Source: an optimization exercise on an open RTL-to-GDS flow (aim: small area, a short achievable clock period and few clock cycles). Production flows keep margins and buffers that such runs may drop. Where RTL was checked, it was by simulation tests only, not by an equivalence proof against the original. The series may have gaps, and a smaller design here may also do less where the tests do not look. Function not checked in runs 2, 3, 5 to 10 and 13: the RTL went through the layout flow alone.

`flow/config.mk`:
```
export PLATFORM = sky130hd
export DESIGN_NAME = Datapath
export DESIGN_NICKNAME = Datapath
export VERILOG_FILES = /design/flow/design.v
export SDC_FILE = /design/flow/constraint.sdc
export NUM_CORES = 4
export LEC_CHECK = 0
export CAP_MARGIN = 20
export CORE_MARGIN = 2
export CORE_UTILIZATION = 40
export SLEW_MARGIN = 20
```
`flow/run.sh`:
```
#!/bin/bash
# synth_recipe.tcl (not shown) runs the flow's synth.tcl, then flattens the netlist and writes it again
# the make line also repeats each setting of config.mk as NAME=value (left out here)
make -C /OpenROAD-flow-scripts/flow DESIGN_CONFIG=/design/flow/config.mk WORK_HOME=/design/flow/orfs CLKGATE_MAP_FILE= SYNTH_SCRIPT=/design/flow/synth_recipe.tcl finish
```
`flow/constraint.sdc`:
```
create_clock -name core_clock -period 10.0 [get_ports {clk}]
set_input_delay 2.0000 -clock core_clock [delete_from_list [all_inputs] [get_ports {clk}]]
set_output_delay 2.0000 -clock core_clock [all_outputs]
set_load 0.01 [all_outputs]
```
`flow/design.v`:
```
module Decoder ( input [3:0] reg_addr,
                 output [13:0] out
);
  reg [13:0] register;
  always @(*) begin
    case (reg_addr) 
            4'b0001: register = 14'b10000000000000;  
			4'b0010: register = 14'b01000000000000;  
			4'b0011: register = 14'b00100000000000;  
			4'b0100: register = 14'b00010000000000;  
			4'b0101: register = 14'b00001000000000;  
			4'b0110: register = 14'b00000100000000;  
			4'b0111: register = 14'b00000010000000;  
			4'b1000: register = 14'b00000001000000;  
			4'b1001: register = 14'b00000000100000;  
			4'b1010: register = 14'b00000000010000;  
			4'b1011: register = 14'b00000000001000;  
			4'b1100: register = 14'b00000000000100;  
            4'b1101: register = 14'b00000000000010;  
            4'b1110: register = 14'b00000000000001;  
			default: register = 14'b00000000000000;  
    endcase   
  end
    assign out = register;
endmodule  
module Controller ( input clk, rst, neg_flag,
                    input [23:0] IR,
                    output reg IR_write, IR_read, IRAM_read, DRAM_read, DRAM_write, MDR_write, MDR_read, AC_write, AC_read, ALU_MUX, AC_reset, 
                        L_write, L_read, X_read, X_write, CenterP_write, CenterP_read, J_read, J_write, MAR_write, MAR_read, T_write, T_read, H_read, H_write,
                        W_read, W_write, PC_write, K_read, K_write, Count_write, Count_read, PC_inc, PC_read, 
                    output reg [2:0] ALU_op,
                    output reg [2:0] MUX,
                    output halted
);
    reg [4:0] state;
    reg [3:0] read_reg;
    reg [3:0] write_reg;
    wire [13:0] out_w;
    wire [13:0] out_r;
    Decoder write(write_reg, out_w);
    Decoder read(read_reg, out_r);
    assign halted = (state == 5'd0);
    always @(posedge clk) begin
        if (rst) begin
            state <= 5'd1;
            PC_inc <= 1'b0;
            AC_reset <= 1'b0;
            DRAM_write <= 1'b0;
            DRAM_read <= 1'b0;
            IRAM_read <= 1'b0;
            ALU_MUX <= 1'b0;
            MUX <= 3'b111;
            ALU_op <= 3'b000;
            write_reg <= 4'b0;
            read_reg <= 4'b0;
            {H_read, W_read, K_read, Count_read, X_read, J_read, L_read, CenterP_read, T_read, AC_read, PC_read, MDR_read, MAR_read, IR_read} <= 14'b0;
            {H_write, W_write, K_write, Count_write, X_write, J_write, L_write, CenterP_write, T_write, AC_write, PC_write, MDR_write, MAR_write, IR_write} <= 14'b0;
        end
        else case (state)
            5'd0 : begin  
                PC_inc <= 1'b0;
            end
            5'd1 : begin  
                PC_inc <= 1'b0; 
                AC_reset <= 0; 
                DRAM_write <= 1'b0;
                DRAM_read <= 1'b0;
                ALU_MUX <= 0;
                MUX <= 3'b111;
                write_reg <= 4'b0;
                read_reg <= 4'b0;
                {H_read, W_read, K_read, Count_read, X_read, J_read, L_read, CenterP_read, T_read, AC_read, PC_read, MDR_read, MAR_read, IR_read} <= 14'b0;
                {H_write, W_write, K_write, Count_write, X_write, J_write, L_write, CenterP_write, T_write, AC_write, PC_write, MDR_write, MAR_write, IR_write} <= 14'b0;
                IR_write <= 1'b1;
                IRAM_read <= 1'b1;
                state <= 5'd2;
            end
            5'd2 : begin  
                IR_write <= 1'b0;
                IRAM_read <= 1'b0;
                PC_inc <= 1'b1;
                read_reg <= IR[12:9];
                write_reg <= IR[8:5];
                state <= IR[4:0];
            end
            5'd3 : begin  
                PC_inc <= 1'b0;
                DRAM_read <= 1'b1;
                MDR_write <= 1'b1;
                state <= 5'd4;
            end
            5'd4 : begin  
                DRAM_read <= 1'b0;
                MDR_write <= 1'b0;
                MDR_read <= 1'b1;
                AC_write <= 1'b1;
                ALU_MUX <= 1'b0;
                state <= 5'd1;
            end
            5'd5 : begin  
                PC_inc <= 1'b0;
                AC_read <= 1'b1;
                ALU_MUX <= 1'b0;
                MDR_write <= 1'b1;
                state <= 5'd6;
            end
            5'd6 : begin  
                AC_read <= 1'b0;
                MDR_write <= 1'b0;
                DRAM_write <= 1'b1;
                state <= 5'd1;
            end
            5'd7 : begin  
                PC_inc <= 1'b0;
                AC_reset <= 1'b1;
                state <= 5'd1;
            end
            5'd8 : begin  
                PC_inc <= 1'b0;
                ALU_MUX <= 1'b0;
                {H_write, W_write, K_write, Count_write, X_write, J_write, L_write, CenterP_write, T_write, AC_write, PC_write, MDR_write, MAR_write, IR_write} <= {out_w};
                {H_read, W_read, K_read, Count_read, X_read, J_read, L_read, CenterP_read, T_read, AC_read, PC_read, MDR_read, MAR_read, IR_read} <= {out_r};
                state <= 5'd1;
            end 
            5'd9 : begin  
                PC_inc <= 1'b0;
                ALU_op <= 3'b110;
                ALU_MUX <= 1'b1;
                AC_write <= 1'b1;
                state <= 5'd1;
            end
            5'd10 : begin  
                PC_inc <= 1'b0;
                ALU_op <= 3'b111;
                ALU_MUX <= 1'b1;
                AC_write <= 1'b1;
                state <= 5'd1;
            end
            5'd11 : begin  
                PC_inc <= 1'b0;
                MUX <= write_reg[3:0];
                ALU_op <= 3'b000;
                ALU_MUX <= 1'b1;
                AC_write <= 1'b1;
                state <= 5'd1;
            end
            5'd12 : begin  
                PC_inc <= 1'b0;
                MUX <= write_reg[3:0];
                ALU_op <= 3'b001;
                ALU_MUX <= 1'b1;
                AC_write <= 1'b1;
                state <= 5'd1;
            end
            5'd13 : begin  
                PC_inc <= 1'b0;
                ALU_op <= 3'b101;
                ALU_MUX <= 1'b1;
                AC_write <= 1'b1;
                state <= 5'd1;
            end
            5'd14 : begin  
                PC_inc <= 1'b0;
                ALU_op <= 3'b010;
                ALU_MUX <= 1'b1;
                AC_write <= 1'b1;
                state <= 5'd1;
            end            
            5'd15 : begin  
                PC_inc <= 1'b0;
                ALU_op <= 3'b011;
                ALU_MUX <= 1'b1;
                AC_write <= 1'b1;
                state <= 5'd1;
            end
            5'd16 : begin  
                PC_inc <= 1'b0;
                MUX <= write_reg[3:0];
                ALU_op <= 3'b100;
                ALU_MUX <= 1'b1;
                AC_write <= 1'b1;
                state <= 5'd1;
            end
            5'd17 : begin  
                PC_inc <= 1'b0;
                MUX <= write_reg[3:0];
                ALU_op <= 3'b001;
                state <= 5'd18;
            end 
            5'd18 : begin  
                if (neg_flag) begin
                    PC_inc <= 1'b1;
                    state <= 5'd1;
                end
                else begin
                    IR_write <= 1'b1;
                    IRAM_read <= 1'b1;
                    state <= 5'd19;                    
                end
            end
            5'd19 : begin   
                IR_write <= 1'b0;
                IRAM_read <= 1'b0;
                IR_read <= 1'b1;
                PC_write <= 1'b1;
                state <= 5'd1;
            end 
            5'd20 : begin  
                PC_inc <= 1'b1;
                IR_write <= 1'b1;
                IRAM_read <= 1'b1;
                state <= 5'd21;
            end
            5'd21 : begin  
                PC_inc <= 1'b0;
                IR_write <= 1'b0;
                IRAM_read <= 1'b0;
                IR_read <= 1'b1; 
                ALU_MUX <= 1'b0;
                {H_write, W_write, K_write, Count_write, X_write, J_write, L_write, CenterP_write, T_write, AC_write, PC_write, MDR_write, MAR_write, IR_write} <= {out_w};
                state <= 5'd1;
            end
        endcase
    end
endmodule  
module ALU ( input [2:0] operation,
             input [23:0] alu_in1,  
             input [23:0] alu_in2,  
             output [23:0] alu_out,
             output neg_flag
);
    reg [23:0] result;
    always @(*) begin
        case (operation)
            3'b000: result = alu_in1 + alu_in2;
            3'b001: result = alu_in1 - alu_in2;
            3'b010: result = alu_in1 * 2;
            3'b011: result = alu_in1 * 4;
            3'b100: result = alu_in1 * alu_in2;
            3'b101: result = alu_in1 / 16;
            3'b110: result = alu_in1 + 1;
            3'b111: result = alu_in1 - 1;
            default : result = 24'd0;
        endcase
    end
    assign neg_flag = (result[23] == 1'b1) ? 1'b1: 1'b0;
    assign alu_out = result;
endmodule  
module ALU_MUX (input clk, mux,
                input [23:0] ALU_out,
                input [23:0] Bus_out,
                output [23:0] MUX_out
);
    assign MUX_out = mux ? ALU_out : Bus_out ;
endmodule  
module MUX ( input clk, 
             input [2:0] mux,
             input [23:0] L,
             input [23:0] W,
             input [23:0] K,
             input [23:0] T,
             input [23:0] X,
             input [23:0] J,
             output [23:0] MUX_out   
);
    assign MUX_out = (mux == 3'b111) ? L  : (mux == 3'b010) ? W : (mux == 3'b011) ? K : (mux == 3'b001) ? T : (mux == 3'b101) ? X : (mux == 3'b110) ? J : L;
endmodule  
module AC ( input clk, read_bus, write, reset,
            input [23:0] data_in,
            output [23:0] BUS_OUT, 
            output [23:0] ALU_IN 
);
    reg [23:0] register ;
    always @(posedge clk ) begin
        if (write) begin
            register <= data_in;
        end 
        if (reset) begin
            register <= 24'b0;
        end
    end
    assign ALU_IN = register;
    assign BUS_OUT = read_bus ? register : 24'd0;
endmodule  
module GPR1 ( input clk, read_bus, write,
              input [23:0] data_in,
              output [23:0] MUX,
              output [23:0] BUS_OUT
);
    reg [23:0] register;
    always @(posedge clk ) begin
        if (write) begin
            register <= data_in;
        end
    end
    assign MUX = register;
    assign BUS_OUT = read_bus ? register : 24'd0;
endmodule  
module GPR2 (input clk, write, read,
             input [23:0] data_in,
             output [23:0] data_out
);
    reg [23:0] register ;
    always @(posedge clk ) begin
        if (write) begin
            register <= data_in;
        end
    end
    assign data_out = read ? register : 24'd0;
endmodule  
module IR ( input clk, write, read,
            input [23:0] ins_in,      
            output [23:0] ins_out     
);
    reg [23:0] register;
    always @(posedge clk ) begin
        if (write) begin
            register <= ins_in;
        end
    end
  assign ins_out = read ? register : 24'd0; 
endmodule  
module MAR (input clk, rst, write,
            input [23:0] addr_in,
            output [23:0] DMEM    
);
    reg [23:0] register ;
    assign DMEM = register ;
    always @(posedge clk ) begin
        if (rst) begin
            register <= 24'b0 ;
        end
        else if (write) begin
            register <= addr_in ;
        end
    end
endmodule  
module MDR (input clk, write, read_bus,
            input [23:0] data_in,
            output [23:0] Bus_out,
            output [23:0] DMEM 
);
    reg [23:0] register ;
    assign DMEM = register;
    always @(posedge clk ) begin
        if (write) begin
            register <= data_in;
        end    
    end
    assign Bus_out = read_bus ? register : 24'd0;
endmodule  
module PC (input clk, rst, write, PC_INC,
           input [23:0] ins_in,       
           output [23:0] ins_out      
);
    reg [23:0] register ;
    assign ins_out = register;
    always @(posedge clk ) begin
        if (write) begin
            register <= ins_in;
        end
        if (PC_INC) begin
            register <= register + 24'b00000001;
        end
        if (rst) begin
            register <= 24'b0;
        end
    end
endmodule  
module Bus ( input clk, rst, H_read, W_read, K_read, Count_read, X_read, J_read, L_read, CenterP_read, T_read, AC_read, PC_read, MDR_read, MAR_read, IR_read,
                H_write, W_write, K_write, Count_write, X_write, J_write, L_write, CenterP_write, T_write, AC_write, PC_write, MDR_write, MAR_write, IR_write, 
                DRAM_read, AC_reset, PC_inc,
             input [2:0] mux_ctrl,
             input [23:0] FROM_IRAM,  
             input [23:0] FROM_DMEM,   
             input [23:0] C_Bus, 
             output [23:0] B_Bus, ALU_IN, TO_DMEM, IRAM_addr, MUX_out, DMEM_addr, IR_out
     );
    wire [23:0] MUX_J, MUX_L, MUX_K, MUX_T, MUX_X, MUX_W, MDR_out, H_out, CenterP_out, J_out, Count_out, X_out, L_out, W_out, K_out, T_out, AC_out, ALU_IN_;
    MUX mux(.clk(clk), .mux(mux_ctrl), .L(MUX_L), .W(MUX_W), .K(MUX_K), .T(MUX_T), .X(MUX_X), .J(MUX_J), .MUX_out(MUX_out));
    MAR MAR(.clk(clk), .rst(rst), .write(MAR_write), .addr_in(C_Bus), .DMEM(DMEM_addr));  
    MDR MDR(.clk(clk), .write(MDR_write), .read_bus(MDR_read), .data_in(C_Bus), .Bus_out(MDR_out), .DMEM(TO_DMEM));  
    PC PC(.clk(clk), .rst(rst), .write(PC_write), .PC_INC(PC_inc), .ins_in(C_Bus), .ins_out(IRAM_addr));  
    IR IR(.clk(clk), .write(IR_write), .read(IR_read), .ins_in(FROM_IRAM), .ins_out(IR_out));  
    GPR2 H(.clk(clk), .write(H_write), .read(H_read), .data_in(C_Bus), .data_out(H_out));  
    GPR2 CenterP(.clk(clk), .write(CenterP_write), .read(CenterP_read), .data_in(C_Bus), .data_out(CenterP_out));  
    GPR1 J(.clk(clk), .write(J_write), .read_bus(J_read), .data_in(C_Bus), .MUX(MUX_J), .BUS_OUT(J_out));  
    GPR2 Count(.clk(clk), .write(Count_write), .read(Count_read), .data_in(C_Bus), .data_out(Count_out));  
    GPR1 X(.clk(clk), .write(X_write), .read_bus(X_read), .data_in(C_Bus), .MUX(MUX_X), .BUS_OUT(X_out));  
    GPR1 L(.clk(clk), .write(L_write), .read_bus(L_read), .data_in(C_Bus), .MUX(MUX_L), .BUS_OUT(L_out));  
    GPR1 W(.clk(clk), .write(W_write), .read_bus(W_read), .data_in(C_Bus), .MUX(MUX_W), .BUS_OUT(W_out));  
    GPR1 K(.clk(clk), .write(K_write), .read_bus(K_read), .data_in(C_Bus), .MUX(MUX_K), .BUS_OUT(K_out));  
    GPR1 T(.clk(clk), .write(T_write), .read_bus(T_read), .data_in(C_Bus), .MUX(MUX_T), .BUS_OUT(T_out));  
    AC AC(.clk(clk), .read_bus(AC_read), .write(AC_write), .reset(AC_reset), .data_in(C_Bus), .BUS_OUT(AC_out), .ALU_IN(ALU_IN));  
    assign B_Bus = DRAM_read ? FROM_DMEM : Count_read ? Count_out : W_read ? W_out : IR_read ? IR_out : K_read ? K_out : AC_read ? AC_out : H_read ? H_out : T_read ? T_out : CenterP_read ? CenterP_out : J_read ? J_out : X_read ? X_out : L_read ? L_out : MDR_read ? MDR_out : T_read ? T_out : AC_read ? AC_out : 24'b0;
endmodule  
module Datapath (input clk, rst,
                 input [23:0] imem_data,    
                 input [23:0] dmem_rdata,   
                 output [23:0] imem_addr,   
                 output [23:0] dmem_addr,   
                 output [23:0] dmem_wdata,  
                 output dmem_we,            
                 output halted              
);
    wire IR_write, IR_read, IRAM_read, DRAM_read, DRAM_write, MDR_write, MDR_read, AC_write, AC_read, alu_mux, AC_reset, 
                        L_write, L_read, X_read, X_write, CenterP_write, CenterP_read, J_read, J_write, MAR_write, MAR_read, T_write, T_read, H_read, H_write,
                        W_read, W_write, PC_write, K_read, K_write, Count_write, Count_read, PC_inc, PC_read, neg_flag;
    wire [23:0] TO_DMEM, FROM_DMEM, FROM_IRAM, C_Bus, B_Bus, ALU_out, ALU_IN, MUX_out, IR, IRAM_addr, IR_out, DMEM_addr;
    wire [2:0] ALU_op, mux_ctrl;
    assign FROM_DMEM = dmem_rdata;
    assign FROM_IRAM = imem_data;
    assign imem_addr = IRAM_addr;
    assign dmem_addr = DMEM_addr;
    assign dmem_wdata = TO_DMEM;
    assign dmem_we = DRAM_write;
    Bus BUS(.clk(clk), .rst(rst), .AC_read(AC_read), .AC_reset(AC_reset), .L_read(L_read), .L_write(L_write), .X_read(X_read), .X_write(X_write), .CenterP_write(CenterP_write), 
    .CenterP_read(CenterP_read), .J_read(J_read), .J_write(J_write), .MAR_write(MAR_write), .MAR_read(MAR_read),.PC_read(PC_read), .PC_inc(PC_inc), .IR_read(IR_read),
    .T_write(T_write), .T_read(T_read), .H_read(H_read), .H_write(H_write), .W_read(W_read), .AC_write(AC_write), .W_write(W_write), .DRAM_read(DRAM_read), .IR_write(IR_write),
    .PC_write(PC_write), .K_read(K_read), .K_write(K_write), .Count_write(Count_write), .Count_read(Count_read), .MDR_write(MDR_write), .MDR_read(MDR_read), 
    .mux_ctrl(mux_ctrl), .FROM_DMEM(FROM_DMEM), .FROM_IRAM(FROM_IRAM), .C_Bus(C_Bus), .IR_out(IR_out),
    .B_Bus(B_Bus), .ALU_IN(ALU_IN), .TO_DMEM(TO_DMEM), .IRAM_addr(IRAM_addr), .MUX_out(MUX_out), .DMEM_addr(DMEM_addr));
    ALU ALU(.operation(ALU_op), .alu_in1(ALU_IN), .alu_in2(MUX_out), .alu_out(ALU_out), .neg_flag(neg_flag));
    ALU_MUX ALU_MUX(.clk(clk), .mux(alu_mux), .ALU_out(ALU_out), .Bus_out(B_Bus), .MUX_out(C_Bus));
    Controller Controller(.clk(clk), .rst(rst), .halted(halted), .PC_read(PC_read), .neg_flag(neg_flag), .IR(FROM_IRAM), .IR_write(IR_write), .L_read(L_read),
    .IRAM_read(IRAM_read), .PC_inc(PC_inc), .DRAM_read(DRAM_read), .DRAM_write(DRAM_write), .MDR_read(MDR_read),
    .MDR_write(MDR_write), .AC_write(AC_write), .ALU_MUX(alu_mux), .AC_read(AC_read), .IR_read(IR_read),
    .AC_reset(AC_reset), .L_write(L_write), .X_read(X_read), .X_write(X_write), .CenterP_write(CenterP_write), 
    .CenterP_read(CenterP_read), .J_read(J_read), .J_write(J_write), .MAR_write(MAR_write), .MAR_read(MAR_read), 
    .T_write(T_write), .T_read(T_read), .H_read(H_read), .H_write(H_write), .W_read(W_read), .W_write(W_write), 
    .PC_write(PC_write), .K_read(K_read), .K_write(K_write), .Count_write(Count_write), .Count_read(Count_read), 
    .ALU_op(ALU_op), .MUX(mux_ctrl));
endmodule  
```
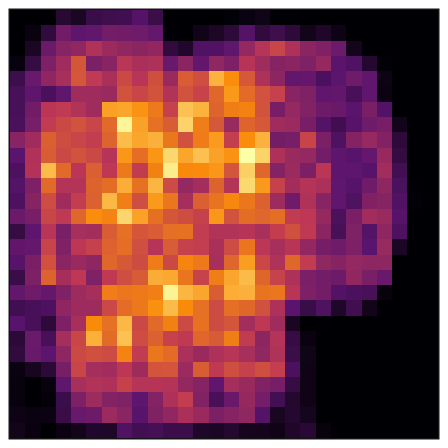
Run 1: signal metal coverage by tile
The die is cut into 28 by 28 equal tiles; black is low, pale yellow is high, scaled to the fullest tile. Values are wire area over tile area, all layers added.
fullest tile: 0.68
mean over tiles: 0.24
densest ninth of the die: center

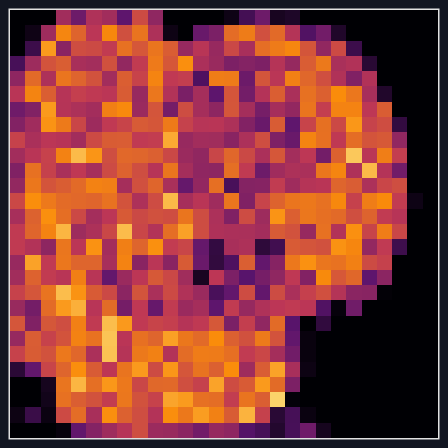
Run 1: local utilization
The die is cut into 28 by 28 equal tiles; black is low, pale yellow is high, 0 to 100% covered.
tiles over 75% full: 6.1%
emptiest ninth of the die: lower right
mean over tiles: 42%

==> impl_metrics.env, run 1 <==
export IMPL_clockNetworkAreaShare_pct=3.792
export IMPL_grt_met2_usage_pct=47.56
export IMPL_first_iter_violations=2755
export IMPL_rsz0062_at_grt="false"
export IMPL_dp_hpwl_um=85690
export IMPL_slowest_delay_ns=0.68
export IMPL_cp_end_kind="register"
export IMPL_top_layer="met4"
export IMPL_dp_slack_ns=0.7455
export IMPL_cts_resized_gates=0
export IMPL_cp_start_kind="register"
export IMPL_htreeDepth=2
export IMPL_grt_pass1_wl_um=169000
export IMPL_synth_xor_area_share_pct=2.267
export IMPL_synth_edff_count=264
export IMPL_crit_required_ns=10.25
export IMPL_clockBufferDepth=3
export IMPL_status="no timing/DRC/antenna violations"
export IMPL_multiInputGateArea_um2=17880
export IMPL_cap_viol_max_count=0
export IMPL_yosys_area_share_simple_pct=15.93
export IMPL_finalCritPeriodShare_pct=95.01
export IMPL_fin_cells=4441
export IMPL_syn_nets=3707
export IMPL_drt_pass1_iterations=8
export IMPL_yosysTopAreaCellShare_pct=25.51
export IMPL_final_setup_tns_ns=0
export IMPL_multi_input_cells=2338
export IMPL_place_area_um2=33410
export IMPL_ys_seq_area_share_pct=35.05
export IMPL_cts_sinks=412
export IMPL_dp_cells=4364
export IMPL_num_antenna_cells=1
export IMPL_synth_mux_area_share_pct=3.048
export IMPL_yosysUniqueCellTypes=91
export IMPL_die_width_um=282.7
export IMPL_taps=1040
export IMPL_drtAntennaViolNets=0
Testbench counts for the RTL of run 1, summed over its fixed seeds: cycles 309,012.
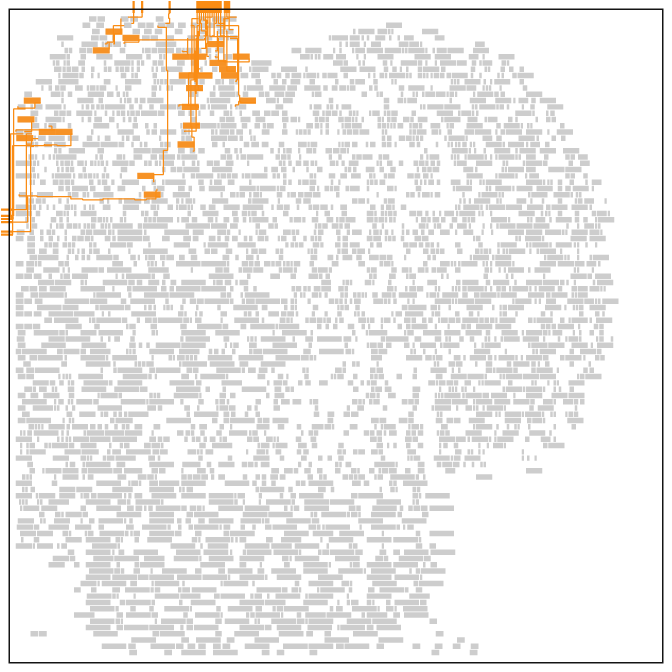
Run 1: nets reached from selected ports
[`dmem_addr`] orange | bits: 24 | direction: output | end cells: 24 | buffers: 24 | wire: 1,150 um

[run 1: critical path: cells and delay by family (launching register included)]
| family | cells | cell delay, ns |
|---|---|---|
| fa+ha+maj | 7 | 3.26 |
| simple gates | 3 | 1.02 |
| xor+xnor | 9 | 1.69 |
| buf+inv | 5 | 0.81 |
| compound gates | 4 | 1.81 |
| flops | 1 | 0.53 |
[run 1: final timing paths]
kind | cells after the start | slack (ns) | endpoint | start
max | 28 | 0.50 | BUS.X.register[23] | Controller.MUX[1]
min | 2 | 0.45 | Controller.MDR_write | Controller.out_w[2]
max reg2reg | 28 | 0.50 | BUS.X.register[23] | Controller.MUX[1]
min reg2reg | 2 | 0.45 | Controller.MDR_write | Controller.out_w[2]
Run 1, sizing map:
Scale bar: 100 um.
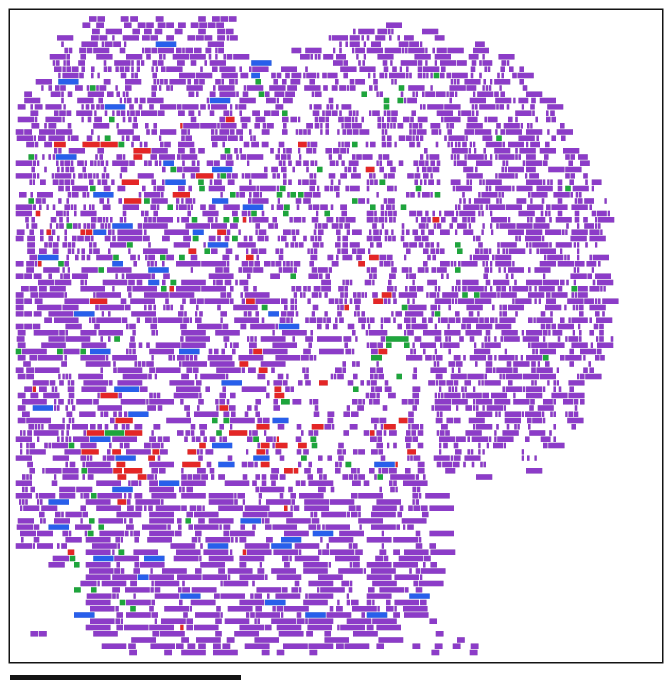

--- run 2 (changed files replaced; the others as in run 1) ---
==> flow/design.v <==
module Datapath (input clk, rst,
                 input [23:0] imem_data,
                 input [23:0] dmem_rdata,
                 output [23:0] imem_addr,
                 output [23:0] dmem_addr,
                 output [23:0] dmem_wdata,
                 output dmem_we,
                 output halted
);
    reg [23:0] H, W, K, C, X, J, L, P, T, AC, MDR, MAR, PC;
    reg [4:0]  op;       
    reg [3:0]  dst;      
    reg [10:0] ihi;      
    reg [11:0] rsel;     
    reg [4:0]  mcnt;
    wire [4:0] f_op  = imem_data[4:0];
    wire [3:0] f_dst = imem_data[8:5];
    wire [3:0] f_src = imem_data[12:9];
    wire f_mv   = f_op == 5'd8;
    wire f_st   = f_op == 5'd5;
    wire f_opnd = (f_op == 5'd11) | (f_op == 5'd12) | (f_op == 5'd16) | (f_op == 5'd17);
    reg [11:0] f_rsel;
    always @(*) begin
        f_rsel = 12'd0;
        if (f_mv) begin
            case (f_src)
                4'd1:  f_rsel[0]  = 1'b1;
                4'd2:  f_rsel[1]  = 1'b1;
                4'd3:  f_rsel[2]  = 1'b1;
                4'd4:  f_rsel[3]  = 1'b1;
                4'd5:  f_rsel[4]  = 1'b1;
                4'd6:  f_rsel[5]  = 1'b1;
                4'd7:  f_rsel[6]  = 1'b1;
                4'd8:  f_rsel[7]  = 1'b1;
                4'd9:  f_rsel[8]  = 1'b1;
                4'd10: f_rsel[9]  = 1'b1;
                4'd12: f_rsel[10] = 1'b1;
                4'd14: f_rsel[11] = 1'b1;
                default: ;
            endcase
        end else if (f_opnd) begin
            case (f_dst[2:0])
                3'd2: f_rsel[1] = 1'b1;
                3'd3: f_rsel[2] = 1'b1;
                3'd1: f_rsel[8] = 1'b1;
                3'd5: f_rsel[4] = 1'b1;
                3'd6: f_rsel[5] = 1'b1;
                default: f_rsel[6] = 1'b1;
            endcase
        end else if (f_st) begin
            f_rsel[9] = 1'b1;
        end
    end
    wire is_halt  = ~op[4] & ~op[3] & ~op[0];
    wire is_ld    = op == 5'd3;
    wire is_st    = op == 5'd5;
    wire is_clac  = op == 5'd7;
    wire is_mv    = op == 5'd8;
    wire is_inc   = op == 5'd9;
    wire is_dec   = op == 5'd10;
    wire is_add   = op == 5'd11;
    wire is_sub   = op == 5'd12;
    wire is_div   = op == 5'd13;
    wire is_mul2  = op == 5'd14;
    wire is_mul4  = op == 5'd15;
    wire is_mul   = op[4] & ~op[2] & ~op[0];
    wire is_jmp   = op[4] & op[0];
    wire is_const = op[4] & op[2];
    wire [23:0] irword = {ihi, 4'd14, dst, 5'd8};    
    wire [23:0] rd = ({24{rsel[0]}}  & H)  | ({24{rsel[1]}}  & W)  | ({24{rsel[2]}}  & K) |
                     ({24{rsel[3]}}  & C)  | ({24{rsel[4]}}  & X)  | ({24{rsel[5]}}  & J) |
                     ({24{rsel[6]}}  & L)  | ({24{rsel[7]}}  & P)  | ({24{rsel[8]}}  & T) |
                     ({24{rsel[9]}}  & AC) | ({24{rsel[10]}} & MDR) | ({24{rsel[11]}} & irword);
    wire [23:0] wval = rd | ({24{is_const}} & imem_data) | ({24{is_ld}} & dmem_rdata);
    wire        wr   = is_mv | is_const;
    wire        sub   = is_sub | is_jmp | is_dec;
    wire [23:0] a_in  = is_mul ? {AC[22:0], 1'b0} : AC;
    wire [23:0] sum   = a_in + (rd ^ {24{sub}}) + {23'd0, is_inc | is_sub | is_jmp};
    wire [23:0] mmask = ~(24'hFFFFFE << mcnt) & {24{AC[23]}};
    wire        mlast = mcnt == 5'd23;
    wire taken = is_jmp & ~sum[23];
    wire stall = (is_mul & ~mlast) | is_halt;
    assign imem_addr  = PC;
    assign dmem_addr  = MAR;
    assign dmem_wdata = AC;
    assign dmem_we    = is_st;
    assign halted     = is_halt;
    always @(posedge clk) begin
        if (rst) begin
            PC   <= 24'd0;
            op   <= 5'd1;
            mcnt <= 5'd0;
        end else begin
            if (!stall) begin
                PC <= taken ? imem_data : PC + 24'd1;
                op <= (is_jmp | is_const) ? 5'd1 : f_op;
            end
            mcnt <= (is_mul & ~mlast) ? mcnt + 5'd1 : 5'd0;
        end
    end
    always @(posedge clk) begin
        ihi <= imem_data[23:13];
        if (!stall) begin
            dst  <= f_dst;
            rsel <= f_rsel;
        end
    end
    always @(posedge clk) begin
        if (wr && dst == 4'd1)  H <= wval;
        if (wr && dst == 4'd2)  W <= wval;
        if (wr && dst == 4'd3)  K <= wval;
        if (wr && dst == 4'd4)  C <= wval;
        if (wr && dst == 4'd5)  X <= wval;
        if (wr && dst == 4'd6)  J <= wval;
        if (wr && dst == 4'd7)  L <= wval;
        if (wr && dst == 4'd8)  P <= wval;
        if (wr && dst == 4'd9)  T <= wval;
        if (wr && dst == 4'd13) MAR <= wval;
        if ((wr && dst == 4'd12) || is_ld || is_st) MDR <= wval;
        if ((wr && dst == 4'd10) || is_ld)               AC <= wval;
        else if (is_clac)                                AC <= 24'd0;
        else if (is_inc | is_dec | is_add | is_sub)      AC <= sum;
        else if (is_div)                                 AC <= {4'd0, AC[23:4]};
        else if (is_mul2)                                AC <= {AC[22:0], 1'b0};
        else if (is_mul4)                                AC <= {AC[21:0], 2'b0};
        else if (is_mul)                                 AC <= (mmask & sum) | (~mmask & {AC[22:0], 1'b0});
    end
endmodule
==> flow/config.mk <==
export PLATFORM = sky130hd
export DESIGN_NAME = Datapath
export DESIGN_NICKNAME = Datapath
export VERILOG_FILES = /design/flow/design.v
export SDC_FILE = /design/flow/constraint.sdc
export NUM_CORES = 4
export LEC_CHECK = 0
export ABC_AREA = 1
export CAP_MARGIN = 20
export CORE_MARGIN = 2
export CORE_UTILIZATION = 60
export SETUP_SLACK_MARGIN = 5
export SLEW_MARGIN = 20
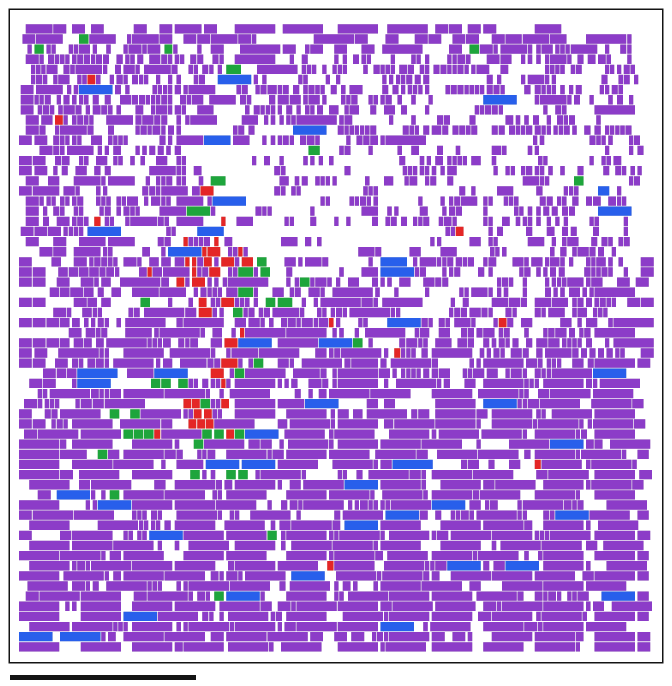
Run 2: sizing map
Scale bar: 50 um.
[_6 and larger] blue | cells: 44 | share: 2.2%
[_2 cells] red | cells: 44 | share: 2.2%
[_0 and _1 cells] purple | cells: 1,911 | share: 94%
[_3 and _4 cells] green | cells: 41 | share: 2.0%

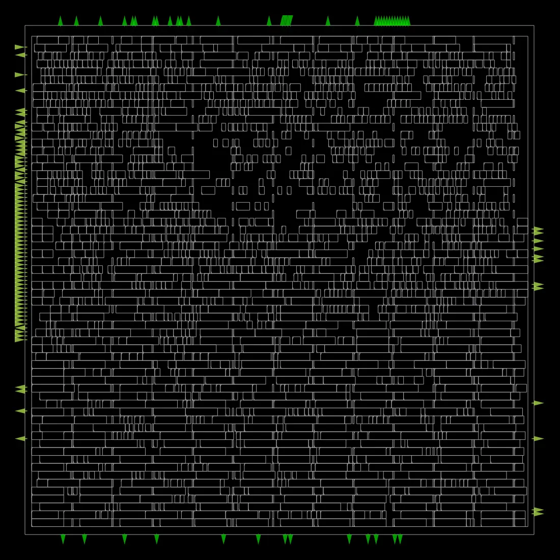
Run 2: cell placement
Non-Filler Instances: 2,425
TAP cells: 384
post-layout util: 71.01%
Seq cells: 349
core area: 28,780 um^2

==> run 2 against run 1 <==
Net effect: register-to-register slack improved by 4.8 ns; first-iteration DRC count fell by 7.6%; non-clock buffer count fell by 68; final cell count fell by 45%; hold slack improved by 0.034 ns; sequential share of layout area rose by 18 points; global-route usage rose by 12 points; clock-buffer cell count fell by 12; clock skew fell by 0.0037 ns; setup slack improved by 4.8 ns.
==> impl_metrics.env, run 2 <==
export IMPL_syn_nets=1967
export IMPL_dp_slack_ns=5.343
export IMPL_final_setup_tns_ns=0
export IMPL_dp_hpwl_um=42550
export IMPL_synth_edff_count=304
export IMPL_worstSetupPathDepth=20
export IMPL_grt_met2_usage_pct=62.52
export IMPL_drtAntennaViolNets=0
export IMPL_clockBufferDepth=3
export IMPL_crit_required_ns=10.31
export IMPL_synth_xor_area_share_pct=2.594
export IMPL_drt_pass1_iterations=9
export IMPL_die_width_um=175.1
export IMPL_status="no timing/DRC/antenna violations"
export IMPL_ys_seq_area_share_pct=57.13
export IMPL_crit_family="simple AND/OR/NAND/NOR gates"
export IMPL_dp_cells=2359
export IMPL_htreeDepth=2
export IMPL_finalCritPeriodShare_pct=47.16
run 2: cell types whose count changed after synthesis, moves of 66 or more:
cell and change:
ha_1 -81, o21ai_0 -74, fa_1 -212, clkbuf_1 -139, nor2b_1 -66, dfxtp_1 -103
nor2_1 -132, and2_1 -134, inv_1 -170, nand2_1 +201
run 2: final timing paths:
check | start | to | slack, ns
max | rsel[9] | AC[16] | 5.28
min | mcnt[0] | mcnt[0] | 0.48
max reg2reg | rsel[9] | AC[16] | 5.28
min reg2reg | mcnt[0] | mcnt[0] | 0.48
run 2: area by class of cell:
| cell class | instances | area [um^2] | area share, % |
|---|---|---|---|
| Sequential cell | 349 | 10030 | 49.08 |
| Timing Repair Buffer | 154 | 1476 | 7.225 |
| Antenna cell | 1 | 2.502 | 0.01225 |
| Inverter | 190 | 719.4 | 3.520 |
| Clock buffer | 43 | 948.4 | 4.641 |
| Multi-Input combinational cell | 1282 | 6561 | 32.11 |
| Tap cell | 384 | 480.5 | 2.351 |
| Clock inverter | 22 | 217.7 | 1.065 |
run 2: what timing repair did:
action / in CTS / in global routing
setup endpoints to repair: 0 / 2
resized for setup: 0 / 1
buffers inserted: 0 / 0
==> inputs of run 3 (changes only) <==
--- a/flow/config.mk
+++ b/flow/config.mk
@@ -6,8 +6,6 @@
 export NUM_CORES = 4
 export LEC_CHECK = 0
-export ABC_AREA = 1
 export CAP_MARGIN = 20
 export CORE_MARGIN = 2
-export CORE_UTILIZATION = 60
-export SETUP_SLACK_MARGIN = 5
+export CORE_UTILIZATION = 40
 export SLEW_MARGIN = 20
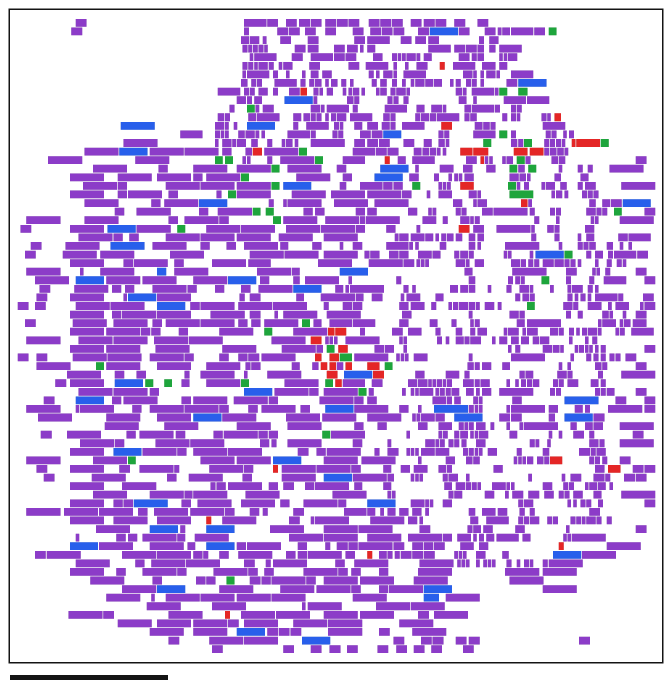
Run 3: sizing map
Scale bar: 50 um.
[_0 and _1 cells] purple | cells: 1,403 | share: 92%
[_3 and _4 cells] green | cells: 44 | share: 2.9%
[_2 cells] red | cells: 36 | share: 2.4%
[_6 and larger] blue | cells: 47 | share: 3.1%

==> run 3 against run 2 <==
Net effect: still clean; clock skew fell by 0.0026 ns; final cell count fell by 15%; critical path depth fell by 4; global-route usage fell by 14 points; hold slack got worse by 0.012 ns; via count fell by 18%; sequential cell count did not move; clock-buffer cell count rose by 2; fmax fell by 5.1%.
==> impl_metrics.env, run 3 <==
export IMPL_yosysTopAreaCellShare_pct=55.53
export IMPL_rsz0062_at_grt="false"
export IMPL_synth_edff_count=304
export IMPL_dp_hpwl_um=37490
export IMPL_top_layer="met5"
export IMPL_cts_sinks=349
export IMPL_syn_nets=1460
export IMPL_routedWlPerCell_um=27.04
export IMPL_hold_start="mcnt[0]"
export IMPL_fin_worst_skew_ns=0.02127
export IMPL_core_area_um2=40740
export IMPL_fill_cells=3660
export IMPL_grt_met2_usage_pct=39.46
export IMPL_cts_resized_gates=0
export IMPL_dr_wl_met3_um=5231
export IMPL_worst_pin_slew_ns=1.005
export IMPL_first_iter_violations=1628
export IMPL_port_buffers=123
export IMPL_dp_cells=1990
export IMPL_post_cts_buffers=0
export IMPL_cp_end_kind="register"
export IMPL_die_width_um=206.7
export IMPL_dp_slack_ns=5.127
export IMPL_vias=12698
export IMPL_slowest_delay_ns=0.46
export IMPL_fin_cells=2063
export IMPL_crit_required_ns=10.32
export IMPL_grt_ovfl_total=0
export IMPL_cap_viol_max_count=0
export IMPL_r2r_start="op[1]"
export IMPL_drt_pass1_iterations=5
export IMPL_startpoint="op[1]"
export IMPL_place_area_um2=18340
export IMPL_cp_start_kind="register"
export IMPL_initial_utilization_pct=40.35
export IMPL_status="no timing/DRC/antenna violations"
export IMPL_grt_pass1_wl_um=80700
export IMPL_num_rows=74
export IMPL_yosysUniqueCellTypes=65
export IMPL_finalCritPeriodShare_pct=49.69
export IMPL_drtAntennaViolNets=0
export IMPL_clockBufferDepth=3
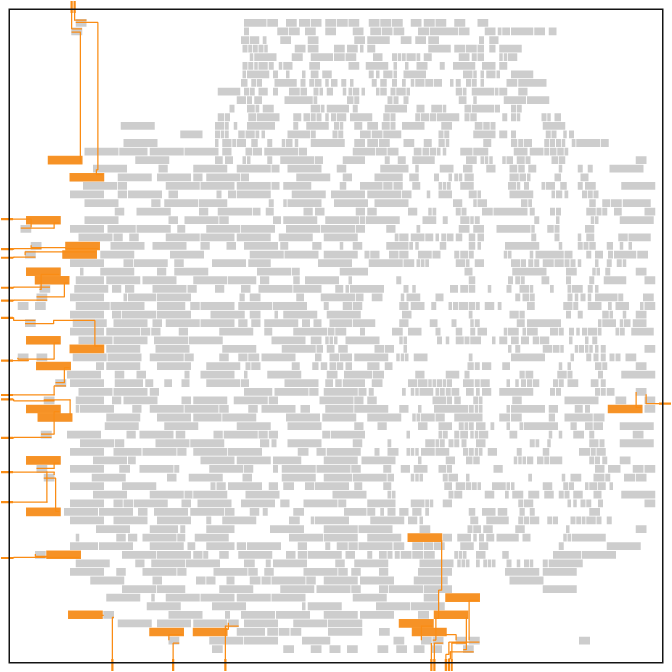
Run 3: nets reached from selected ports
[`dmem_addr`] orange | bits: 24 | direction: output | end cells: 24 | buffers: 24 | wire: 673 um

[run 3: area by class of cell]
class | count | area (um^2) | area share [%]
inverter | 26 | 97.59 | 0.4970
clock buffer | 45 | 1008 | 5.136
antenna | 1 | 2.502 | 0.01274
sequential | 349 | 10030 | 51.09
multi-input combinational | 924 | 6046 | 30.79
clock inverter | 27 | 282.8 | 1.440
tap | 532 | 665.6 | 3.390
timing repair buffer | 159 | 1501 | 7.647
[run 3: path summary, 6_finish.rpt]
check        slack [ns]  cells after the start  endpoint
max                5.03                     16    AC[22]
min                0.47                      1   mcnt[0]
min reg2reg        0.47                      1   mcnt[0]
max reg2reg        5.03                     16    AC[22]
[run 3: cells by family after synthesis]
family | share of synthesized area, %
AND/OR/NAND/NOR | 10.71
multiplexers | 1.202
adder cells (fa/ha/maj) | 2.298
flip-flops | 61.01
AO/OA/AOI/OAI | 18.83
XOR/XNOR | 3.410
buffers and inverters | 2.542
[run 3: worst max-delay path, delay by kind of cell (launching register included)]
kind | cells | cell delay, ns
AO/OA/AOI/OAI | 9 | 2.15
XOR/XNOR | 3 | 0.47
adder cells (fa/ha/maj) | 2 | 0.92
buffers and inverters | 2 | 0.83
flip-flops | 1 | 0.31
==> inputs of run 4 (changes only) <==
==> flow/design.v (replaced) <==
module Datapath (input clk, rst,
                 input [23:0] imem_data,
                 input [23:0] dmem_rdata,
                 output [23:0] imem_addr,
                 output [23:0] dmem_addr,
                 output [23:0] dmem_wdata,
                 output dmem_we,
                 output halted
);
    reg [23:0] H, W, K, C, X, J, L, P, T, AC, MDR, MAR, PC, IR;
    reg [4:0]  mcnt;
    wire [4:0] op  = IR[4:0];
    wire [3:0] dst = IR[8:5];
    wire [3:0] src = IR[12:9];
    wire is_halt  = ~op[4] & ~op[3] & ~op[0];
    wire is_ld    = op == 5'd3;
    wire is_st    = op == 5'd5;
    wire is_clac  = op == 5'd7;
    wire is_mv    = op == 5'd8;
    wire is_inc   = op == 5'd9;
    wire is_dec   = op == 5'd10;
    wire is_add   = op == 5'd11;
    wire is_sub   = op == 5'd12;
    wire is_div   = op == 5'd13;
    wire is_mul2  = op == 5'd14;
    wire is_mul4  = op == 5'd15;
    wire is_mul   = op[4] & ~op[2] & ~op[0];
    wire is_jmp   = op[4] & op[0];
    wire is_const = op[4] & op[2];
    reg [23:0] opnd;
    always @(*) begin
        case (dst[2:0])
            3'd2: opnd = W;
            3'd3: opnd = K;
            3'd1: opnd = T;
            3'd5: opnd = X;
            3'd6: opnd = J;
            default: opnd = L;
        endcase
    end
    reg [23:0] srcv;
    always @(*) begin
        case (src)
            4'd1:  srcv = H;
            4'd2:  srcv = W;
            4'd3:  srcv = K;
            4'd4:  srcv = C;
            4'd5:  srcv = X;
            4'd6:  srcv = J;
            4'd7:  srcv = L;
            4'd8:  srcv = P;
            4'd9:  srcv = T;
            4'd10: srcv = AC;
            4'd12: srcv = MDR;
            default: srcv = IR;
        endcase
    end
    wire        wr   = is_mv | is_const;
    wire [23:0] wval = is_const ? imem_data : srcv;
    wire        sub   = is_sub | is_jmp | is_dec;
    wire [23:0] a_in  = is_mul ? {AC[22:0], 1'b0} : AC;
    wire [23:0] b_in  = (is_inc | is_dec) ? 24'd0 : opnd;
    wire [23:0] sum   = a_in + (b_in ^ {24{sub}}) + {23'd0, is_inc | is_sub | is_jmp};
    wire [23:0] mmask = ~(24'hFFFFFE << mcnt);
    wire        mlast = mcnt == 5'd23;
    wire [23:0] mstep = (mmask & {24{AC[23]}} & sum) | (~(mmask & {24{AC[23]}}) & {AC[22:0], 1'b0});
    wire taken = is_jmp & ~sum[23];
    wire stall = (is_mul & ~mlast) | is_halt;
    assign imem_addr  = PC;
    assign dmem_addr  = MAR;
    assign dmem_wdata = AC;
    assign dmem_we    = is_st;
    assign halted     = is_halt;
    always @(posedge clk) begin
        if (rst) begin
            PC   <= 24'd0;
            IR   <= 24'd1;
            mcnt <= 5'd0;
        end else begin
            if (!stall) PC <= taken ? imem_data : PC + 24'd1;
            if (!stall) IR <= (is_jmp | is_const) ? 24'd1 : imem_data;
            mcnt <= (is_mul & ~mlast) ? mcnt + 5'd1 : 5'd0;
        end
    end
    always @(posedge clk) begin
        if (wr && dst == 4'd1)  H <= wval;
        if (wr && dst == 4'd2)  W <= wval;
        if (wr && dst == 4'd3)  K <= wval;
        if (wr && dst == 4'd4)  C <= wval;
        if (wr && dst == 4'd5)  X <= wval;
        if (wr && dst == 4'd6)  J <= wval;
        if (wr && dst == 4'd7)  L <= wval;
        if (wr && dst == 4'd8)  P <= wval;
        if (wr && dst == 4'd9)  T <= wval;
        if (wr && dst == 4'd13) MAR <= wval;
        if (wr && dst == 4'd12) MDR <= wval;
        else if (is_ld)         MDR <= dmem_rdata;
        else if (is_st)         MDR <= AC;
        if (wr && dst == 4'd10)                          AC <= wval;
        else if (is_ld)                                  AC <= dmem_rdata;
        else if (is_clac)                                AC <= 24'd0;
        else if (is_inc | is_dec | is_add | is_sub)      AC <= sum;
        else if (is_div)                                 AC <= {4'd0, AC[23:4]};
        else if (is_mul2)                                AC <= {AC[22:0], 1'b0};
        else if (is_mul4)                                AC <= {AC[21:0], 2'b0};
        else if (is_mul)                                 AC <= mstep;
    end
endmodule
==> run 4 against run 3 <==
Net effect: clock-buffer cell count increased by 5; global-route usage rose by 5.2 points; design area grew 11%; still clean; routed wire length up 35%; synthesized cell count up 26%.
==> impl_metrics.env, run 4 <==
export IMPL_worst_pin_slew_ns=1.201
export IMPL_routedWlPerCell_um=30.65
export IMPL_cts_resized_gates=0
export IMPL_worstReg2RegEnd="PC[23]"
export IMPL_crit_required_ns=10.47
export IMPL_worstRegToRegCells=15
export IMPL_ys_seq_area_share_pct=52.84
export IMPL_grt_pass1_wl_um=109000
export IMPL_cp_start_kind="register"
export IMPL_dp_hpwl_um=50650
export IMPL_synth_fa_ha_area_share_pct=2.111
export IMPL_status="no timing/DRC/antenna violations"
export IMPL_syn_nets=1824
export IMPL_post_cts_buffers=0
export IMPL_worstSetupPathDepth=15
export IMPL_die_width_um=218.3
export IMPL_dp_cells=2389
export IMPL_grt_met2_usage_pct=47.34
export IMPL_synth_xor_area_share_pct=2.192
export IMPL_synth_top_family_by_area="compound AO/OA/AOI/OAI gates"
export IMPL_r2r_start="IR[5]"
export IMPL_drtAntennaViolNets=0
export IMPL_fin_cells=2464
export IMPL_clockBufferDepth=3
export IMPL_rsz0062_at_grt="false"
export IMPL_port_buffers=123
export IMPL_vias=16476
export IMPL_synth_mux_area_share_pct=4.031
export IMPL_synth_edff_count=288
export IMPL_finalCritPeriodShare_pct=61.53
export IMPL_yosysTopAreaCellShare_pct=47.06
export IMPL_reg2reg_slack_ns=3.85
export IMPL_cts_sinks=341
export IMPL_drt_pass1_iterations=6
export IMPL_cp_end_kind="register"
export IMPL_initial_utilization_pct=40.49
export IMPL_htreeDepth=2
export IMPL_slowest_delay_ns=0.79
export IMPL_first_iter_violations=2362
Testbench counts for the RTL of run 4, summed over its fixed seeds: cycles 104,856.
-- run 4: layout make-up --
cell class / instances / area [um^2] / share of cell area (%)
multi-input combinational: 1228 / 8155 / 37.56
clock buffer: 50 / 1091 / 5.025
tap: 600 / 750.7 / 3.458
sequential: 341 / 9713 / 44.74
inverter: 40 / 150.1 / 0.6916
clock inverter: 24 / 181.4 / 0.8356
timing repair buffer: 181 / 1669 / 7.688
-- run 4: worst reg2reg max path: cells and delay by family, from the launching register on --
kind            cells  cell delay (ns)
xor+xnor            1             0.09
compound gates      4             1.04
buf+inv             2             0.92
fa+ha+maj           1             0.53
flops               1             0.69
simple gates        7             2.78
-- run 4: worst min-delay path by stage --
| stage | startpoint | endpoint | slack [ns] | cells after the start |
|---|---|---|---|---|
| 3_3_place_gp | IR[15] | IR[15] | 0.44 | 2 |
| 5_1_grt | IR[16] | IR[16] | 0.47 | 2 |
| 6_report | IR[21] | IR[21] | 0.46 | 2 |
| 4_1_cts | IR[21] | IR[21] | 0.46 | 2 |
| 2_1_floorplan | IR[22] | IR[22] | 0.43 | 2 |
| 3_5_place_dp | IR[13] | IR[13] | 0.45 | 2 |
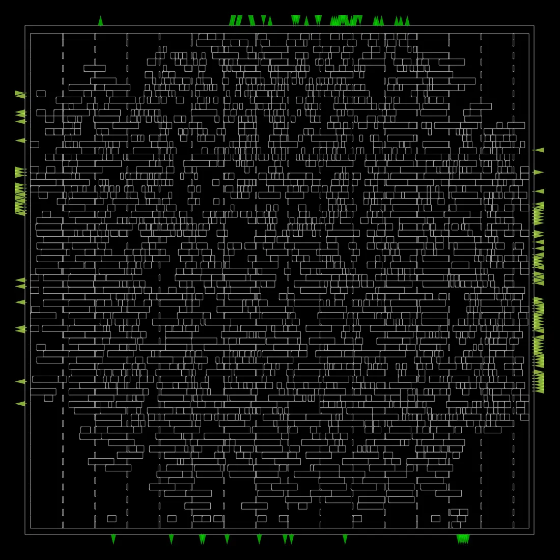
Run 4: cell placement
core area: 45,380 um^2
post-layout util: 47.84%
fillcell total: 4,158
sequential portion of the cell area: 44.74%

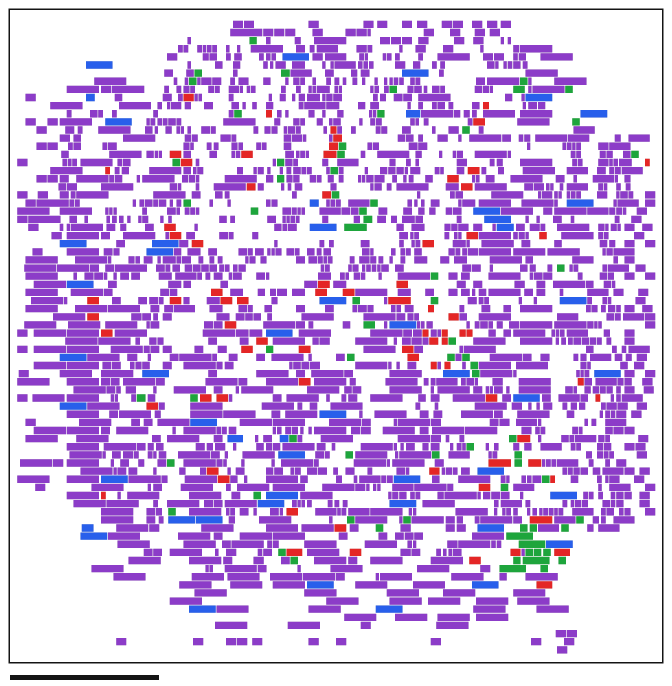
Run 4: sizing map
Scale bar: 50 um.
[_2 cells] red | cells: 77 | share: 4.1%
[_6 and larger] blue | cells: 50 | share: 2.7%
[_0 and _1 cells] purple | cells: 1,666 | share: 89%
[_3 and _4 cells] green | cells: 71 | share: 3.8%

--- run 5 (changed files replaced; the others as in run 4) ---
==> flow/design.v <==
module Datapath (input clk, rst,
                 input [23:0] imem_data,
                 input [23:0] dmem_rdata,
                 output [23:0] imem_addr,
                 output [23:0] dmem_addr,
                 output [23:0] dmem_wdata,
                 output dmem_we,
                 output halted
);
    reg [23:0] H, W, K, C, X, J, L, P, T, AC, MDR, MAR, PC;
    reg [4:0]  op;       
    reg [3:0]  dst;      
    reg [10:0] ihi;      
    reg [11:0] rsel;     
    reg        x_sub, x_cin, x_mul, x_jmp, x_alu, x_st, x_halt;
    reg [4:0]  mcnt;     
    reg        mskip;    
    wire [4:0] f_op  = imem_data[4:0];
    wire [3:0] f_dst = imem_data[8:5];
    wire [3:0] f_src = imem_data[12:9];
    wire f_mv   = f_op == 5'd8;
    wire f_st   = f_op == 5'd5;
    wire f_opnd = (f_op == 5'd11) | (f_op == 5'd12) | (f_op == 5'd16) | (f_op == 5'd17);
    reg [11:0] f_rsel;
    always @(*) begin
        f_rsel = 12'd0;
        if (f_mv) begin
            case (f_src)
                4'd1:  f_rsel[0]  = 1'b1;
                4'd2:  f_rsel[1]  = 1'b1;
                4'd3:  f_rsel[2]  = 1'b1;
                4'd4:  f_rsel[3]  = 1'b1;
                4'd5:  f_rsel[4]  = 1'b1;
                4'd6:  f_rsel[5]  = 1'b1;
                4'd7:  f_rsel[6]  = 1'b1;
                4'd8:  f_rsel[7]  = 1'b1;
                4'd9:  f_rsel[8]  = 1'b1;
                4'd10: f_rsel[9]  = 1'b1;
                4'd12: f_rsel[10] = 1'b1;
                4'd14: f_rsel[11] = 1'b1;
                default: ;
            endcase
        end else if (f_opnd) begin
            case (f_dst[2:0])
                3'd2: f_rsel[1] = 1'b1;
                3'd3: f_rsel[2] = 1'b1;
                3'd1: f_rsel[8] = 1'b1;
                3'd5: f_rsel[4] = 1'b1;
                3'd6: f_rsel[5] = 1'b1;
                default: f_rsel[6] = 1'b1;
            endcase
        end else if (f_st) begin
            f_rsel[9] = 1'b1;
        end
    end
    wire is_ld    = op == 5'd3;
    wire is_clac  = op == 5'd7;
    wire is_mv    = op == 5'd8;
    wire is_div   = op == 5'd13;
    wire is_mul2  = op == 5'd14;
    wire is_mul4  = op == 5'd15;
    wire is_const = op[4] & op[2];
    wire bubble   = x_jmp | is_const;     
    wire [23:0] irword = {ihi, 4'd14, dst, 5'd8};    
    wire [23:0] rd = ({24{rsel[0]}}  & H)  | ({24{rsel[1]}}  & W)  | ({24{rsel[2]}}  & K) |
                     ({24{rsel[3]}}  & C)  | ({24{rsel[4]}}  & X)  | ({24{rsel[5]}}  & J) |
                     ({24{rsel[6]}}  & L)  | ({24{rsel[7]}}  & P)  | ({24{rsel[8]}}  & T) |
                     ({24{rsel[9]}}  & AC) | ({24{rsel[10]}} & MDR) | ({24{rsel[11]}} & irword);
    wire [23:0] wval = rd | ({24{is_const}} & imem_data) | ({24{is_ld}} & dmem_rdata);
    wire        wr   = is_mv | is_const;
    wire [23:0] a_in = x_mul ? {AC[22:0], 1'b0} : AC;
    wire [23:0] b_in = rd ^ {24{x_sub}};
    wire [23:0] sum;
    wire        c23;
    prefix_add24 adder (.a(a_in), .b(b_in), .cin(x_cin), .s(sum), .c23(c23));
    wire [23:0] mmask = ~(24'hFFFFFE << mcnt) & {24{AC[23]}};
    wire        skip4 = mskip & (AC[23:20] == 4'd0);
    wire [4:0]  mnext = mcnt + (skip4 ? 5'd4 : 5'd1);
    wire        mdone = skip4 ? (mcnt == 5'd20) : (mcnt == 5'd23);
    wire taken = x_jmp & ~sum[23];
    wire stall = (x_mul & ~mdone) | x_halt;
    wire [23:0] pc_inc;
    inc24 pcinc (.a(PC), .y(pc_inc));
    assign imem_addr  = PC;
    assign dmem_addr  = MAR;
    assign dmem_wdata = AC;
    assign dmem_we    = x_st;
    assign halted     = x_halt;
    wire f_halt = ~f_op[4] & ~f_op[3] & ~f_op[0];
    always @(posedge clk) begin
        if (rst) begin
            PC     <= 24'd0;
            op     <= 5'd1;
            x_jmp  <= 1'b0;
            x_mul  <= 1'b0;
            x_st   <= 1'b0;
            x_halt <= 1'b0;
            mcnt   <= 5'd0;
            mskip  <= 1'b1;
        end else begin
            if (!stall) begin
                PC     <= taken ? imem_data : pc_inc;
                op     <= bubble ? 5'd1 : f_op;
                x_jmp  <= ~bubble & (f_op == 5'd17);
                x_mul  <= ~bubble & (f_op == 5'd16);
                x_st   <= ~bubble & f_st;
                x_halt <= ~bubble & f_halt;
            end
            mcnt  <= (x_mul & ~mdone) ? mnext : 5'd0;
            mskip <= ~(x_mul & ~mdone) | skip4;
        end
    end
    always @(posedge clk) begin
        ihi <= imem_data[23:13];
        if (!stall) begin
            dst   <= f_dst;
            rsel  <= f_rsel;
            x_sub <= (f_op == 5'd12) | (f_op == 5'd17) | (f_op == 5'd10);
            x_cin <= (f_op == 5'd12) | (f_op == 5'd17) | (f_op == 5'd9);
            x_alu <= ~bubble & ((f_op == 5'd9) | (f_op == 5'd10) | (f_op == 5'd11) | (f_op == 5'd12));
        end
    end
    always @(posedge clk) begin
        if (wr && dst == 4'd1)  H <= wval;
        if (wr && dst == 4'd2)  W <= wval;
        if (wr && dst == 4'd3)  K <= wval;
        if (wr && dst == 4'd4)  C <= wval;
        if (wr && dst == 4'd5)  X <= wval;
        if (wr && dst == 4'd6)  J <= wval;
        if (wr && dst == 4'd7)  L <= wval;
        if (wr && dst == 4'd8)  P <= wval;
        if (wr && dst == 4'd9)  T <= wval;
        if (wr && dst == 4'd13) MAR <= wval;
        if ((wr && dst == 4'd12) || is_ld || x_st) MDR <= wval;
        if ((wr && dst == 4'd10) || is_ld)               AC <= wval;
        else if (is_clac)                                AC <= 24'd0;
        else if (x_alu)                                  AC <= sum;
        else if (is_div)                                 AC <= {4'd0, AC[23:4]};
        else if (is_mul2)                                AC <= {AC[22:0], 1'b0};
        else if (is_mul4)                                AC <= {AC[21:0], 2'b0};
        else if (x_mul & skip4)                          AC <= {AC[19:0], 4'd0};
        else if (x_mul)                                  AC <= (mmask & sum) | (~mmask & {AC[22:0], 1'b0});
    end
endmodule
module prefix_add24 (input [23:0] a, b, input cin, output [23:0] s, output c23);
    wire [23:0] p0 = a ^ b;
    wire [23:0] g0 = a & b;
    wire [23:0] g [0:5];
    wire [23:0] p [0:5];
    assign g[0] = {g0[23:1], g0[0] | (p0[0] & cin)};
    assign p[0] = p0;
    genvar l, i;
    generate
        for (l = 0; l < 5; l = l + 1) begin : lev
            for (i = 0; i < 24; i = i + 1) begin : bi
                if (i >= (1 << l)) begin : n
                    assign g[l+1][i] = g[l][i] | (p[l][i] & g[l][i - (1 << l)]);
                    assign p[l+1][i] = p[l][i] & p[l][i - (1 << l)];
                end else begin : pass
                    assign g[l+1][i] = g[l][i];
                    assign p[l+1][i] = p[l][i];
                end
            end
        end
    endgenerate
    wire [23:0] c = {g[5][22:0], cin};    
    assign s   = p0 ^ c;
    assign c23 = c[23];
endmodule
module inc24 (input [23:0] a, output [23:0] y);
    wire [23:0] t [0:5];
    assign t[0] = a;
    genvar l, i;
    generate
        for (l = 0; l < 5; l = l + 1) begin : lev
            for (i = 0; i < 24; i = i + 1) begin : bi
                if (i >= (1 << l)) begin : n
                    assign t[l+1][i] = t[l][i] & t[l][i - (1 << l)];
                end else begin : pass
                    assign t[l+1][i] = t[l][i];
                end
            end
        end
    endgenerate
    wire [23:0] c = {t[5][22:0], 1'b1};   
    assign y = a ^ c;
endmodule
==> run 5 against run 4 <==
Net effect: hold slack improved by 0.033 ns; clock-buffer cell count decreased by 3; routed wire length decreased by 23%; critical path depth unchanged; design area decreased by 4.4%; synthesized cell count decreased by 17%; die area decreased by 4.2%; global-route usage decreased by 5.8 points; first-iteration DRC count decreased by 27%; utilization increased by 0.14 points.
==> impl_metrics.env, run 5 <==
export IMPL_status="no timing/DRC/antenna violations"
export IMPL_num_rows=76
export IMPL_htreeDepth=2
export IMPL_clockNetworkAreaShare_pct=6.219
export IMPL_vias=13542
export IMPL_place_area_um2=19470
export IMPL_syn_nets=1526
export IMPL_initial_utilization_pct=40.65
export IMPL_clock_buffers=47
export IMPL_yosysTopAreaCellShare_pct=52.41
export IMPL_fill_cells=3814
export IMPL_finalCritPeriodShare_pct=47.31
export IMPL_dominant_cells="flip-flops and latches"
export IMPL_ys_seq_area_share_pct=58.10
export IMPL_cts_sinks=357
export IMPL_fin_util_pct=47.98
export IMPL_layout_nonclk_buf_share_pct=7.280
export IMPL_cap_viol_max_count=0
export IMPL_holdPathStages=2
export IMPL_post_cts_buffers=0
export IMPL_num_antenna_cells=0
export IMPL_worst_pin_slew_ns=0.8424
export IMPL_routedWlPerCell_um=26.81
export IMPL_drtAntennaViolNets=0
export IMPL_final_setup_tns_ns=0
-- run 5: metal layers --
metal  wire [um]  global-route usage, %  vias up  part of all wire (%)
met2       26700                  39.97      657                    46
met4        1857                  8.860        0                   3.2
met3        4728                  3.471      100                   8.1
met5           0                      0        -                     0
met1       24760                  36.45     6794                    43
li1            -                      -     5991                     -
-- run 5: critical path, cell delays in order (launching register included) --
cell	delay (ns)
edfxtp_1	0.36
buf_4	0.27
a22o_1	0.25
a221oi_1	0.40
nand3_1	0.24
xor2_1	0.20
ha_1	0.37
o211ai_1	0.12
a21oi_2	0.20
o211a_1	0.25
o2111ai_2	0.17
a2111oi_2	0.62
or3_1	0.23
and2_4	0.60
a21oi_1	0.15
o31ai_1	0.19
-- run 5: final timing paths --
check	endpoint	startpoint
worst max-delay path	PC[1]	rsel[7]
worst min register to register	x_halt	x_halt
worst max register to register	PC[1]	rsel[7]
worst min-delay path	x_halt	x_halt
-- run 5: cells by family after synthesis --
group	Yosys count	share of synthesized area (%)
and+or+nand+nor	409	12.10
adders and majority gates	28	2.077
buffers and inverters	117	2.746
muxes	41	2.490
DFF	357	58.10
AOI/OAI and AO/OA	446	20.00
xor gates and xnor gates	50	2.490
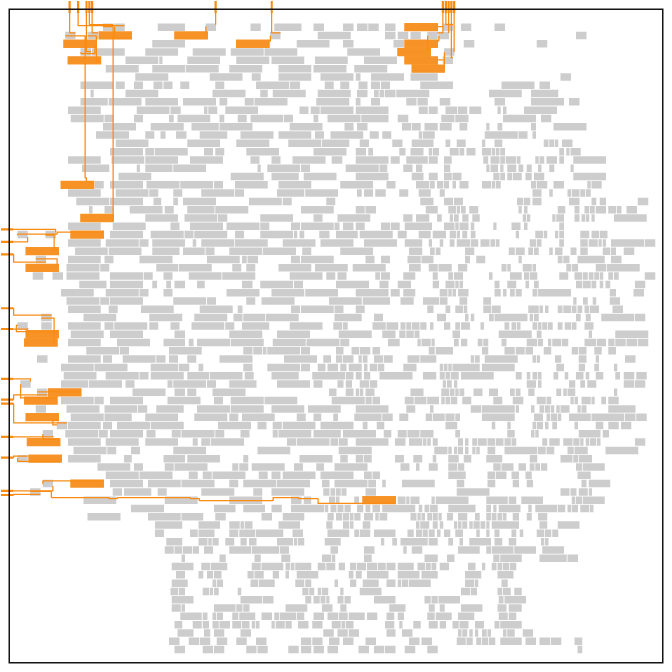
Run 5: nets reached from selected ports
[`dmem_addr`] orange | bits: 24 | direction: output | end cells: 24 | buffers: 24 | wire: 731 um

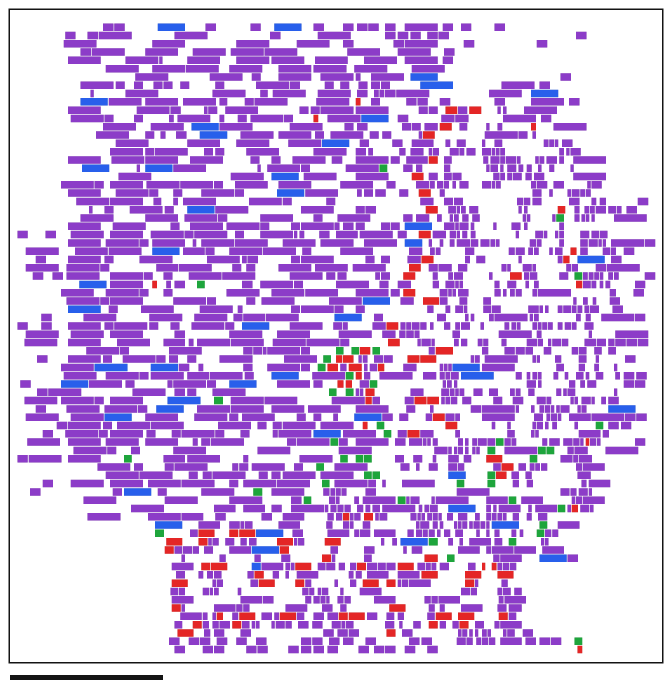
Run 5: sizing map
Scale bar: 50 um.
[_2 cells] red | cells: 97 | share: 6.1%
[_0 and _1 cells] purple | cells: 1,390 | share: 88%
[_3 and _4 cells] green | cells: 46 | share: 2.9%
[_6 and larger] blue | cells: 47 | share: 3.0%

==> inputs of run 6 (changes only) <==
--- a/flow/config.mk
+++ b/flow/config.mk
@@ -6,4 +6,5 @@
 export NUM_CORES = 4
 export LEC_CHECK = 0
+export ABC_AREA = 1
 export CAP_MARGIN = 20
 export CORE_MARGIN = 2
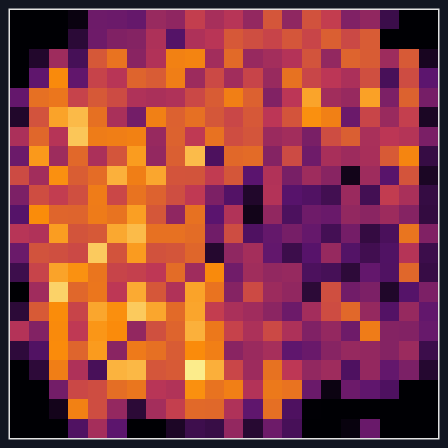
Run 6: local utilization
The die is cut into 22 by 22 equal tiles; black is low, pale yellow is high, 0 to 100% covered.
densest ninth of the die: middle left
tiles over 75% full: 7.4%
fullest tile: 96%
nearly empty tiles: 7.9%
emptiest ninth of the die: lower right
mean over tiles: 44%

==> run 6 against run 5 <==
Net effect: still clean; setup slack lost 0.23 ns; critical path depth grew 3; first-iteration DRC count grew 21%; via count grew 14%; clock-buffer cell count grew 4; design area grew 2.5%; sequential cell count is the same; hold slack gained 0.042 ns; sequential share of layout area shrank 1.2 points; clock skew grew 0.020 ns; non-clock buffer count shrank 7.
==> impl_metrics.env, run 6 <==
export IMPL_crit_chain="inv_1, o21ai_0, a221oi_1, nand4_1, nor3_1, xor2_1, ha_1, a21oi_1, o21ai_1, a21oi_1, inv_1, a21oi_1, nand3_2, nand3_4, nand3_1, nand3_1, nand2_1, inv_1"
export IMPL_yosysTopAreaCellShare_pct=50.86
export IMPL_clockBufferDepth=3
export IMPL_ys_seq_area_share_pct=56.38
export IMPL_synth_mux_area_share_pct=0.06212
export IMPL_dp_slack_ns=5.116
export IMPL_num_antenna_cells=0
export IMPL_slowest_delay_ns=0.59
export IMPL_syn_nets=2009
export IMPL_top_usage_layer="met2"
export IMPL_first_iter_violations=2102
export IMPL_core_area_um2=45090
export IMPL_grtUsageMet3_pct=4.221
export IMPL_worstRegToRegCells=18
export IMPL_cts_resized_gates=0
export IMPL_min_to="op[1]"
export IMPL_status="no timing/DRC/antenna violations"
export IMPL_synth_top_family_by_area="simple AND/OR/NAND/NOR gates"
export IMPL_vias=15484
export IMPL_crit_family="simple AND/OR/NAND/NOR gates"
export IMPL_synth_xor_area_share_pct=2.609
export IMPL_top_layer="met4"
export IMPL_finalCritPeriodShare_pct=49.64
export IMPL_synth_fa_ha_area_share_pct=2.015
export IMPL_synth_edff_count=307
export IMPL_crit_required_ns=10.50
export IMPL_hold_start="op[1]"
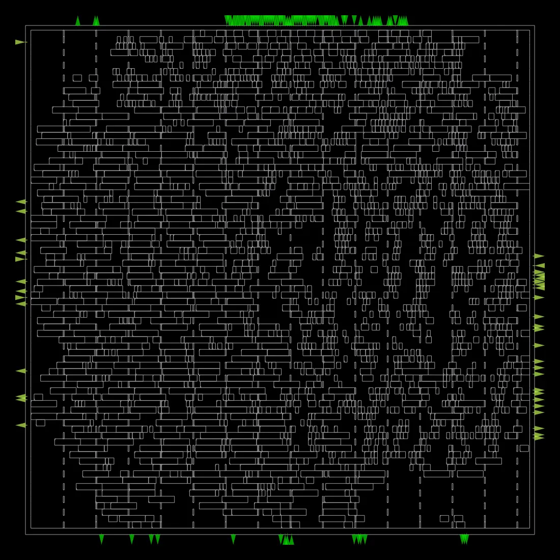
Run 6: cell placement
fillcell total: 4,332
Non-Filler Instances: 2,682
Seq cells: 357
FP Rows: 78
sequential portion of the cell area: 48.00%

==> run 6: worst max path at each step <==
stage | startpoint | end | slack, ns | cells past startpoint
after floorplan | rsel[9] | AC[12] | 6.83 | 22
after detailed placement | rsel[9] | PC[1] | 5.12 | 17
after CTS | rsel[9] | PC[4] | 5.06 | 18
after global routing | rsel[9] | PC[4] | 4.59 | 18
final | rsel[9] | PC[4] | 5.04 | 18
after global placement | rsel[9] | PC[23] | 5.22 | 18
==> run 6: area by class of cell <==
cell class / count / area, um^2 / share of cell area [%]
flip-flops and latches: 357 / 10220 / 48.00
multi-input cells: 1293 / 6838 / 32.12
repair buffers: 154 / 1464 / 6.876
clock buffers: 51 / 1051 / 4.937
inverters: 207 / 780.7 / 3.667
well taps: 600 / 750.7 / 3.526
clock inverters: 20 / 185.2 / 0.8698
==> inputs of run 7 (changes only) <==
--- a/flow/design.v
+++ b/flow/design.v
@@ -11,6 +11,5 @@
     reg [4:0]  op;       
     reg [3:0]  dst;      
-    reg [10:0] ihi;      
-    reg [11:0] rsel;     
+    reg [10:0] rsel;     
     reg        x_sub, x_cin, x_mul, x_jmp, x_alu, x_st, x_halt;
     reg [4:0]  mcnt;     
@@ -22,7 +21,8 @@
     wire f_st   = f_op == 5'd5;
     wire f_opnd = (f_op == 5'd11) | (f_op == 5'd12) | (f_op == 5'd16) | (f_op == 5'd17);
-    reg [11:0] f_rsel;
+    wire f_mvir = f_mv & (f_src == 4'd14);
+    reg [10:0] f_rsel;
     always @(*) begin
-        f_rsel = 12'd0;
+        f_rsel = 11'd0;
         if (f_mv) begin
             case (f_src)
@@ -38,5 +38,4 @@
                 4'd10: f_rsel[9]  = 1'b1;
                 4'd12: f_rsel[10] = 1'b1;
-                4'd14: f_rsel[11] = 1'b1;
                 default: ;
             endcase
@@ -62,9 +61,8 @@
     wire is_const = op[4] & op[2];
     wire bubble   = x_jmp | is_const;     
-    wire [23:0] irword = {ihi, 4'd14, dst, 5'd8};    
     wire [23:0] rd = ({24{rsel[0]}}  & H)  | ({24{rsel[1]}}  & W)  | ({24{rsel[2]}}  & K) |
                      ({24{rsel[3]}}  & C)  | ({24{rsel[4]}}  & X)  | ({24{rsel[5]}}  & J) |
                      ({24{rsel[6]}}  & L)  | ({24{rsel[7]}}  & P)  | ({24{rsel[8]}}  & T) |
-                     ({24{rsel[9]}}  & AC) | ({24{rsel[10]}} & MDR) | ({24{rsel[11]}} & irword);
+                     ({24{rsel[9]}}  & AC) | ({24{rsel[10]}} & MDR);
     wire [23:0] wval = rd | ({24{is_const}} & imem_data) | ({24{is_ld}} & dmem_rdata);
     wire        wr   = is_mv | is_const;
@@ -100,6 +98,6 @@
         end else begin
             if (!stall) begin
-                PC     <= taken ? imem_data : pc_inc;
-                op     <= bubble ? 5'd1 : f_op;
+                if (bubble | ~f_mvir) PC <= taken ? imem_data : pc_inc;
+                op     <= bubble ? 5'd1 : f_mvir ? 5'd20 : f_op;
                 x_jmp  <= ~bubble & (f_op == 5'd17);
                 x_mul  <= ~bubble & (f_op == 5'd16);
@@ -112,5 +110,4 @@
     end
     always @(posedge clk) begin
-        ihi <= imem_data[23:13];
         if (!stall) begin
             dst   <= f_dst;
--- a/flow/config.mk
+++ b/flow/config.mk
@@ -6,5 +6,4 @@
 export NUM_CORES = 4
 export LEC_CHECK = 0
-export ABC_AREA = 1
 export CAP_MARGIN = 20
 export CORE_MARGIN = 2
==> run 7 against run 6 <==
Net effect: still clean on timing, DRC and antenna; design area fell by 6.4%; critical path type unchanged; clock skew down 0.0026 ns.
==> impl_metrics.env, run 7 <==
export IMPL_worst_pin_slew_ns=0.9798
export IMPL_multiInputGateArea_um2=6487
export IMPL_cp_start_kind="register"
export IMPL_status="no timing/DRC/antenna violations"
export IMPL_fill_cells=3693
export IMPL_min_to="op[3]"
export IMPL_worstRegToRegCells=15
export IMPL_crit_family="compound AO/OA/AOI/OAI gates"
export IMPL_synth_top_family_by_area="compound AO/OA/AOI/OAI gates"
export IMPL_num_antenna_cells=0
export IMPL_vias=13132
export IMPL_reg2reg_slack_ns=4.85
export IMPL_worstSetupPathDepth=15
export IMPL_initial_utilization_pct=40.38
export IMPL_syn_nets=1476
export IMPL_ys_seq_area_share_pct=59.12
export IMPL_dp_cells=2011
export IMPL_grt_ovfl_total=0
export IMPL_fin_worst_skew_ns=0.03850
export IMPL_yosysTopAreaCellShare_pct=54.49
export IMPL_cp_endpoint="AC[20]"
export IMPL_synth_edff_count=306
export IMPL_place_area_um2=18760
export IMPL_cap_viol_max_count=0
export IMPL_first_iter_violations=1580
export IMPL_die_width_um=209.3
export IMPL_holdPathStages=2
## run 7: changes by cell type after synthesis, sizes merged, moves of 16 or more
cell    before  now
nand4       58    7
mux2         1   29
nand3      106   69
a31oi        3   27
a21oi      104   68
inv        204   23
a222oi       0   25
mux2i        0   16
clkbuf      50   71
nor2       120   78
a22o        22   47
xor2        47   29
o21ai      107   73
nand2      540   84
## run 7: routing by layer
| layer | part of all wire, % | GRT usage (%) | up-vias |
|---|---|---|---|
| met5 | 0 | 0 | - |
| met4 | 3.6 | 9.975 | 0 |
| met3 | 9.1 | 4.130 | 99 |
| met2 | 44 | 37.48 | 675 |
| met1 | 43 | 35.74 | 6515 |
| li1 | - | - | 5843 |
## run 7: final cells by class
type	count	area share, %
flip-flops and latches	345	50.03
repair buffers	164	7.723
clock buffers	49	5.080
clock inverters	18	0.7912
inverters	23	0.4333
multi-input cells	940	32.56
well taps	539	3.384
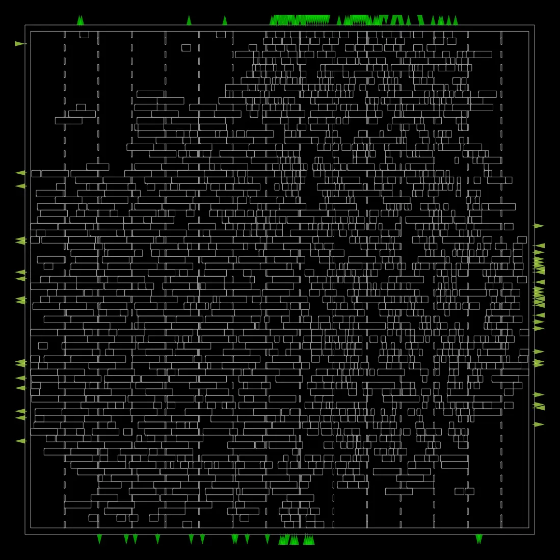
Run 7: cell placement
post-layout util: 47.72%
FP Rows: 75
TAP cells: 539
Non-Filler Instances: 2,078

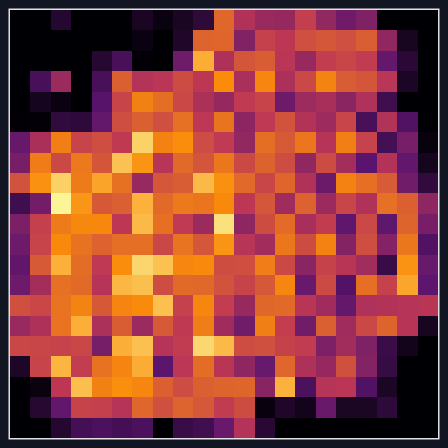
Run 7: local utilization
The die is cut into 21 by 21 equal tiles; black is low, pale yellow is high, 0 to 100% covered.
tiles over 75% full: 7.9%
fullest tile: 98%
emptiest ninth of the die: upper left
mean over tiles: 44%
nearly empty tiles: 12%

==> inputs of run 8 (changes only) <==
==> flow/flow/run.sh (new file) <==
#!/bin/bash
# Standard layout, with timing repair aiming at a 6.5 ns setup margin.
bash standard.sh SETUP_SLACK_MARGIN=6.5 finish > standard.log 2>&1
==> flow/standard.sh (new file) <==
#!/bin/bash
# synth_recipe.tcl (not shown) runs the flow's synth.tcl, then flattens the netlist and writes it again
# the make line also repeats each setting of config.mk as NAME=value (left out here)
make -C /OpenROAD-flow-scripts/flow DESIGN_CONFIG=/design/flow/config.mk WORK_HOME=/design/flow/orfs CLKGATE_MAP_FILE= SYNTH_SCRIPT=/design/flow/synth_recipe.tcl "${@:-finish}"
removed: flow/run.sh
==> run 8 against run 7 <==
Net effect: routed wire length rose by 9.4%; fmax rose by 22%; first-iteration DRC count rose by 7.1%; setup slack improved by 0.93 ns; final cell count rose by 5.7%; global-route usage rose by 1.9 points; highest routed layer is now met5; still clean; clock-buffer cell count fell by 3; hold slack got worse by 0.0048 ns.
==> impl_metrics.env, run 8 <==
export IMPL_status="no timing/DRC/antenna violations"
export IMPL_synth_top_family_by_area="compound AO/OA/AOI/OAI gates"
export IMPL_yosysTopAreaCellShare_pct=54.49
export IMPL_grt_pass1_wl_um=86710
export IMPL_crit_top_cell="fa_2"
export IMPL_crit_chain="buf_12, a22o_1, a221oi_2, nand3_2, xnor2_2, fa_2, fa_2, nor2b_4, o2111ai_4, a2111oi_4, o21a_1, buf_4, a211oi_1, a211oi_2, a2bb2oi_1, o21ai_0"
export IMPL_rsz0062_at_grt="true"
export IMPL_fin_worst_skew_ns=0.03502
export IMPL_num_rows=75
export IMPL_clock_buffers=46
export IMPL_drtAntennaViolNets=0
export IMPL_multiInputGateArea_um2=7248
export IMPL_worst_pin_slew_ns=0.8603
export IMPL_clockBufferDepth=3
export IMPL_synth_compound_area_share_pct=19.02
export IMPL_drt_pass1_iterations=6
export IMPL_routedWlPerCell_um=27.55
export IMPL_synth_fa_ha_area_share_pct=2.166
export IMPL_clockNetworkAreaShare_pct=5.764
export IMPL_dp_cells=2006
export IMPL_multi_input_cells=943
export IMPL_layout_area_seq_um2=9990
export IMPL_cts_resized_gates=197
export IMPL_cpMaxStageDelayCell="edfxtp_1"
export IMPL_yosysUniqueCellTypes=78
export IMPL_cts_sinks=345
export IMPL_post_cts_buffers=79
export IMPL_vias=13893
export IMPL_layout_nonclk_buf_share_pct=11.93
export IMPL_first_iter_violations=1692
export IMPL_crit_required_ns=10.31
export IMPL_crit_buf_inv=2
export IMPL_port_buffers=123
export IMPL_dominant_cells="flip-flops and latches"
export IMPL_final_setup_tns_ns=0
export IMPL_cp_end_kind="register"
export IMPL_yosys_area_share_simple_pct=11.54
export IMPL_htreeDepth=2
export IMPL_finalCritPeriodShare_pct=42.17
export IMPL_ys_seq_area_share_pct=59.12
export IMPL_core_area_um2=41760
export IMPL_cap_viol_max_count=0
export IMPL_dp_hpwl_um=37490
export IMPL_synth_edff_count=306
export IMPL_n_all_buffers=275
export IMPL_crit_family="compound AO/OA/AOI/OAI gates"
export IMPL_synth_xor_area_share_pct=2.545
export IMPL_taps=539
==> run 8: cell types whose count changed in the layout (fill, tap and decap cells not counted), sizes merged, moves of 3 or more <==
cell and change:
mux2 +3, clkinvlp +4, clkdlybuf4s15 +4, buf +116, dlymetal6s2s +8, dlygate4sd2 +32, bufinv +3, clkdlybuf4s50 -55
==> run 8: per-stage QoR <==
step | utilization [%] | setup WS [ns]
final | 52.40 | 5.783
after global routing | 52.40 | 5.635
after CTS | 50.88 | 5.886
after detailed placement | 45.10 | 4.988
after global placement | 45.08 | 5.132
after floorplan | - | 6.182
==> run 8: worst paths after layout <==
path | start | endpoint | slack (ns) | cells after the start
max reg2reg | rsel[5] | AC[22] | 5.78 | 16
min reg2reg | op[3] | op[3] | 0.50 | 2
min | op[3] | op[3] | 0.50 | 2
max | rsel[5] | AC[22] | 5.78 | 16
==> run 8: layer usage <==
layer	track usage [%]	routed length [um]	vias up
met2	39.29	26710	749
met4	11.87	2656	2
li1	-	-	6086
met5	0	13	-
met3	5.147	5702	129
met1	38.35	25460	6927
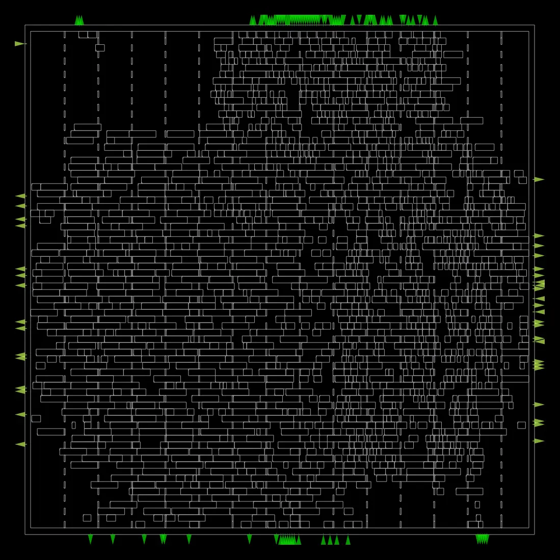
Run 8: cell placement
sequential portion of the cell area: 45.65%
Seq cells: 345
fillcell total: 3,556
Non-Filler Instances: 2,197

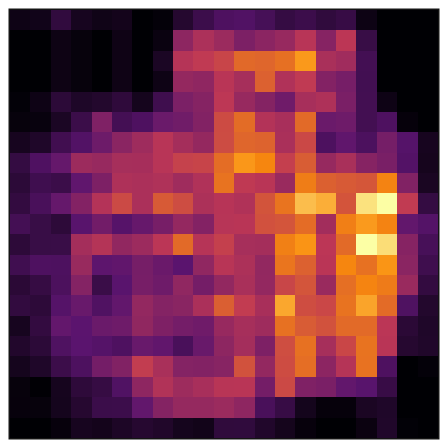
Run 8: signal metal coverage by tile
The die is cut into 21 by 21 equal tiles; black is low, pale yellow is high, scaled to the fullest tile. Values are wire area over tile area, all layers added.
fullest tile: 0.74
nearly empty tiles: 13%
mean over tiles: 0.23

Run 8, nets reached from selected ports:
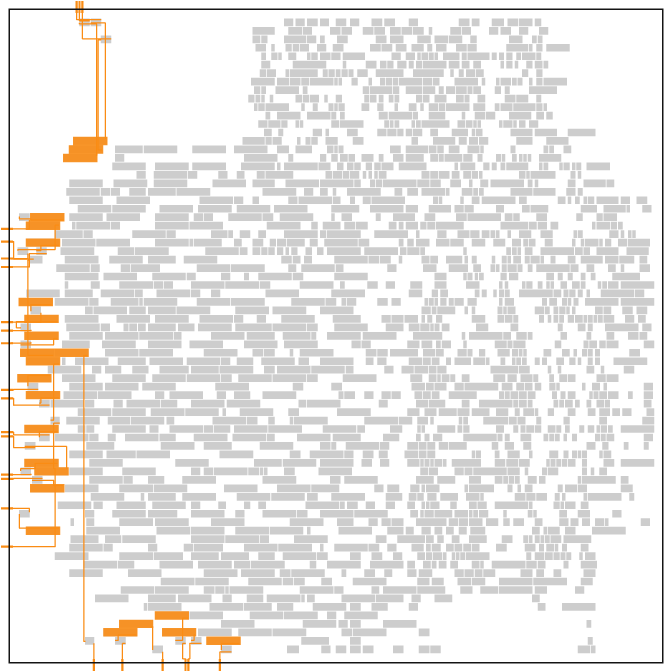

--- run 9 (changed files replaced; the others as in run 8) ---
==> flow/design.v <==
module Datapath (input clk, rst,
                 input [23:0] imem_data,
                 input [23:0] dmem_rdata,
                 output [23:0] imem_addr,
                 output [23:0] dmem_addr,
                 output [23:0] dmem_wdata,
                 output dmem_we,
                 output halted
);
    reg [23:0] H, W, K, C, X, J, L, P, T, AC, MDR, MAR, PC;
    reg [23:0] OPR;      
    reg [4:0]  op;       
    reg [3:0]  dst;      
    reg [3:0]  src;      
    reg        x_sub, x_cin, x_mul, x_jmp, x_alu, x_st, x_halt;
    reg [4:0]  mcnt;     
    reg        mskip;    
    wire is_ld    = op == 5'd3;
    wire is_mv    = op == 5'd8;
    wire is_div   = op == 5'd13;
    wire is_mul2  = op == 5'd14;
    wire is_mul4  = op == 5'd15;
    wire is_const = op[4] & op[2];
    wire bubble   = x_jmp | is_const;     
    wire [23:0] rd = ({24{is_mv & (src == 4'd1)}}  & H) | ({24{is_mv & (src == 4'd2)}}  & W) |
                     ({24{is_mv & (src == 4'd3)}}  & K) | ({24{is_mv & (src == 4'd4)}}  & C) |
                     ({24{is_mv & (src == 4'd5)}}  & X) | ({24{is_mv & (src == 4'd6)}}  & J) |
                     ({24{is_mv & (src == 4'd7)}}  & L) | ({24{is_mv & (src == 4'd8)}}  & P) |
                     ({24{is_mv & (src == 4'd9)}}  & T) | ({24{(is_mv & (src == 4'd10)) | x_st}} & AC) |
                     ({24{is_mv & (src == 4'd12)}} & MDR);
    wire [23:0] wval = rd | ({24{is_const}} & imem_data) | ({24{is_ld}} & dmem_rdata);
    wire        wr   = is_mv | is_const;
    wire we_H = wr & (dst == 4'd1), we_W = wr & (dst == 4'd2), we_K = wr & (dst == 4'd3);
    wire we_C = wr & (dst == 4'd4), we_X = wr & (dst == 4'd5), we_J = wr & (dst == 4'd6);
    wire we_L = wr & (dst == 4'd7), we_P = wr & (dst == 4'd8), we_T = wr & (dst == 4'd9);
    wire we_A = wr & (dst == 4'd10), we_D = wr & (dst == 4'd12), we_M = wr & (dst == 4'd13);
    wire [23:0] a_in = x_mul ? {AC[22:0], 1'b0} : AC;
    wire [23:0] b_in = OPR ^ {24{x_sub}};
    wire [23:0] sum;
    prefix_add24 adder (.a(a_in), .b(b_in), .cin(x_cin), .s(sum));
    wire [23:0] mmask = ~(24'hFFFFFE << mcnt) & {24{AC[23]}};
    wire        skip4 = mskip & (AC[23:20] == 4'd0);
    wire [4:0]  mnext = mcnt + (skip4 ? 5'd4 : 5'd1);
    wire        mdone = skip4 ? (mcnt == 5'd20) : (mcnt == 5'd23);
    wire taken = x_jmp & ~sum[23];
    wire stall = (x_mul & ~mdone) | x_halt;
    wire        ac_ld   = we_A | is_ld;
    wire        ac_hold = ~(ac_ld | x_alu | x_mul | is_div | is_mul2 | is_mul4 | (op == 5'd7));
    wire        mstep   = x_mul & ~skip4;
    wire [23:0] use_sum = {24{x_alu}} | ({24{mstep}} & mmask);
    wire [23:0] ac_oth  = ({24{ac_ld}} & wval) | ({24{ac_hold}} & AC) |
                          ({24{is_div}} & {4'd0, AC[23:4]}) |
                          (({24{is_mul2}} | ({24{mstep}} & ~mmask)) & {AC[22:0], 1'b0}) |
                          ({24{is_mul4}} & {AC[21:0], 2'b0}) |
                          ({24{x_mul & skip4}} & {AC[19:0], 4'd0});
    wire [23:0] ac_next = (use_sum & sum) | (~use_sum & ac_oth);
    wire [23:0] pc_inc;
    inc24 pcinc (.a(PC), .y(pc_inc));
    assign imem_addr  = PC;
    assign dmem_addr  = MAR;
    assign dmem_wdata = AC;
    assign dmem_we    = x_st;
    assign halted     = x_halt;
    wire [4:0] f_op  = imem_data[4:0];
    wire [3:0] f_dst = imem_data[8:5];
    wire [3:0] f_src = imem_data[12:9];
    wire f_mvir   = f_op == 5'd8 && f_src[3:1] == 3'b111;
    wire f_halt   = ~f_op[4] & ~f_op[3] & ~f_op[0];
    wire f_incdec = f_op == 5'd9 || f_op == 5'd10;
    wire o_W = ~f_incdec & (f_dst[2:0] == 3'd2);
    wire o_K = ~f_incdec & (f_dst[2:0] == 3'd3);
    wire o_T = ~f_incdec & (f_dst[2:0] == 3'd1);
    wire o_X = ~f_incdec & (f_dst[2:0] == 3'd5);
    wire o_J = ~f_incdec & (f_dst[2:0] == 3'd6);
    wire o_L = ~f_incdec & (f_dst[2:0] == 3'd0 || f_dst[2:0] == 3'd4 || f_dst[2:0] == 3'd7);
    wire fwd = (o_W & we_W) | (o_K & we_K) | (o_T & we_T) | (o_X & we_X) | (o_J & we_J) | (o_L & we_L);
    wire [23:0] opr_rd = ({24{o_W}} & W) | ({24{o_K}} & K) | ({24{o_T}} & T) |
                         ({24{o_X}} & X) | ({24{o_J}} & J) | ({24{o_L}} & L);
    wire [23:0] opr_next = fwd ? wval : opr_rd;
    always @(posedge clk) begin
        if (rst) begin
            PC     <= 24'd0;
            op     <= 5'd1;
            x_jmp  <= 1'b0;
            x_mul  <= 1'b0;
            x_alu  <= 1'b0;
            x_st   <= 1'b0;
            x_halt <= 1'b0;
            mcnt   <= 5'd0;
            mskip  <= 1'b1;
        end else begin
            if (!stall) begin
                if (bubble | ~f_mvir) PC <= taken ? imem_data : pc_inc;
                op     <= bubble ? 5'd1 : f_mvir ? 5'd20 : f_op;
                x_jmp  <= ~bubble & (f_op == 5'd17);
                x_mul  <= ~bubble & (f_op == 5'd16);
                x_alu  <= ~bubble & (f_op == 5'd9 || f_op == 5'd10 || f_op == 5'd11 || f_op == 5'd12);
                x_st   <= ~bubble & (f_op == 5'd5);
                x_halt <= ~bubble & f_halt;
            end
            mcnt  <= (x_mul & ~mdone) ? mnext : 5'd0;
            mskip <= ~(x_mul & ~mdone) | skip4;
        end
    end
    always @(posedge clk) begin
        if (!stall) begin
            dst   <= f_dst;
            src   <= f_src;
            OPR   <= opr_next;
            x_sub <= f_op == 5'd12 || f_op == 5'd17 || f_op == 5'd10;
            x_cin <= f_op == 5'd12 || f_op == 5'd17 || f_op == 5'd9;
        end
    end
    always @(posedge clk) begin
        if (we_H) H <= wval;
        if (we_W) W <= wval;
        if (we_K) K <= wval;
        if (we_C) C <= wval;
        if (we_X) X <= wval;
        if (we_J) J <= wval;
        if (we_L) L <= wval;
        if (we_P) P <= wval;
        if (we_T) T <= wval;
        if (we_M) MAR <= wval;
        if (we_D | is_ld | x_st) MDR <= wval;
        AC <= ac_next;
    end
endmodule
module prefix_add24 (input [23:0] a, b, input cin, output [23:0] s);
    wire [23:0] p0 = a ^ b;
    wire [23:0] g0 = a & b;
    wire [23:0] g [0:5];
    wire [23:0] p [0:5];
    assign g[0] = {g0[23:1], g0[0] | (p0[0] & cin)};
    assign p[0] = p0;
    genvar l, i;
    generate
        for (l = 0; l < 5; l = l + 1) begin : lev
            for (i = 0; i < 24; i = i + 1) begin : bi
                if (i >= (1 << l)) begin : n
                    assign g[l+1][i] = g[l][i] | (p[l][i] & g[l][i - (1 << l)]);
                    assign p[l+1][i] = p[l][i] & p[l][i - (1 << l)];
                end else begin : pass
                    assign g[l+1][i] = g[l][i];
                    assign p[l+1][i] = p[l][i];
                end
            end
        end
    endgenerate
    wire [23:0] c = {g[5][22:0], cin};    
    assign s = p0 ^ c;
endmodule
module inc24 (input [23:0] a, output [23:0] y);
    wire [23:0] t [0:5];
    assign t[0] = a;
    genvar l, i;
    generate
        for (l = 0; l < 5; l = l + 1) begin : lev
            for (i = 0; i < 24; i = i + 1) begin : bi
                if (i >= (1 << l)) begin : n
                    assign t[l+1][i] = t[l][i] & t[l][i - (1 << l)];
                end else begin : pass
                    assign t[l+1][i] = t[l][i];
                end
            end
        end
    endgenerate
    wire [23:0] c = {t[5][22:0], 1'b1};   
    assign y = a ^ c;
endmodule
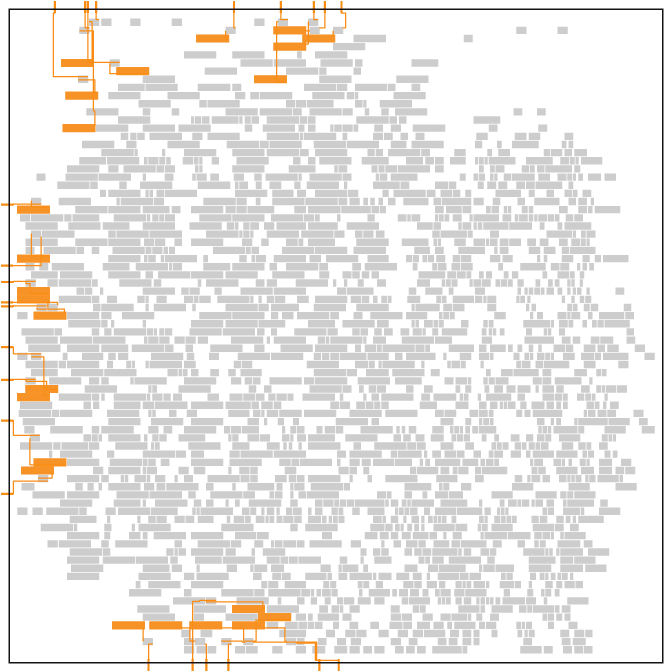
Run 9: nets reached from selected ports
[`dmem_addr`] orange | bits: 24 | direction: output | end cells: 24 | buffers: 24 | wire: 629 um

==> run 9 against run 8 <==
Net effect: highest routed layer is now met4; critical endpoint is now OPR[17]; utilization grew 0.069 points; area after synthesis up 8.2%; setup slack gained 0.41 ns; critical path depth down 4; fmax is 11% higher; via count increased by 12%; critical path type is now in2reg.
==> impl_metrics.env, run 9 <==
export IMPL_ys_seq_area_share_pct=56.05
export IMPL_min_to="x_mul"
export IMPL_synth_edff_count=298
export IMPL_drt_pass1_iterations=7
export IMPL_cpMaxStageDelayCell="or4_4"
export IMPL_core_area_um2=45190
export IMPL_initial_utilization_pct=40.39
export IMPL_final_setup_tns_ns=0
export IMPL_status="no timing/DRC/antenna violations"
export IMPL_dr_wl_met3_um=7223
export IMPL_top_layer="met4"
export IMPL_crit_family="simple AND/OR/NAND/NOR gates"
export IMPL_finalCritPeriodShare_pct=38.03
export IMPL_cts_sinks=362
export IMPL_clockBufferDepth=3
export IMPL_worstRegToRegCells=13
export IMPL_crit_chain="buf_12, xnor2_4, nor3_4, buf_12, or3b_4, or4_4, a21oi_4, a211oi_4, buf_6, buf_6, buf_16, a31oi_1"
export IMPL_die_width_um=217.6
export IMPL_syn_nets=1678
export IMPL_crit_required_ns=10.40
export IMPL_grt_met2_usage_pct=44.96
export IMPL_r2r_start="x_mul"
export IMPL_rsz0062_at_grt="true"
export IMPL_hold_start="x_halt"
export IMPL_fin_cells=2440
export IMPL_dp_cells=2262
export IMPL_holdPathStages=1
export IMPL_final_setup_worst_slack_ns=6.197
export IMPL_dp_hpwl_um=44860
export IMPL_grtUsageMet3_pct=6.987
export IMPL_cap_viol_max_count=0
export IMPL_worstReg2RegEnd="PC[17]"
export IMPL_num_rows=78
export IMPL_place_area_um2=20330
export IMPL_htreeDepth=2
export IMPL_cp_end_kind="register"
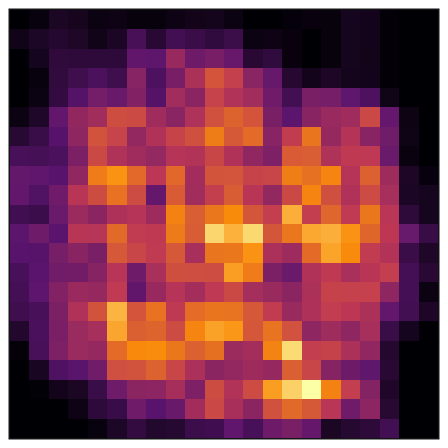
Run 9: signal metal coverage by tile
The die is cut into 22 by 22 equal tiles; black is low, pale yellow is high, scaled to the fullest tile. Values are wire area over tile area, all layers added.
fullest tile: 0.72
mean over tiles: 0.25
emptiest ninth of the die: upper right
tiles over half the peak: 30%
nearly empty tiles: 11%

==> run 9: cell count changes in the layout (fill, tap and decap cells not counted), sizes merged, moves of 12 or more <==
cell,delta
dfxtp,+25
nor2,+57
a22oi,+70
nand2b,+12
nand4,+26
mux2i,+52
a22o,-41
buf,-15
nand3,-26
inv,+12
nor3,-13
a221oi,+19
nand2,+28
==> run 9: logic make-up after synthesis <==
logic type | after synthesis | share of synthesized area (%)
AO/OA/AOI/OAI | 459 | 18.22
XOR/XNOR | 48 | 2.304
adder cells (fa/ha/maj) | 29 | 2.057
buffers and inverters | 140 | 3.051
flip-flops | 362 | 56.05
multiplexers | 101 | 5.766
AND/OR/NAND/NOR | 461 | 12.55
==> run 9: timing repair <==
action,CTS,global route
setup endpoints to repair,388,294
resized for setup,247,60
cloned,10,3
setup buffers,70,16
pin swaps,34,27
==> run 9: layout make-up <==
type | instances | area [um^2]
inverters | 34 | 135.1
fillers | 3897 | 21480
repair buffers | 260 | 2549
clock buffers | 47 | 1091
repair inverters | 2 | 12.51
flip-flops and latches | 362 | 10330
diodes | 3 | 7.507
well taps | 600 | 750.7
clock inverters | 29 | 417.9
multi-input cells | 1103 | 8411
Run 9, sizing map:
Scale bar: 50 um.
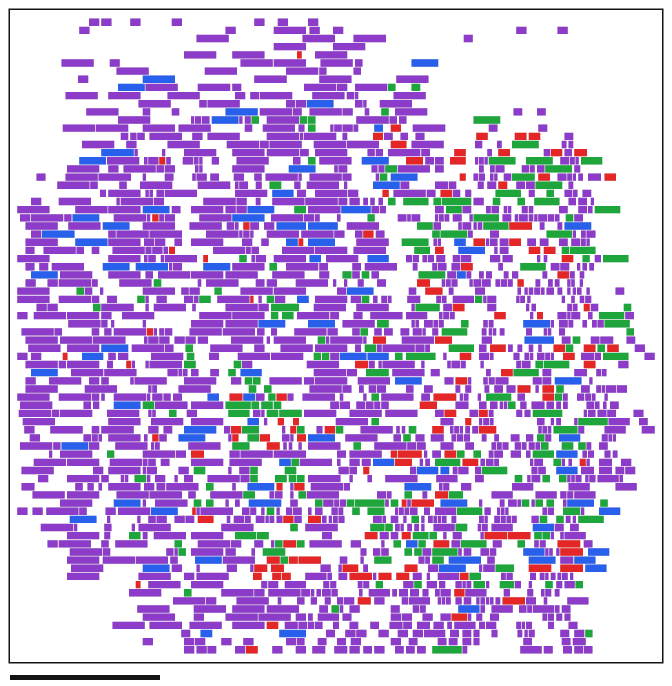

==> inputs of run 10 (changes only) <==
==> flow/flow/run.sh (replaced) <==
#!/bin/bash
# Standard layout, with timing repair aiming at a 7.0 ns setup margin.
bash standard.sh SETUP_SLACK_MARGIN=7.0 finish > standard.log 2>&1
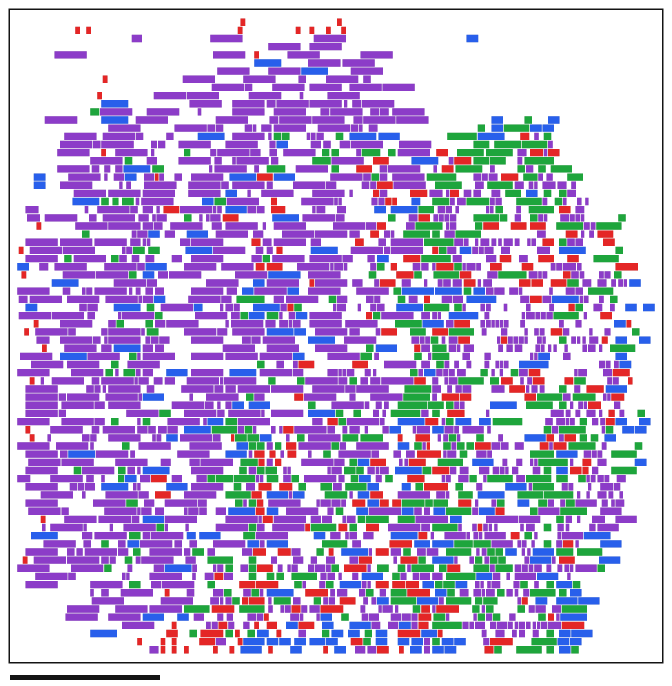
Run 10: sizing map
Scale bar: 50 um.
[_0 and _1 cells] purple | cells: 1,203 | share: 61%
[_3 and _4 cells] green | cells: 339 | share: 17%
[_2 cells] red | cells: 225 | share: 11%
[_6 and larger] blue | cells: 204 | share: 10%

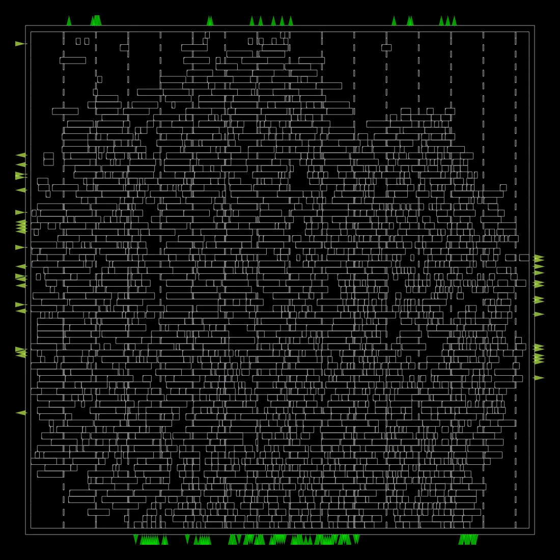
Run 10: cell placement
post-layout util: 56.81%
Non-Filler Instances: 2,572
Seq cells: 362
TAP cells: 600

==> run 10 against run 9 <==
Net effect: still clean on timing, DRC and antenna; utilization grew 4.3 points; design area grew 8.3%; sequential share of layout area shrank 3.1 points; die area is the same; non-clock buffer count grew 121; first-iteration DRC count grew 11%; critical path type unchanged; critical endpoint is now OPR[6]; largest cell class unchanged.
==> impl_metrics.env, run 10 <==
export IMPL_status="no timing/DRC/antenna violations"
export IMPL_multi_input_cells=1105
export IMPL_yosysTopAreaCellShare_pct=49.03
export IMPL_cts_resized_gates=769
export IMPL_post_cts_buffers=150
export IMPL_r2r_start="x_sub"
export IMPL_top_usage_layer="met2"
export IMPL_grt_pass1_wl_um=105300
export IMPL_yosysUniqueCellTypes=79
export IMPL_crit_required_ns=10.31
export IMPL_finalCritPeriodShare_pct=36.06
export IMPL_cp_start_kind="input port"
export IMPL_reg2reg_slack_ns=6.53
export IMPL_worst_pin_slew_ns=0.9497
export IMPL_use_met1_pct=40.82
export IMPL_startpoint="imem_data[1]"
export IMPL_core_area_um2=45190
export IMPL_cap_viol_max_count=0
export IMPL_dp_hpwl_um=44980
export IMPL_multi_input_area_share_pct=35.85
export IMPL_drtAntennaViolNets=0
export IMPL_grtUsageMet3_pct=9.010
export IMPL_final_cell_mix="edfxtp_1 (298), buf_4 (169), nand2_1 (104), nor2_1 (101), buf_6 (99)"
export IMPL_n_all_inverters=48
export IMPL_cts_sinks=362
export IMPL_clock_buffers=50
export IMPL_cp_end_kind="register"
export IMPL_worstReg2RegEnd="PC[20]"
export IMPL_fill_cells=3680
export IMPL_cts_root_buf="clkbuf_16"
export IMPL_grt_met2_usage_pct=46.38
export IMPL_n_all_buffers=381
export IMPL_first_iter_violations=2387
export IMPL_num_rows=78
export IMPL_worstRegToRegCells=14
export IMPL_hold_start="x_halt"
export IMPL_port_buffers=123
export IMPL_grt_ovfl_total=0
export IMPL_synth_edff_count=298
export IMPL_htreeDepth=2
export IMPL_vias=16623
export IMPL_ys_seq_area_share_pct=56.05
export IMPL_num_antenna_cells=1
export IMPL_cp_endpoint="OPR[6]"
export IMPL_layout_nonclk_buf_share_pct=14.73
export IMPL_drv_slew=0
export IMPL_multiInputGateArea_um2=9204
export IMPL_seq_cell_share_pct=40.47
export IMPL_routedWlPerCell_um=29.42
export IMPL_holdPathStages=2
export IMPL_syn_nets=1678
export IMPL_layout_area_seq_um2=10390
[run 10: per-stage QoR]
stage | utilization [%] | worst slack, ns | cells | hold slack (ns) | instance area, um^2
after floorplan | - | 5.831 | 1600 | 0.5053 | 18650
after global placement | 45.42 | 4.280 | 2260 | 0.4757 | 20520
final | 56.81 | 6.394 | 2572 | 0.5326 | 25670
after global routing | 56.81 | 6.358 | 2572 | 0.5561 | 25670
after CTS | 53.85 | 6.414 | 2505 | 0.5263 | 24330
after detailed placement | 45.42 | 4.195 | 2260 | 0.4785 | 20520
[run 10: logic make-up after synthesis]
group / share of synthesized area (%)
simple gates: 12.55
compound gates: 18.22
flops: 56.05
buf+inv: 3.051
mux: 5.766
xor+xnor: 2.304
fa+ha+maj: 2.057
[run 10: worst max-delay path: stages]
cell and delay [ns]:
buf_12 0.11, xnor2_4 0.18, nor3_4 0.10, or3b_4 0.39
or4_4 0.44, a21oi_4 0.16, a211oi_4 0.07, buf_6 0.14
buf_12 0.15, mux2i_2 0.15
[run 10: layer usage]
| layer | share of wire [%] | wire length (um) |
|---|---|---|
| met1 | 38 | 29000 |
| met4 | 4.5 | 3369 |
| met3 | 12 | 9246 |
| met5 | 0.017 | 13 |
| met2 | 45 | 34030 |
Run 10, local utilization:
The die is cut into 22 by 22 equal tiles; black is low, pale yellow is high, 0 to 100% covered.
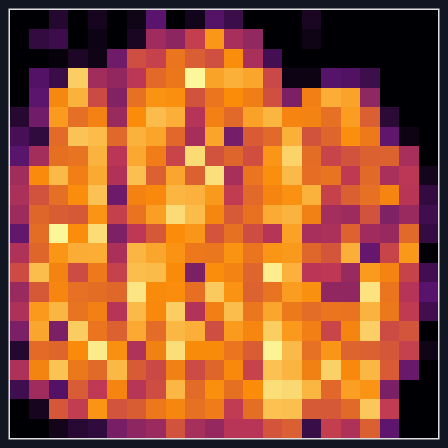

==> inputs of run 11 (changes only) <==
--- a/flow/design.v
+++ b/flow/design.v
@@ -68,14 +68,14 @@
     wire f_halt   = ~f_op[4] & ~f_op[3] & ~f_op[0];
     wire f_incdec = f_op == 5'd9 || f_op == 5'd10;
-    wire o_W = ~f_incdec & (f_dst[2:0] == 3'd2);
-    wire o_K = ~f_incdec & (f_dst[2:0] == 3'd3);
-    wire o_T = ~f_incdec & (f_dst[2:0] == 3'd1);
-    wire o_X = ~f_incdec & (f_dst[2:0] == 3'd5);
-    wire o_J = ~f_incdec & (f_dst[2:0] == 3'd6);
-    wire o_L = ~f_incdec & (f_dst[2:0] == 3'd0 || f_dst[2:0] == 3'd4 || f_dst[2:0] == 3'd7);
+    wire o_W = (f_dst[2:0] == 3'd2);
+    wire o_K = (f_dst[2:0] == 3'd3);
+    wire o_T = (f_dst[2:0] == 3'd1);
+    wire o_X = (f_dst[2:0] == 3'd5);
+    wire o_J = (f_dst[2:0] == 3'd6);
+    wire o_L = (f_dst[2:0] == 3'd0 || f_dst[2:0] == 3'd4 || f_dst[2:0] == 3'd7);
     wire fwd = (o_W & we_W) | (o_K & we_K) | (o_T & we_T) | (o_X & we_X) | (o_J & we_J) | (o_L & we_L);
     wire [23:0] opr_rd = ({24{o_W}} & W) | ({24{o_K}} & K) | ({24{o_T}} & T) |
                          ({24{o_X}} & X) | ({24{o_J}} & J) | ({24{o_L}} & L);
-    wire [23:0] opr_next = fwd ? wval : opr_rd;
+    wire [23:0] opr_next = (fwd ? wval : opr_rd) & {24{~f_incdec}};    
     always @(posedge clk) begin
         if (rst) begin
==> flow/flow/run.sh (replaced) <==
#!/bin/bash
# Standard layout, with timing repair aiming at a 6.5 ns setup margin.
bash standard.sh SETUP_SLACK_MARGIN=6.5 finish > standard.log 2>&1
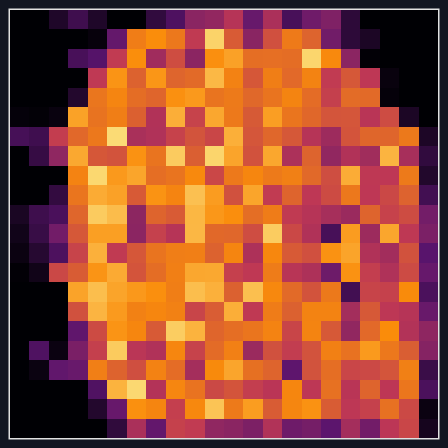
Run 11: local utilization
The die is cut into 22 by 22 equal tiles; black is low, pale yellow is high, 0 to 100% covered.
mean over tiles: 48%
fullest tile: 92%
tiles over 75% full: 16%
nearly empty tiles: 14%
densest ninth of the die: center

==> run 11 against run 10 <==
Net effect: critical path type unchanged; first-iteration DRC count decreased by 3.1%; setup slack gained 0.089 ns; clock skew grew 0.0047 ns; highest routed layer unchanged; largest cell class unchanged; still clean on timing, DRC and antenna; register-to-register slack hardly changed; clock-buffer cell count fell by 2; utilization is 4.6 points lower.
==> impl_metrics.env, run 11 <==
export IMPL_hold_start="PC[21]"
export IMPL_die_width_um=220.2
export IMPL_met1_length_um=28860
export IMPL_yosysUniqueCellTypes=89
export IMPL_use_met1_pct=39.71
export IMPL_status="no timing/DRC/antenna violations"
export IMPL_top_usage_layer="met2"
export IMPL_holdPathStages=2
export IMPL_crit_chain="buf_4, buf_12, buf_4, a22o_1, a221o_1, a221oi_2, nand3_2, a221oi_1, nor2_1"
export IMPL_cp_end_kind="register"
export IMPL_yosysTopAreaCellShare_pct=47.85
export IMPL_cts_root_buf="clkbuf_16"
export IMPL_slowest_delay_ns=0.33
export IMPL_fin_worst_skew_ns=0.01893
export IMPL_syn_nets=1743
export IMPL_worstRegToRegCells=12
export IMPL_num_rows=79
export IMPL_dr_wl_met3_um=7562
export IMPL_place_area_um2=20750
export IMPL_worstSetupPathDepth=9
export IMPL_grt_pass1_wl_um=101300
export IMPL_synth_edff_count=298
export IMPL_vias=16081
export IMPL_met2WireLength_um=32810
export IMPL_worstReg2RegEnd="PC[5]"
export IMPL_crit_required_ns=10.46
export IMPL_worst_pin_slew_ns=1.022
export IMPL_rsz0062_at_grt="true"
export IMPL_ys_seq_area_share_pct=54.70
export IMPL_port_buffers=123
export IMPL_drt_pass1_iterations=8
export IMPL_cts_sinks=362
export IMPL_routedWlPerCell_um=28.66
export IMPL_fin_area_um2=24200
export IMPL_core_area_um2=46360
export IMPL_htreeDepth=2
export IMPL_final_setup_tns_ns=0
export IMPL_cap_viol_max_count=0
export IMPL_top_layer="met5"
export IMPL_clockBufferDepth=3
export IMPL_drv_slew=0
export IMPL_startpoint="imem_data[6]"
export IMPL_reg2reg_slack_ns=6.52
export IMPL_synth_compound_area_share_pct=18.36
export IMPL_final_setup_worst_slack_ns=6.483
export IMPL_grt_ovfl_total=0
export IMPL_cpMaxStageDelayCell="a221o_1"
export IMPL_first_iter_violations=2313
export IMPL_synth_mux_area_share_pct=6.442
Testbench counts for the RTL of run 11, summed over its fixed seeds: cycles 102,099.
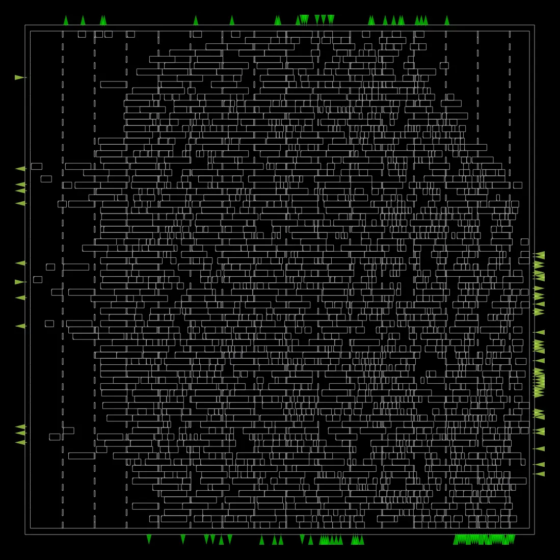
Run 11: cell placement
post-layout util: 52.20%
Non-Filler Instances: 2,506

==> run 11: final cells by class <==
cell class,instances,area (um^2)
diodes,1,2.502
clock buffers,48,1104
clock inverters,26,294.0
fillers,4002,22160
inverters,32,137.6
multi-input cells,1155,8944
flip-flops and latches,362,10340
well taps,607,759.5
repair buffers,272,2597
repair inverters,3,20.02
==> run 11: timing repair <==
| item | 4_1_cts | 5_1_grt |
|---|---|---|
| cloned | 4 | 13 |
| hold buffers | 0 | 0 |
| setup endpoints to repair | 398 | 189 |
| pin swaps | 21 | 40 |
| buffers inserted | 48 | 44 |
| resized for setup | 202 | 119 |
==> run 11: worst min-delay path, cell delays in order, from the launching register on <==
cell and delay, ns:
dfxtp_2 0.35, nand2_1 0.06, o32ai_1 0.06
==> inputs of run 12 (changes only) <==
==> flow/flow/run.sh (replaced) <==
#!/bin/bash
# Standard layout, with plain buffers on the ports and timing repair aiming
# at a 6.5 ns setup margin.
bash standard.sh SETUP_SLACK_MARGIN=6.5 'BUFFER_PORTS_ARGS=-buffer_cell sky130_fd_sc_hd__buf_2' finish > standard.log 2>&1
--- a/flow/config.mk
+++ b/flow/config.mk
@@ -8,4 +8,5 @@
 export CAP_MARGIN = 20
 export CORE_MARGIN = 2
-export CORE_UTILIZATION = 40
+export CORE_UTILIZATION = 60
+export CTS_BUF_LIST = sky130_fd_sc_hd__clkbuf_8
 export SLEW_MARGIN = 20
==> run 12 against run 11 <==
Net effect: design area is 9.3% lower; sequential cell count stayed put; utilization is 19 points higher; non-clock buffer count is 81 lower; sequential share of layout area is 4.0 points higher; critical endpoint is now dmem_wdata[22]; highest routed layer is now met4.
==> impl_metrics.env, run 12 <==
export IMPL_status="no timing/DRC/antenna violations"
export IMPL_final_setup_tns_ns=0
export IMPL_num_antenna_cells=2
export IMPL_drtAntennaViolNets=0
export IMPL_crit_chain="buf_2"
export IMPL_n_all_inverters=32
export IMPL_rsz0062_at_grt="true"
export IMPL_clockNetworkAreaShare_pct=4.956
export IMPL_min_to="PC[23]"
export IMPL_initial_utilization_pct=60.98
export IMPL_cts_sinks=362
export IMPL_crit_required_ns=8.00
export IMPL_worstRegToRegCells=13
export IMPL_cp_end_kind="output port"
export IMPL_seq_cell_share_pct=46.72
export IMPL_cp_start_kind="register"
export IMPL_seq_cells=362
export IMPL_holdPathStages=2
export IMPL_ys_seq_area_share_pct=54.70
export IMPL_routedWlPerCell_um=28.93
export IMPL_r2r_start="x_sub"
export IMPL_synth_top_family_by_area="compound AO/OA/AOI/OAI gates"
export IMPL_worstReg2RegEnd="PC[5]"
export IMPL_grt_ovfl_total=0
export IMPL_postCtsHoldBufs=0
export IMPL_crit_buf_inv=1
run 12: routing by layer:
metal	wire, um	up-vias	track usage [%]
met5	0	-	0
met4	2440	0	13.71
met3	8919	186	9.883
met2	29650	1145	60.06
met1	23940	7718	53.09
li1	-	6830	-
run 12: metrics by stage:
stage | instances | utilization (%) | area [um^2] | hold WS [ns] | setup slack (ns)
3_5_place_dp | 2106 | 64.73 | 19850 | 0.5175 | 4.947
4_1_cts | 2222 | 69.56 | 21330 | 0.5322 | 6.436
2_1_floorplan | 1665 | - | 18890 | 0.4997 | 5.987
5_1_grt | 2243 | 71.52 | 21940 | 0.5578 | 6.380
3_3_place_gp | 2106 | 64.73 | 19850 | 0.5039 | 5.049
6_report | 2245 | 71.54 | 21940 | 0.5321 | 6.435
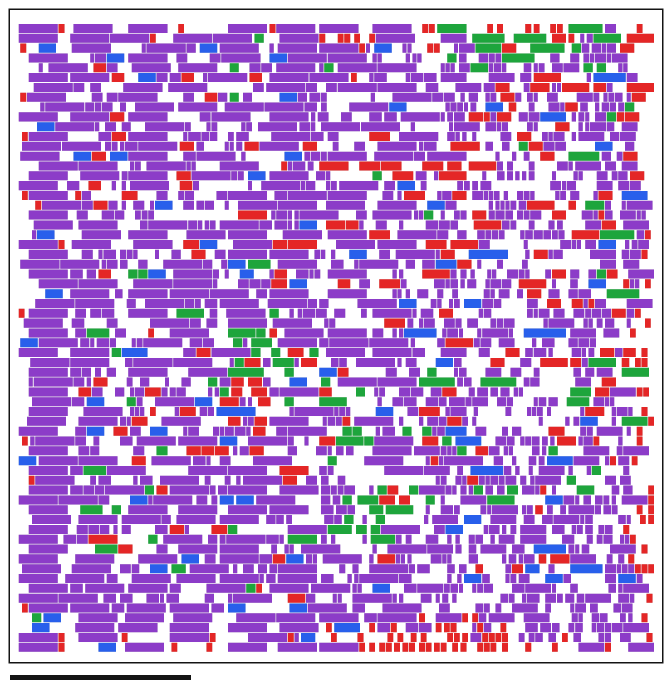
Run 12: sizing map
Scale bar: 50 um.
[_3 and _4 cells] green | cells: 101 | share: 5.5%
[_0 and _1 cells] purple | cells: 1,383 | share: 75%
[_6 and larger] blue | cells: 79 | share: 4.3%
[_2 cells] red | cells: 284 | share: 15%

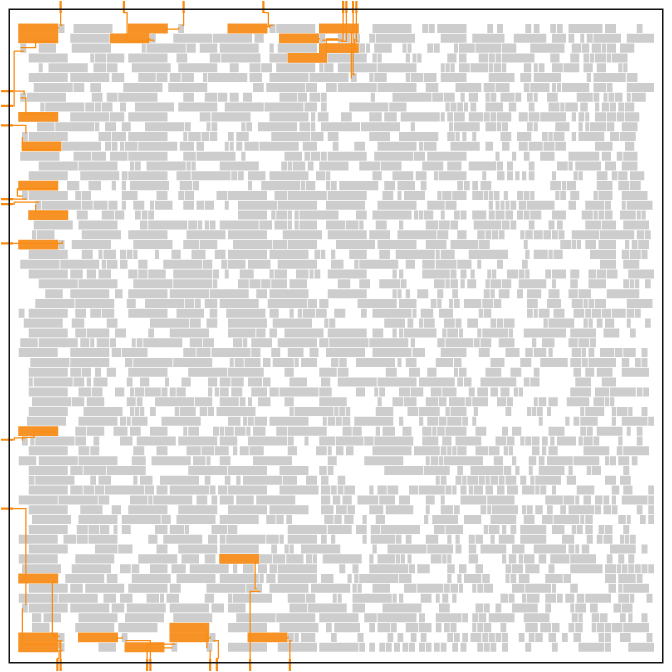
Run 12: nets reached from selected ports
[`dmem_addr`] orange | bits: 24 | direction: output | end cells: 24 | buffers: 24 | wire: 420 um

==> inputs of run 13 (changes only) <==
--- a/flow/design.v
+++ b/flow/design.v
@@ -22,4 +22,5 @@
     wire is_mul4  = op == 5'd15;
     wire is_const = op[4] & op[2];
+    wire is_cw    = op == 5'd2;           
     wire bubble   = x_jmp | is_const;     
     wire [23:0] rd = ({24{is_mv & (src == 4'd1)}}  & H) | ({24{is_mv & (src == 4'd2)}}  & W) |
@@ -29,6 +30,6 @@
                      ({24{is_mv & (src == 4'd9)}}  & T) | ({24{(is_mv & (src == 4'd10)) | x_st}} & AC) |
                      ({24{is_mv & (src == 4'd12)}} & MDR);
-    wire [23:0] wval = rd | ({24{is_const}} & imem_data) | ({24{is_ld}} & dmem_rdata);
-    wire        wr   = is_mv | is_const;
+    wire [23:0] wval = rd | ({24{is_cw}} & OPR) | ({24{is_ld}} & dmem_rdata);
+    wire        wr   = is_mv | is_cw;
     wire we_H = wr & (dst == 4'd1), we_W = wr & (dst == 4'd2), we_K = wr & (dst == 4'd3);
     wire we_C = wr & (dst == 4'd4), we_X = wr & (dst == 4'd5), we_J = wr & (dst == 4'd6);
@@ -92,5 +93,5 @@
             if (!stall) begin
                 if (bubble | ~f_mvir) PC <= taken ? imem_data : pc_inc;
-                op     <= bubble ? 5'd1 : f_mvir ? 5'd20 : f_op;
+                op     <= is_const ? 5'd2 : bubble ? 5'd1 : f_mvir ? 5'd20 : f_op;
                 x_jmp  <= ~bubble & (f_op == 5'd17);
                 x_mul  <= ~bubble & (f_op == 5'd16);
@@ -105,7 +106,7 @@
     always @(posedge clk) begin
         if (!stall) begin
-            dst   <= f_dst;
+            if (!is_const) dst <= f_dst;
             src   <= f_src;
-            OPR   <= opr_next;
+            OPR   <= is_const ? imem_data : opr_next;
             x_sub <= f_op == 5'd12 || f_op == 5'd17 || f_op == 5'd10;
             x_cin <= f_op == 5'd12 || f_op == 5'd17 || f_op == 5'd9;
==> run 13 against run 12 <==
Net effect: still clean; routed wire length grew 7.2%; die area is essentially flat; area after synthesis is essentially flat; design area grew 0.26%; critical path type is now reg2reg; highest routed layer unchanged.
==> impl_metrics.env, run 13 <==
export IMPL_worstReg2RegEnd="AC[22]"
export IMPL_multi_input_area_share_pct=38.54
export IMPL_grt_ovfl_total=0
export IMPL_drv_slew=0
export IMPL_htreeDepth=2
export IMPL_postCtsHoldBufs=0
export IMPL_crit_chain="buf_12, xor2_2, fa_2, inv_2, fa_2, nor2b_4, o31a_1, o31a_1, a221o_1, o221a_4, o41ai_4, buf_4, o21a_1, nor4b_2"
export IMPL_status="no timing/DRC/antenna violations"
export IMPL_n_all_inverters=31
export IMPL_clockNetworkAreaShare_pct=4.579
export IMPL_layout_nonclk_buf_share_pct=7.536
export IMPL_port_buffers=123
export IMPL_dp_hpwl_um=43960
export IMPL_worstRegToRegCells=14
export IMPL_synth_fa_ha_area_share_pct=2.007
export IMPL_slowest_delay_ns=0.46
export IMPL_grtUsageMet3_pct=11.36
export IMPL_multiInputGateArea_um2=8478
export IMPL_startpoint="x_sub"
export IMPL_layout_area_seq_um2=10230
export IMPL_yosysTopAreaCellShare_pct=47.84
export IMPL_synth_edff_count=298
export IMPL_n_all_buffers=229
[run 13: logic make-up (layout without fill, tap and decap cells)]
logic type,Yosys count,after routing
AOI/OAI and AO/OA,534,537
and+or+nand+nor,500,500
DFF,362,362
buffers and inverters,153,361
muxes,79,79
xor gates and xnor gates,51,51
adders and majority gates,29,29
other,0,2
[run 13: worst max-delay path by stage]
stage,to
floorplan,OPR[21]
global placement,OPR[17]
detailed placement,OPR[16]
CTS,PC[9]
global route,AC[22]
finish,AC[22]
[run 13: per-stage QoR]
stage	setup slack (ns)	instances	area, um^2	hold slack (ns)
floorplan	6.275	1708	18800	0.5005
global placement	5.140	2151	19850	0.4786
detailed placement	5.049	2151	19850	0.4803
CTS	6.435	2272	21230	0.4921
global route	6.272	2315	21990	0.5262
finish	6.331	2317	22000	0.5005
[run 13: timing repair]
action	CTS	global route
endpoints found under the setup margin	114	85
resized for setup	49	73
buffers inserted	17	35
cloned	3	8
pin swaps	13	28
[run 13: routing by layer]
layer	up-vias	wire length [um]	share of wire, %
met5	-	0	0
met4	0	3895	5.6
met3	244	10290	15
met2	1382	30130	43
met1	7983	25320	36
li1	7021	-	-
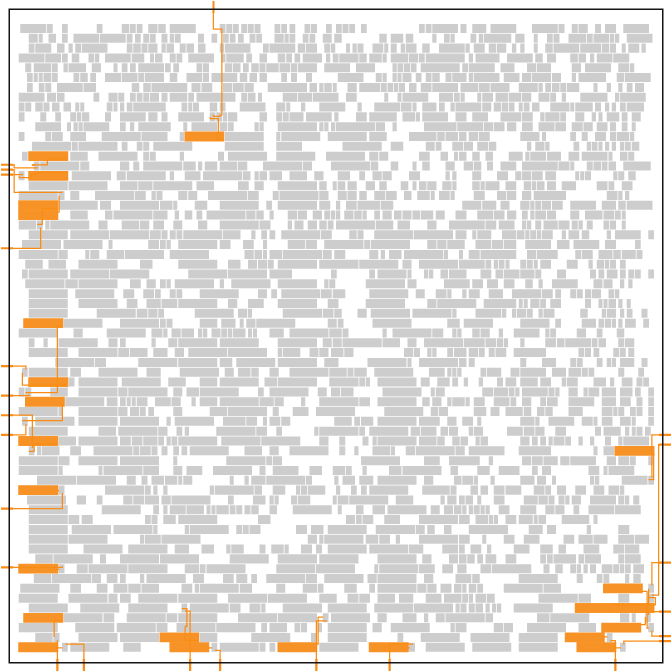
Run 13: nets reached from selected ports
[`dmem_addr`] orange | bits: 24 | direction: output | end cells: 24 | buffers: 24 | wire: 496 um

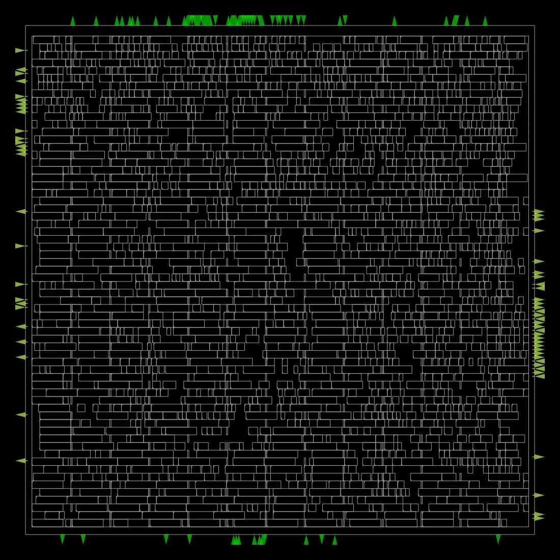
Run 13: cell placement
TAP cells: 396
sequential portion of the cell area: 46.52%
core area: 30,670 um^2
post-layout util: 71.73%

port drivers added, routing unchanged:
Ports are ideal in the flow. The routed layouts listed here were re-timed in OpenROAD.
Step 1 (the two cells are an assumption about what drives the block):
set clk [get_ports {clk}]
set_driving_cell -lib_cell sky130_fd_sc_hd__clkbuf_16 $clk
set_driving_cell -lib_cell sky130_fd_sc_hd__buf_2 [delete_from_list [all_inputs] $clk]
Step 2 adds t to the input delays and takes it off the output delays; t is the mean of the earliest and latest rising clock arrival at the registers after step 1. Input paths then give back, and output paths get back, about the clock's delay inside the block.
Slacks: no drivers / after step 1 / after step 2; pairs: no drivers / after step 1.
run	t, ns	setup slack, ns	hold WS [ns]	clock arrival spread, ns	slew at the worst register clock pin (ns)
run 1	0.645	0.499 / 0.499 / 0.499	0.445 / 0.445 / 0.445	0.027 / 0.027	0.08 / 0.08
run 2	0.607	5.284 / 5.284 / 5.284	0.479 / 0.479 / 0.479	0.024 / 0.024	0.07 / 0.07
run 3	0.619	5.031 / 5.031 / 5.031	0.467 / 0.467 / 0.467	0.021 / 0.021	0.06 / 0.06
run 4	0.629	3.847 / 3.847 / 3.847	0.456 / 0.456 / 0.456	0.035 / 0.034	0.07 / 0.07
run 5	0.613	5.269 / 5.269 / 5.269	0.489 / 0.489 / 0.489	0.022 / 0.021	0.07 / 0.07
run 6	0.623	5.036 / 5.036 / 5.036	0.531 / 0.531 / 0.531	0.041 / 0.041	0.07 / 0.07
run 7	0.596	4.852 / 4.852 / 4.504	0.503 / 0.503 / 0.503	0.039 / 0.038	0.06 / 0.06
run 8	0.611	5.783 / 5.783 / 5.625	0.498 / 0.498 / 0.498	0.035 / 0.035	0.07 / 0.07
run 9	0.615	6.197 / 6.192 / 5.577	0.473 / 0.473 / 0.473	0.013 / 0.014	0.07 / 0.07
run 10	0.616	6.394 / 6.394 / 5.778	0.533 / 0.533 / 0.533	0.015 / 0.014	0.06 / 0.06
run 11	0.625	6.483 / 6.468 / 5.897	0.517 / 0.517 / 0.517	0.019 / 0.019	0.07 / 0.07
run 12	0.670	6.435 / 6.382 / 5.891	0.532 / 0.532 / 0.532	0.017 / 0.016	0.07 / 0.07
run 13	0.674	6.331 / 6.331 / 5.863	0.500 / 0.500 / 0.500	0.053 / 0.054	0.08 / 0.08
After both steps every run listed still meets setup and hold. The setup slack of run 9, which loses most, moves by -0.005 ns with the drivers and by -0.620 ns with both steps.
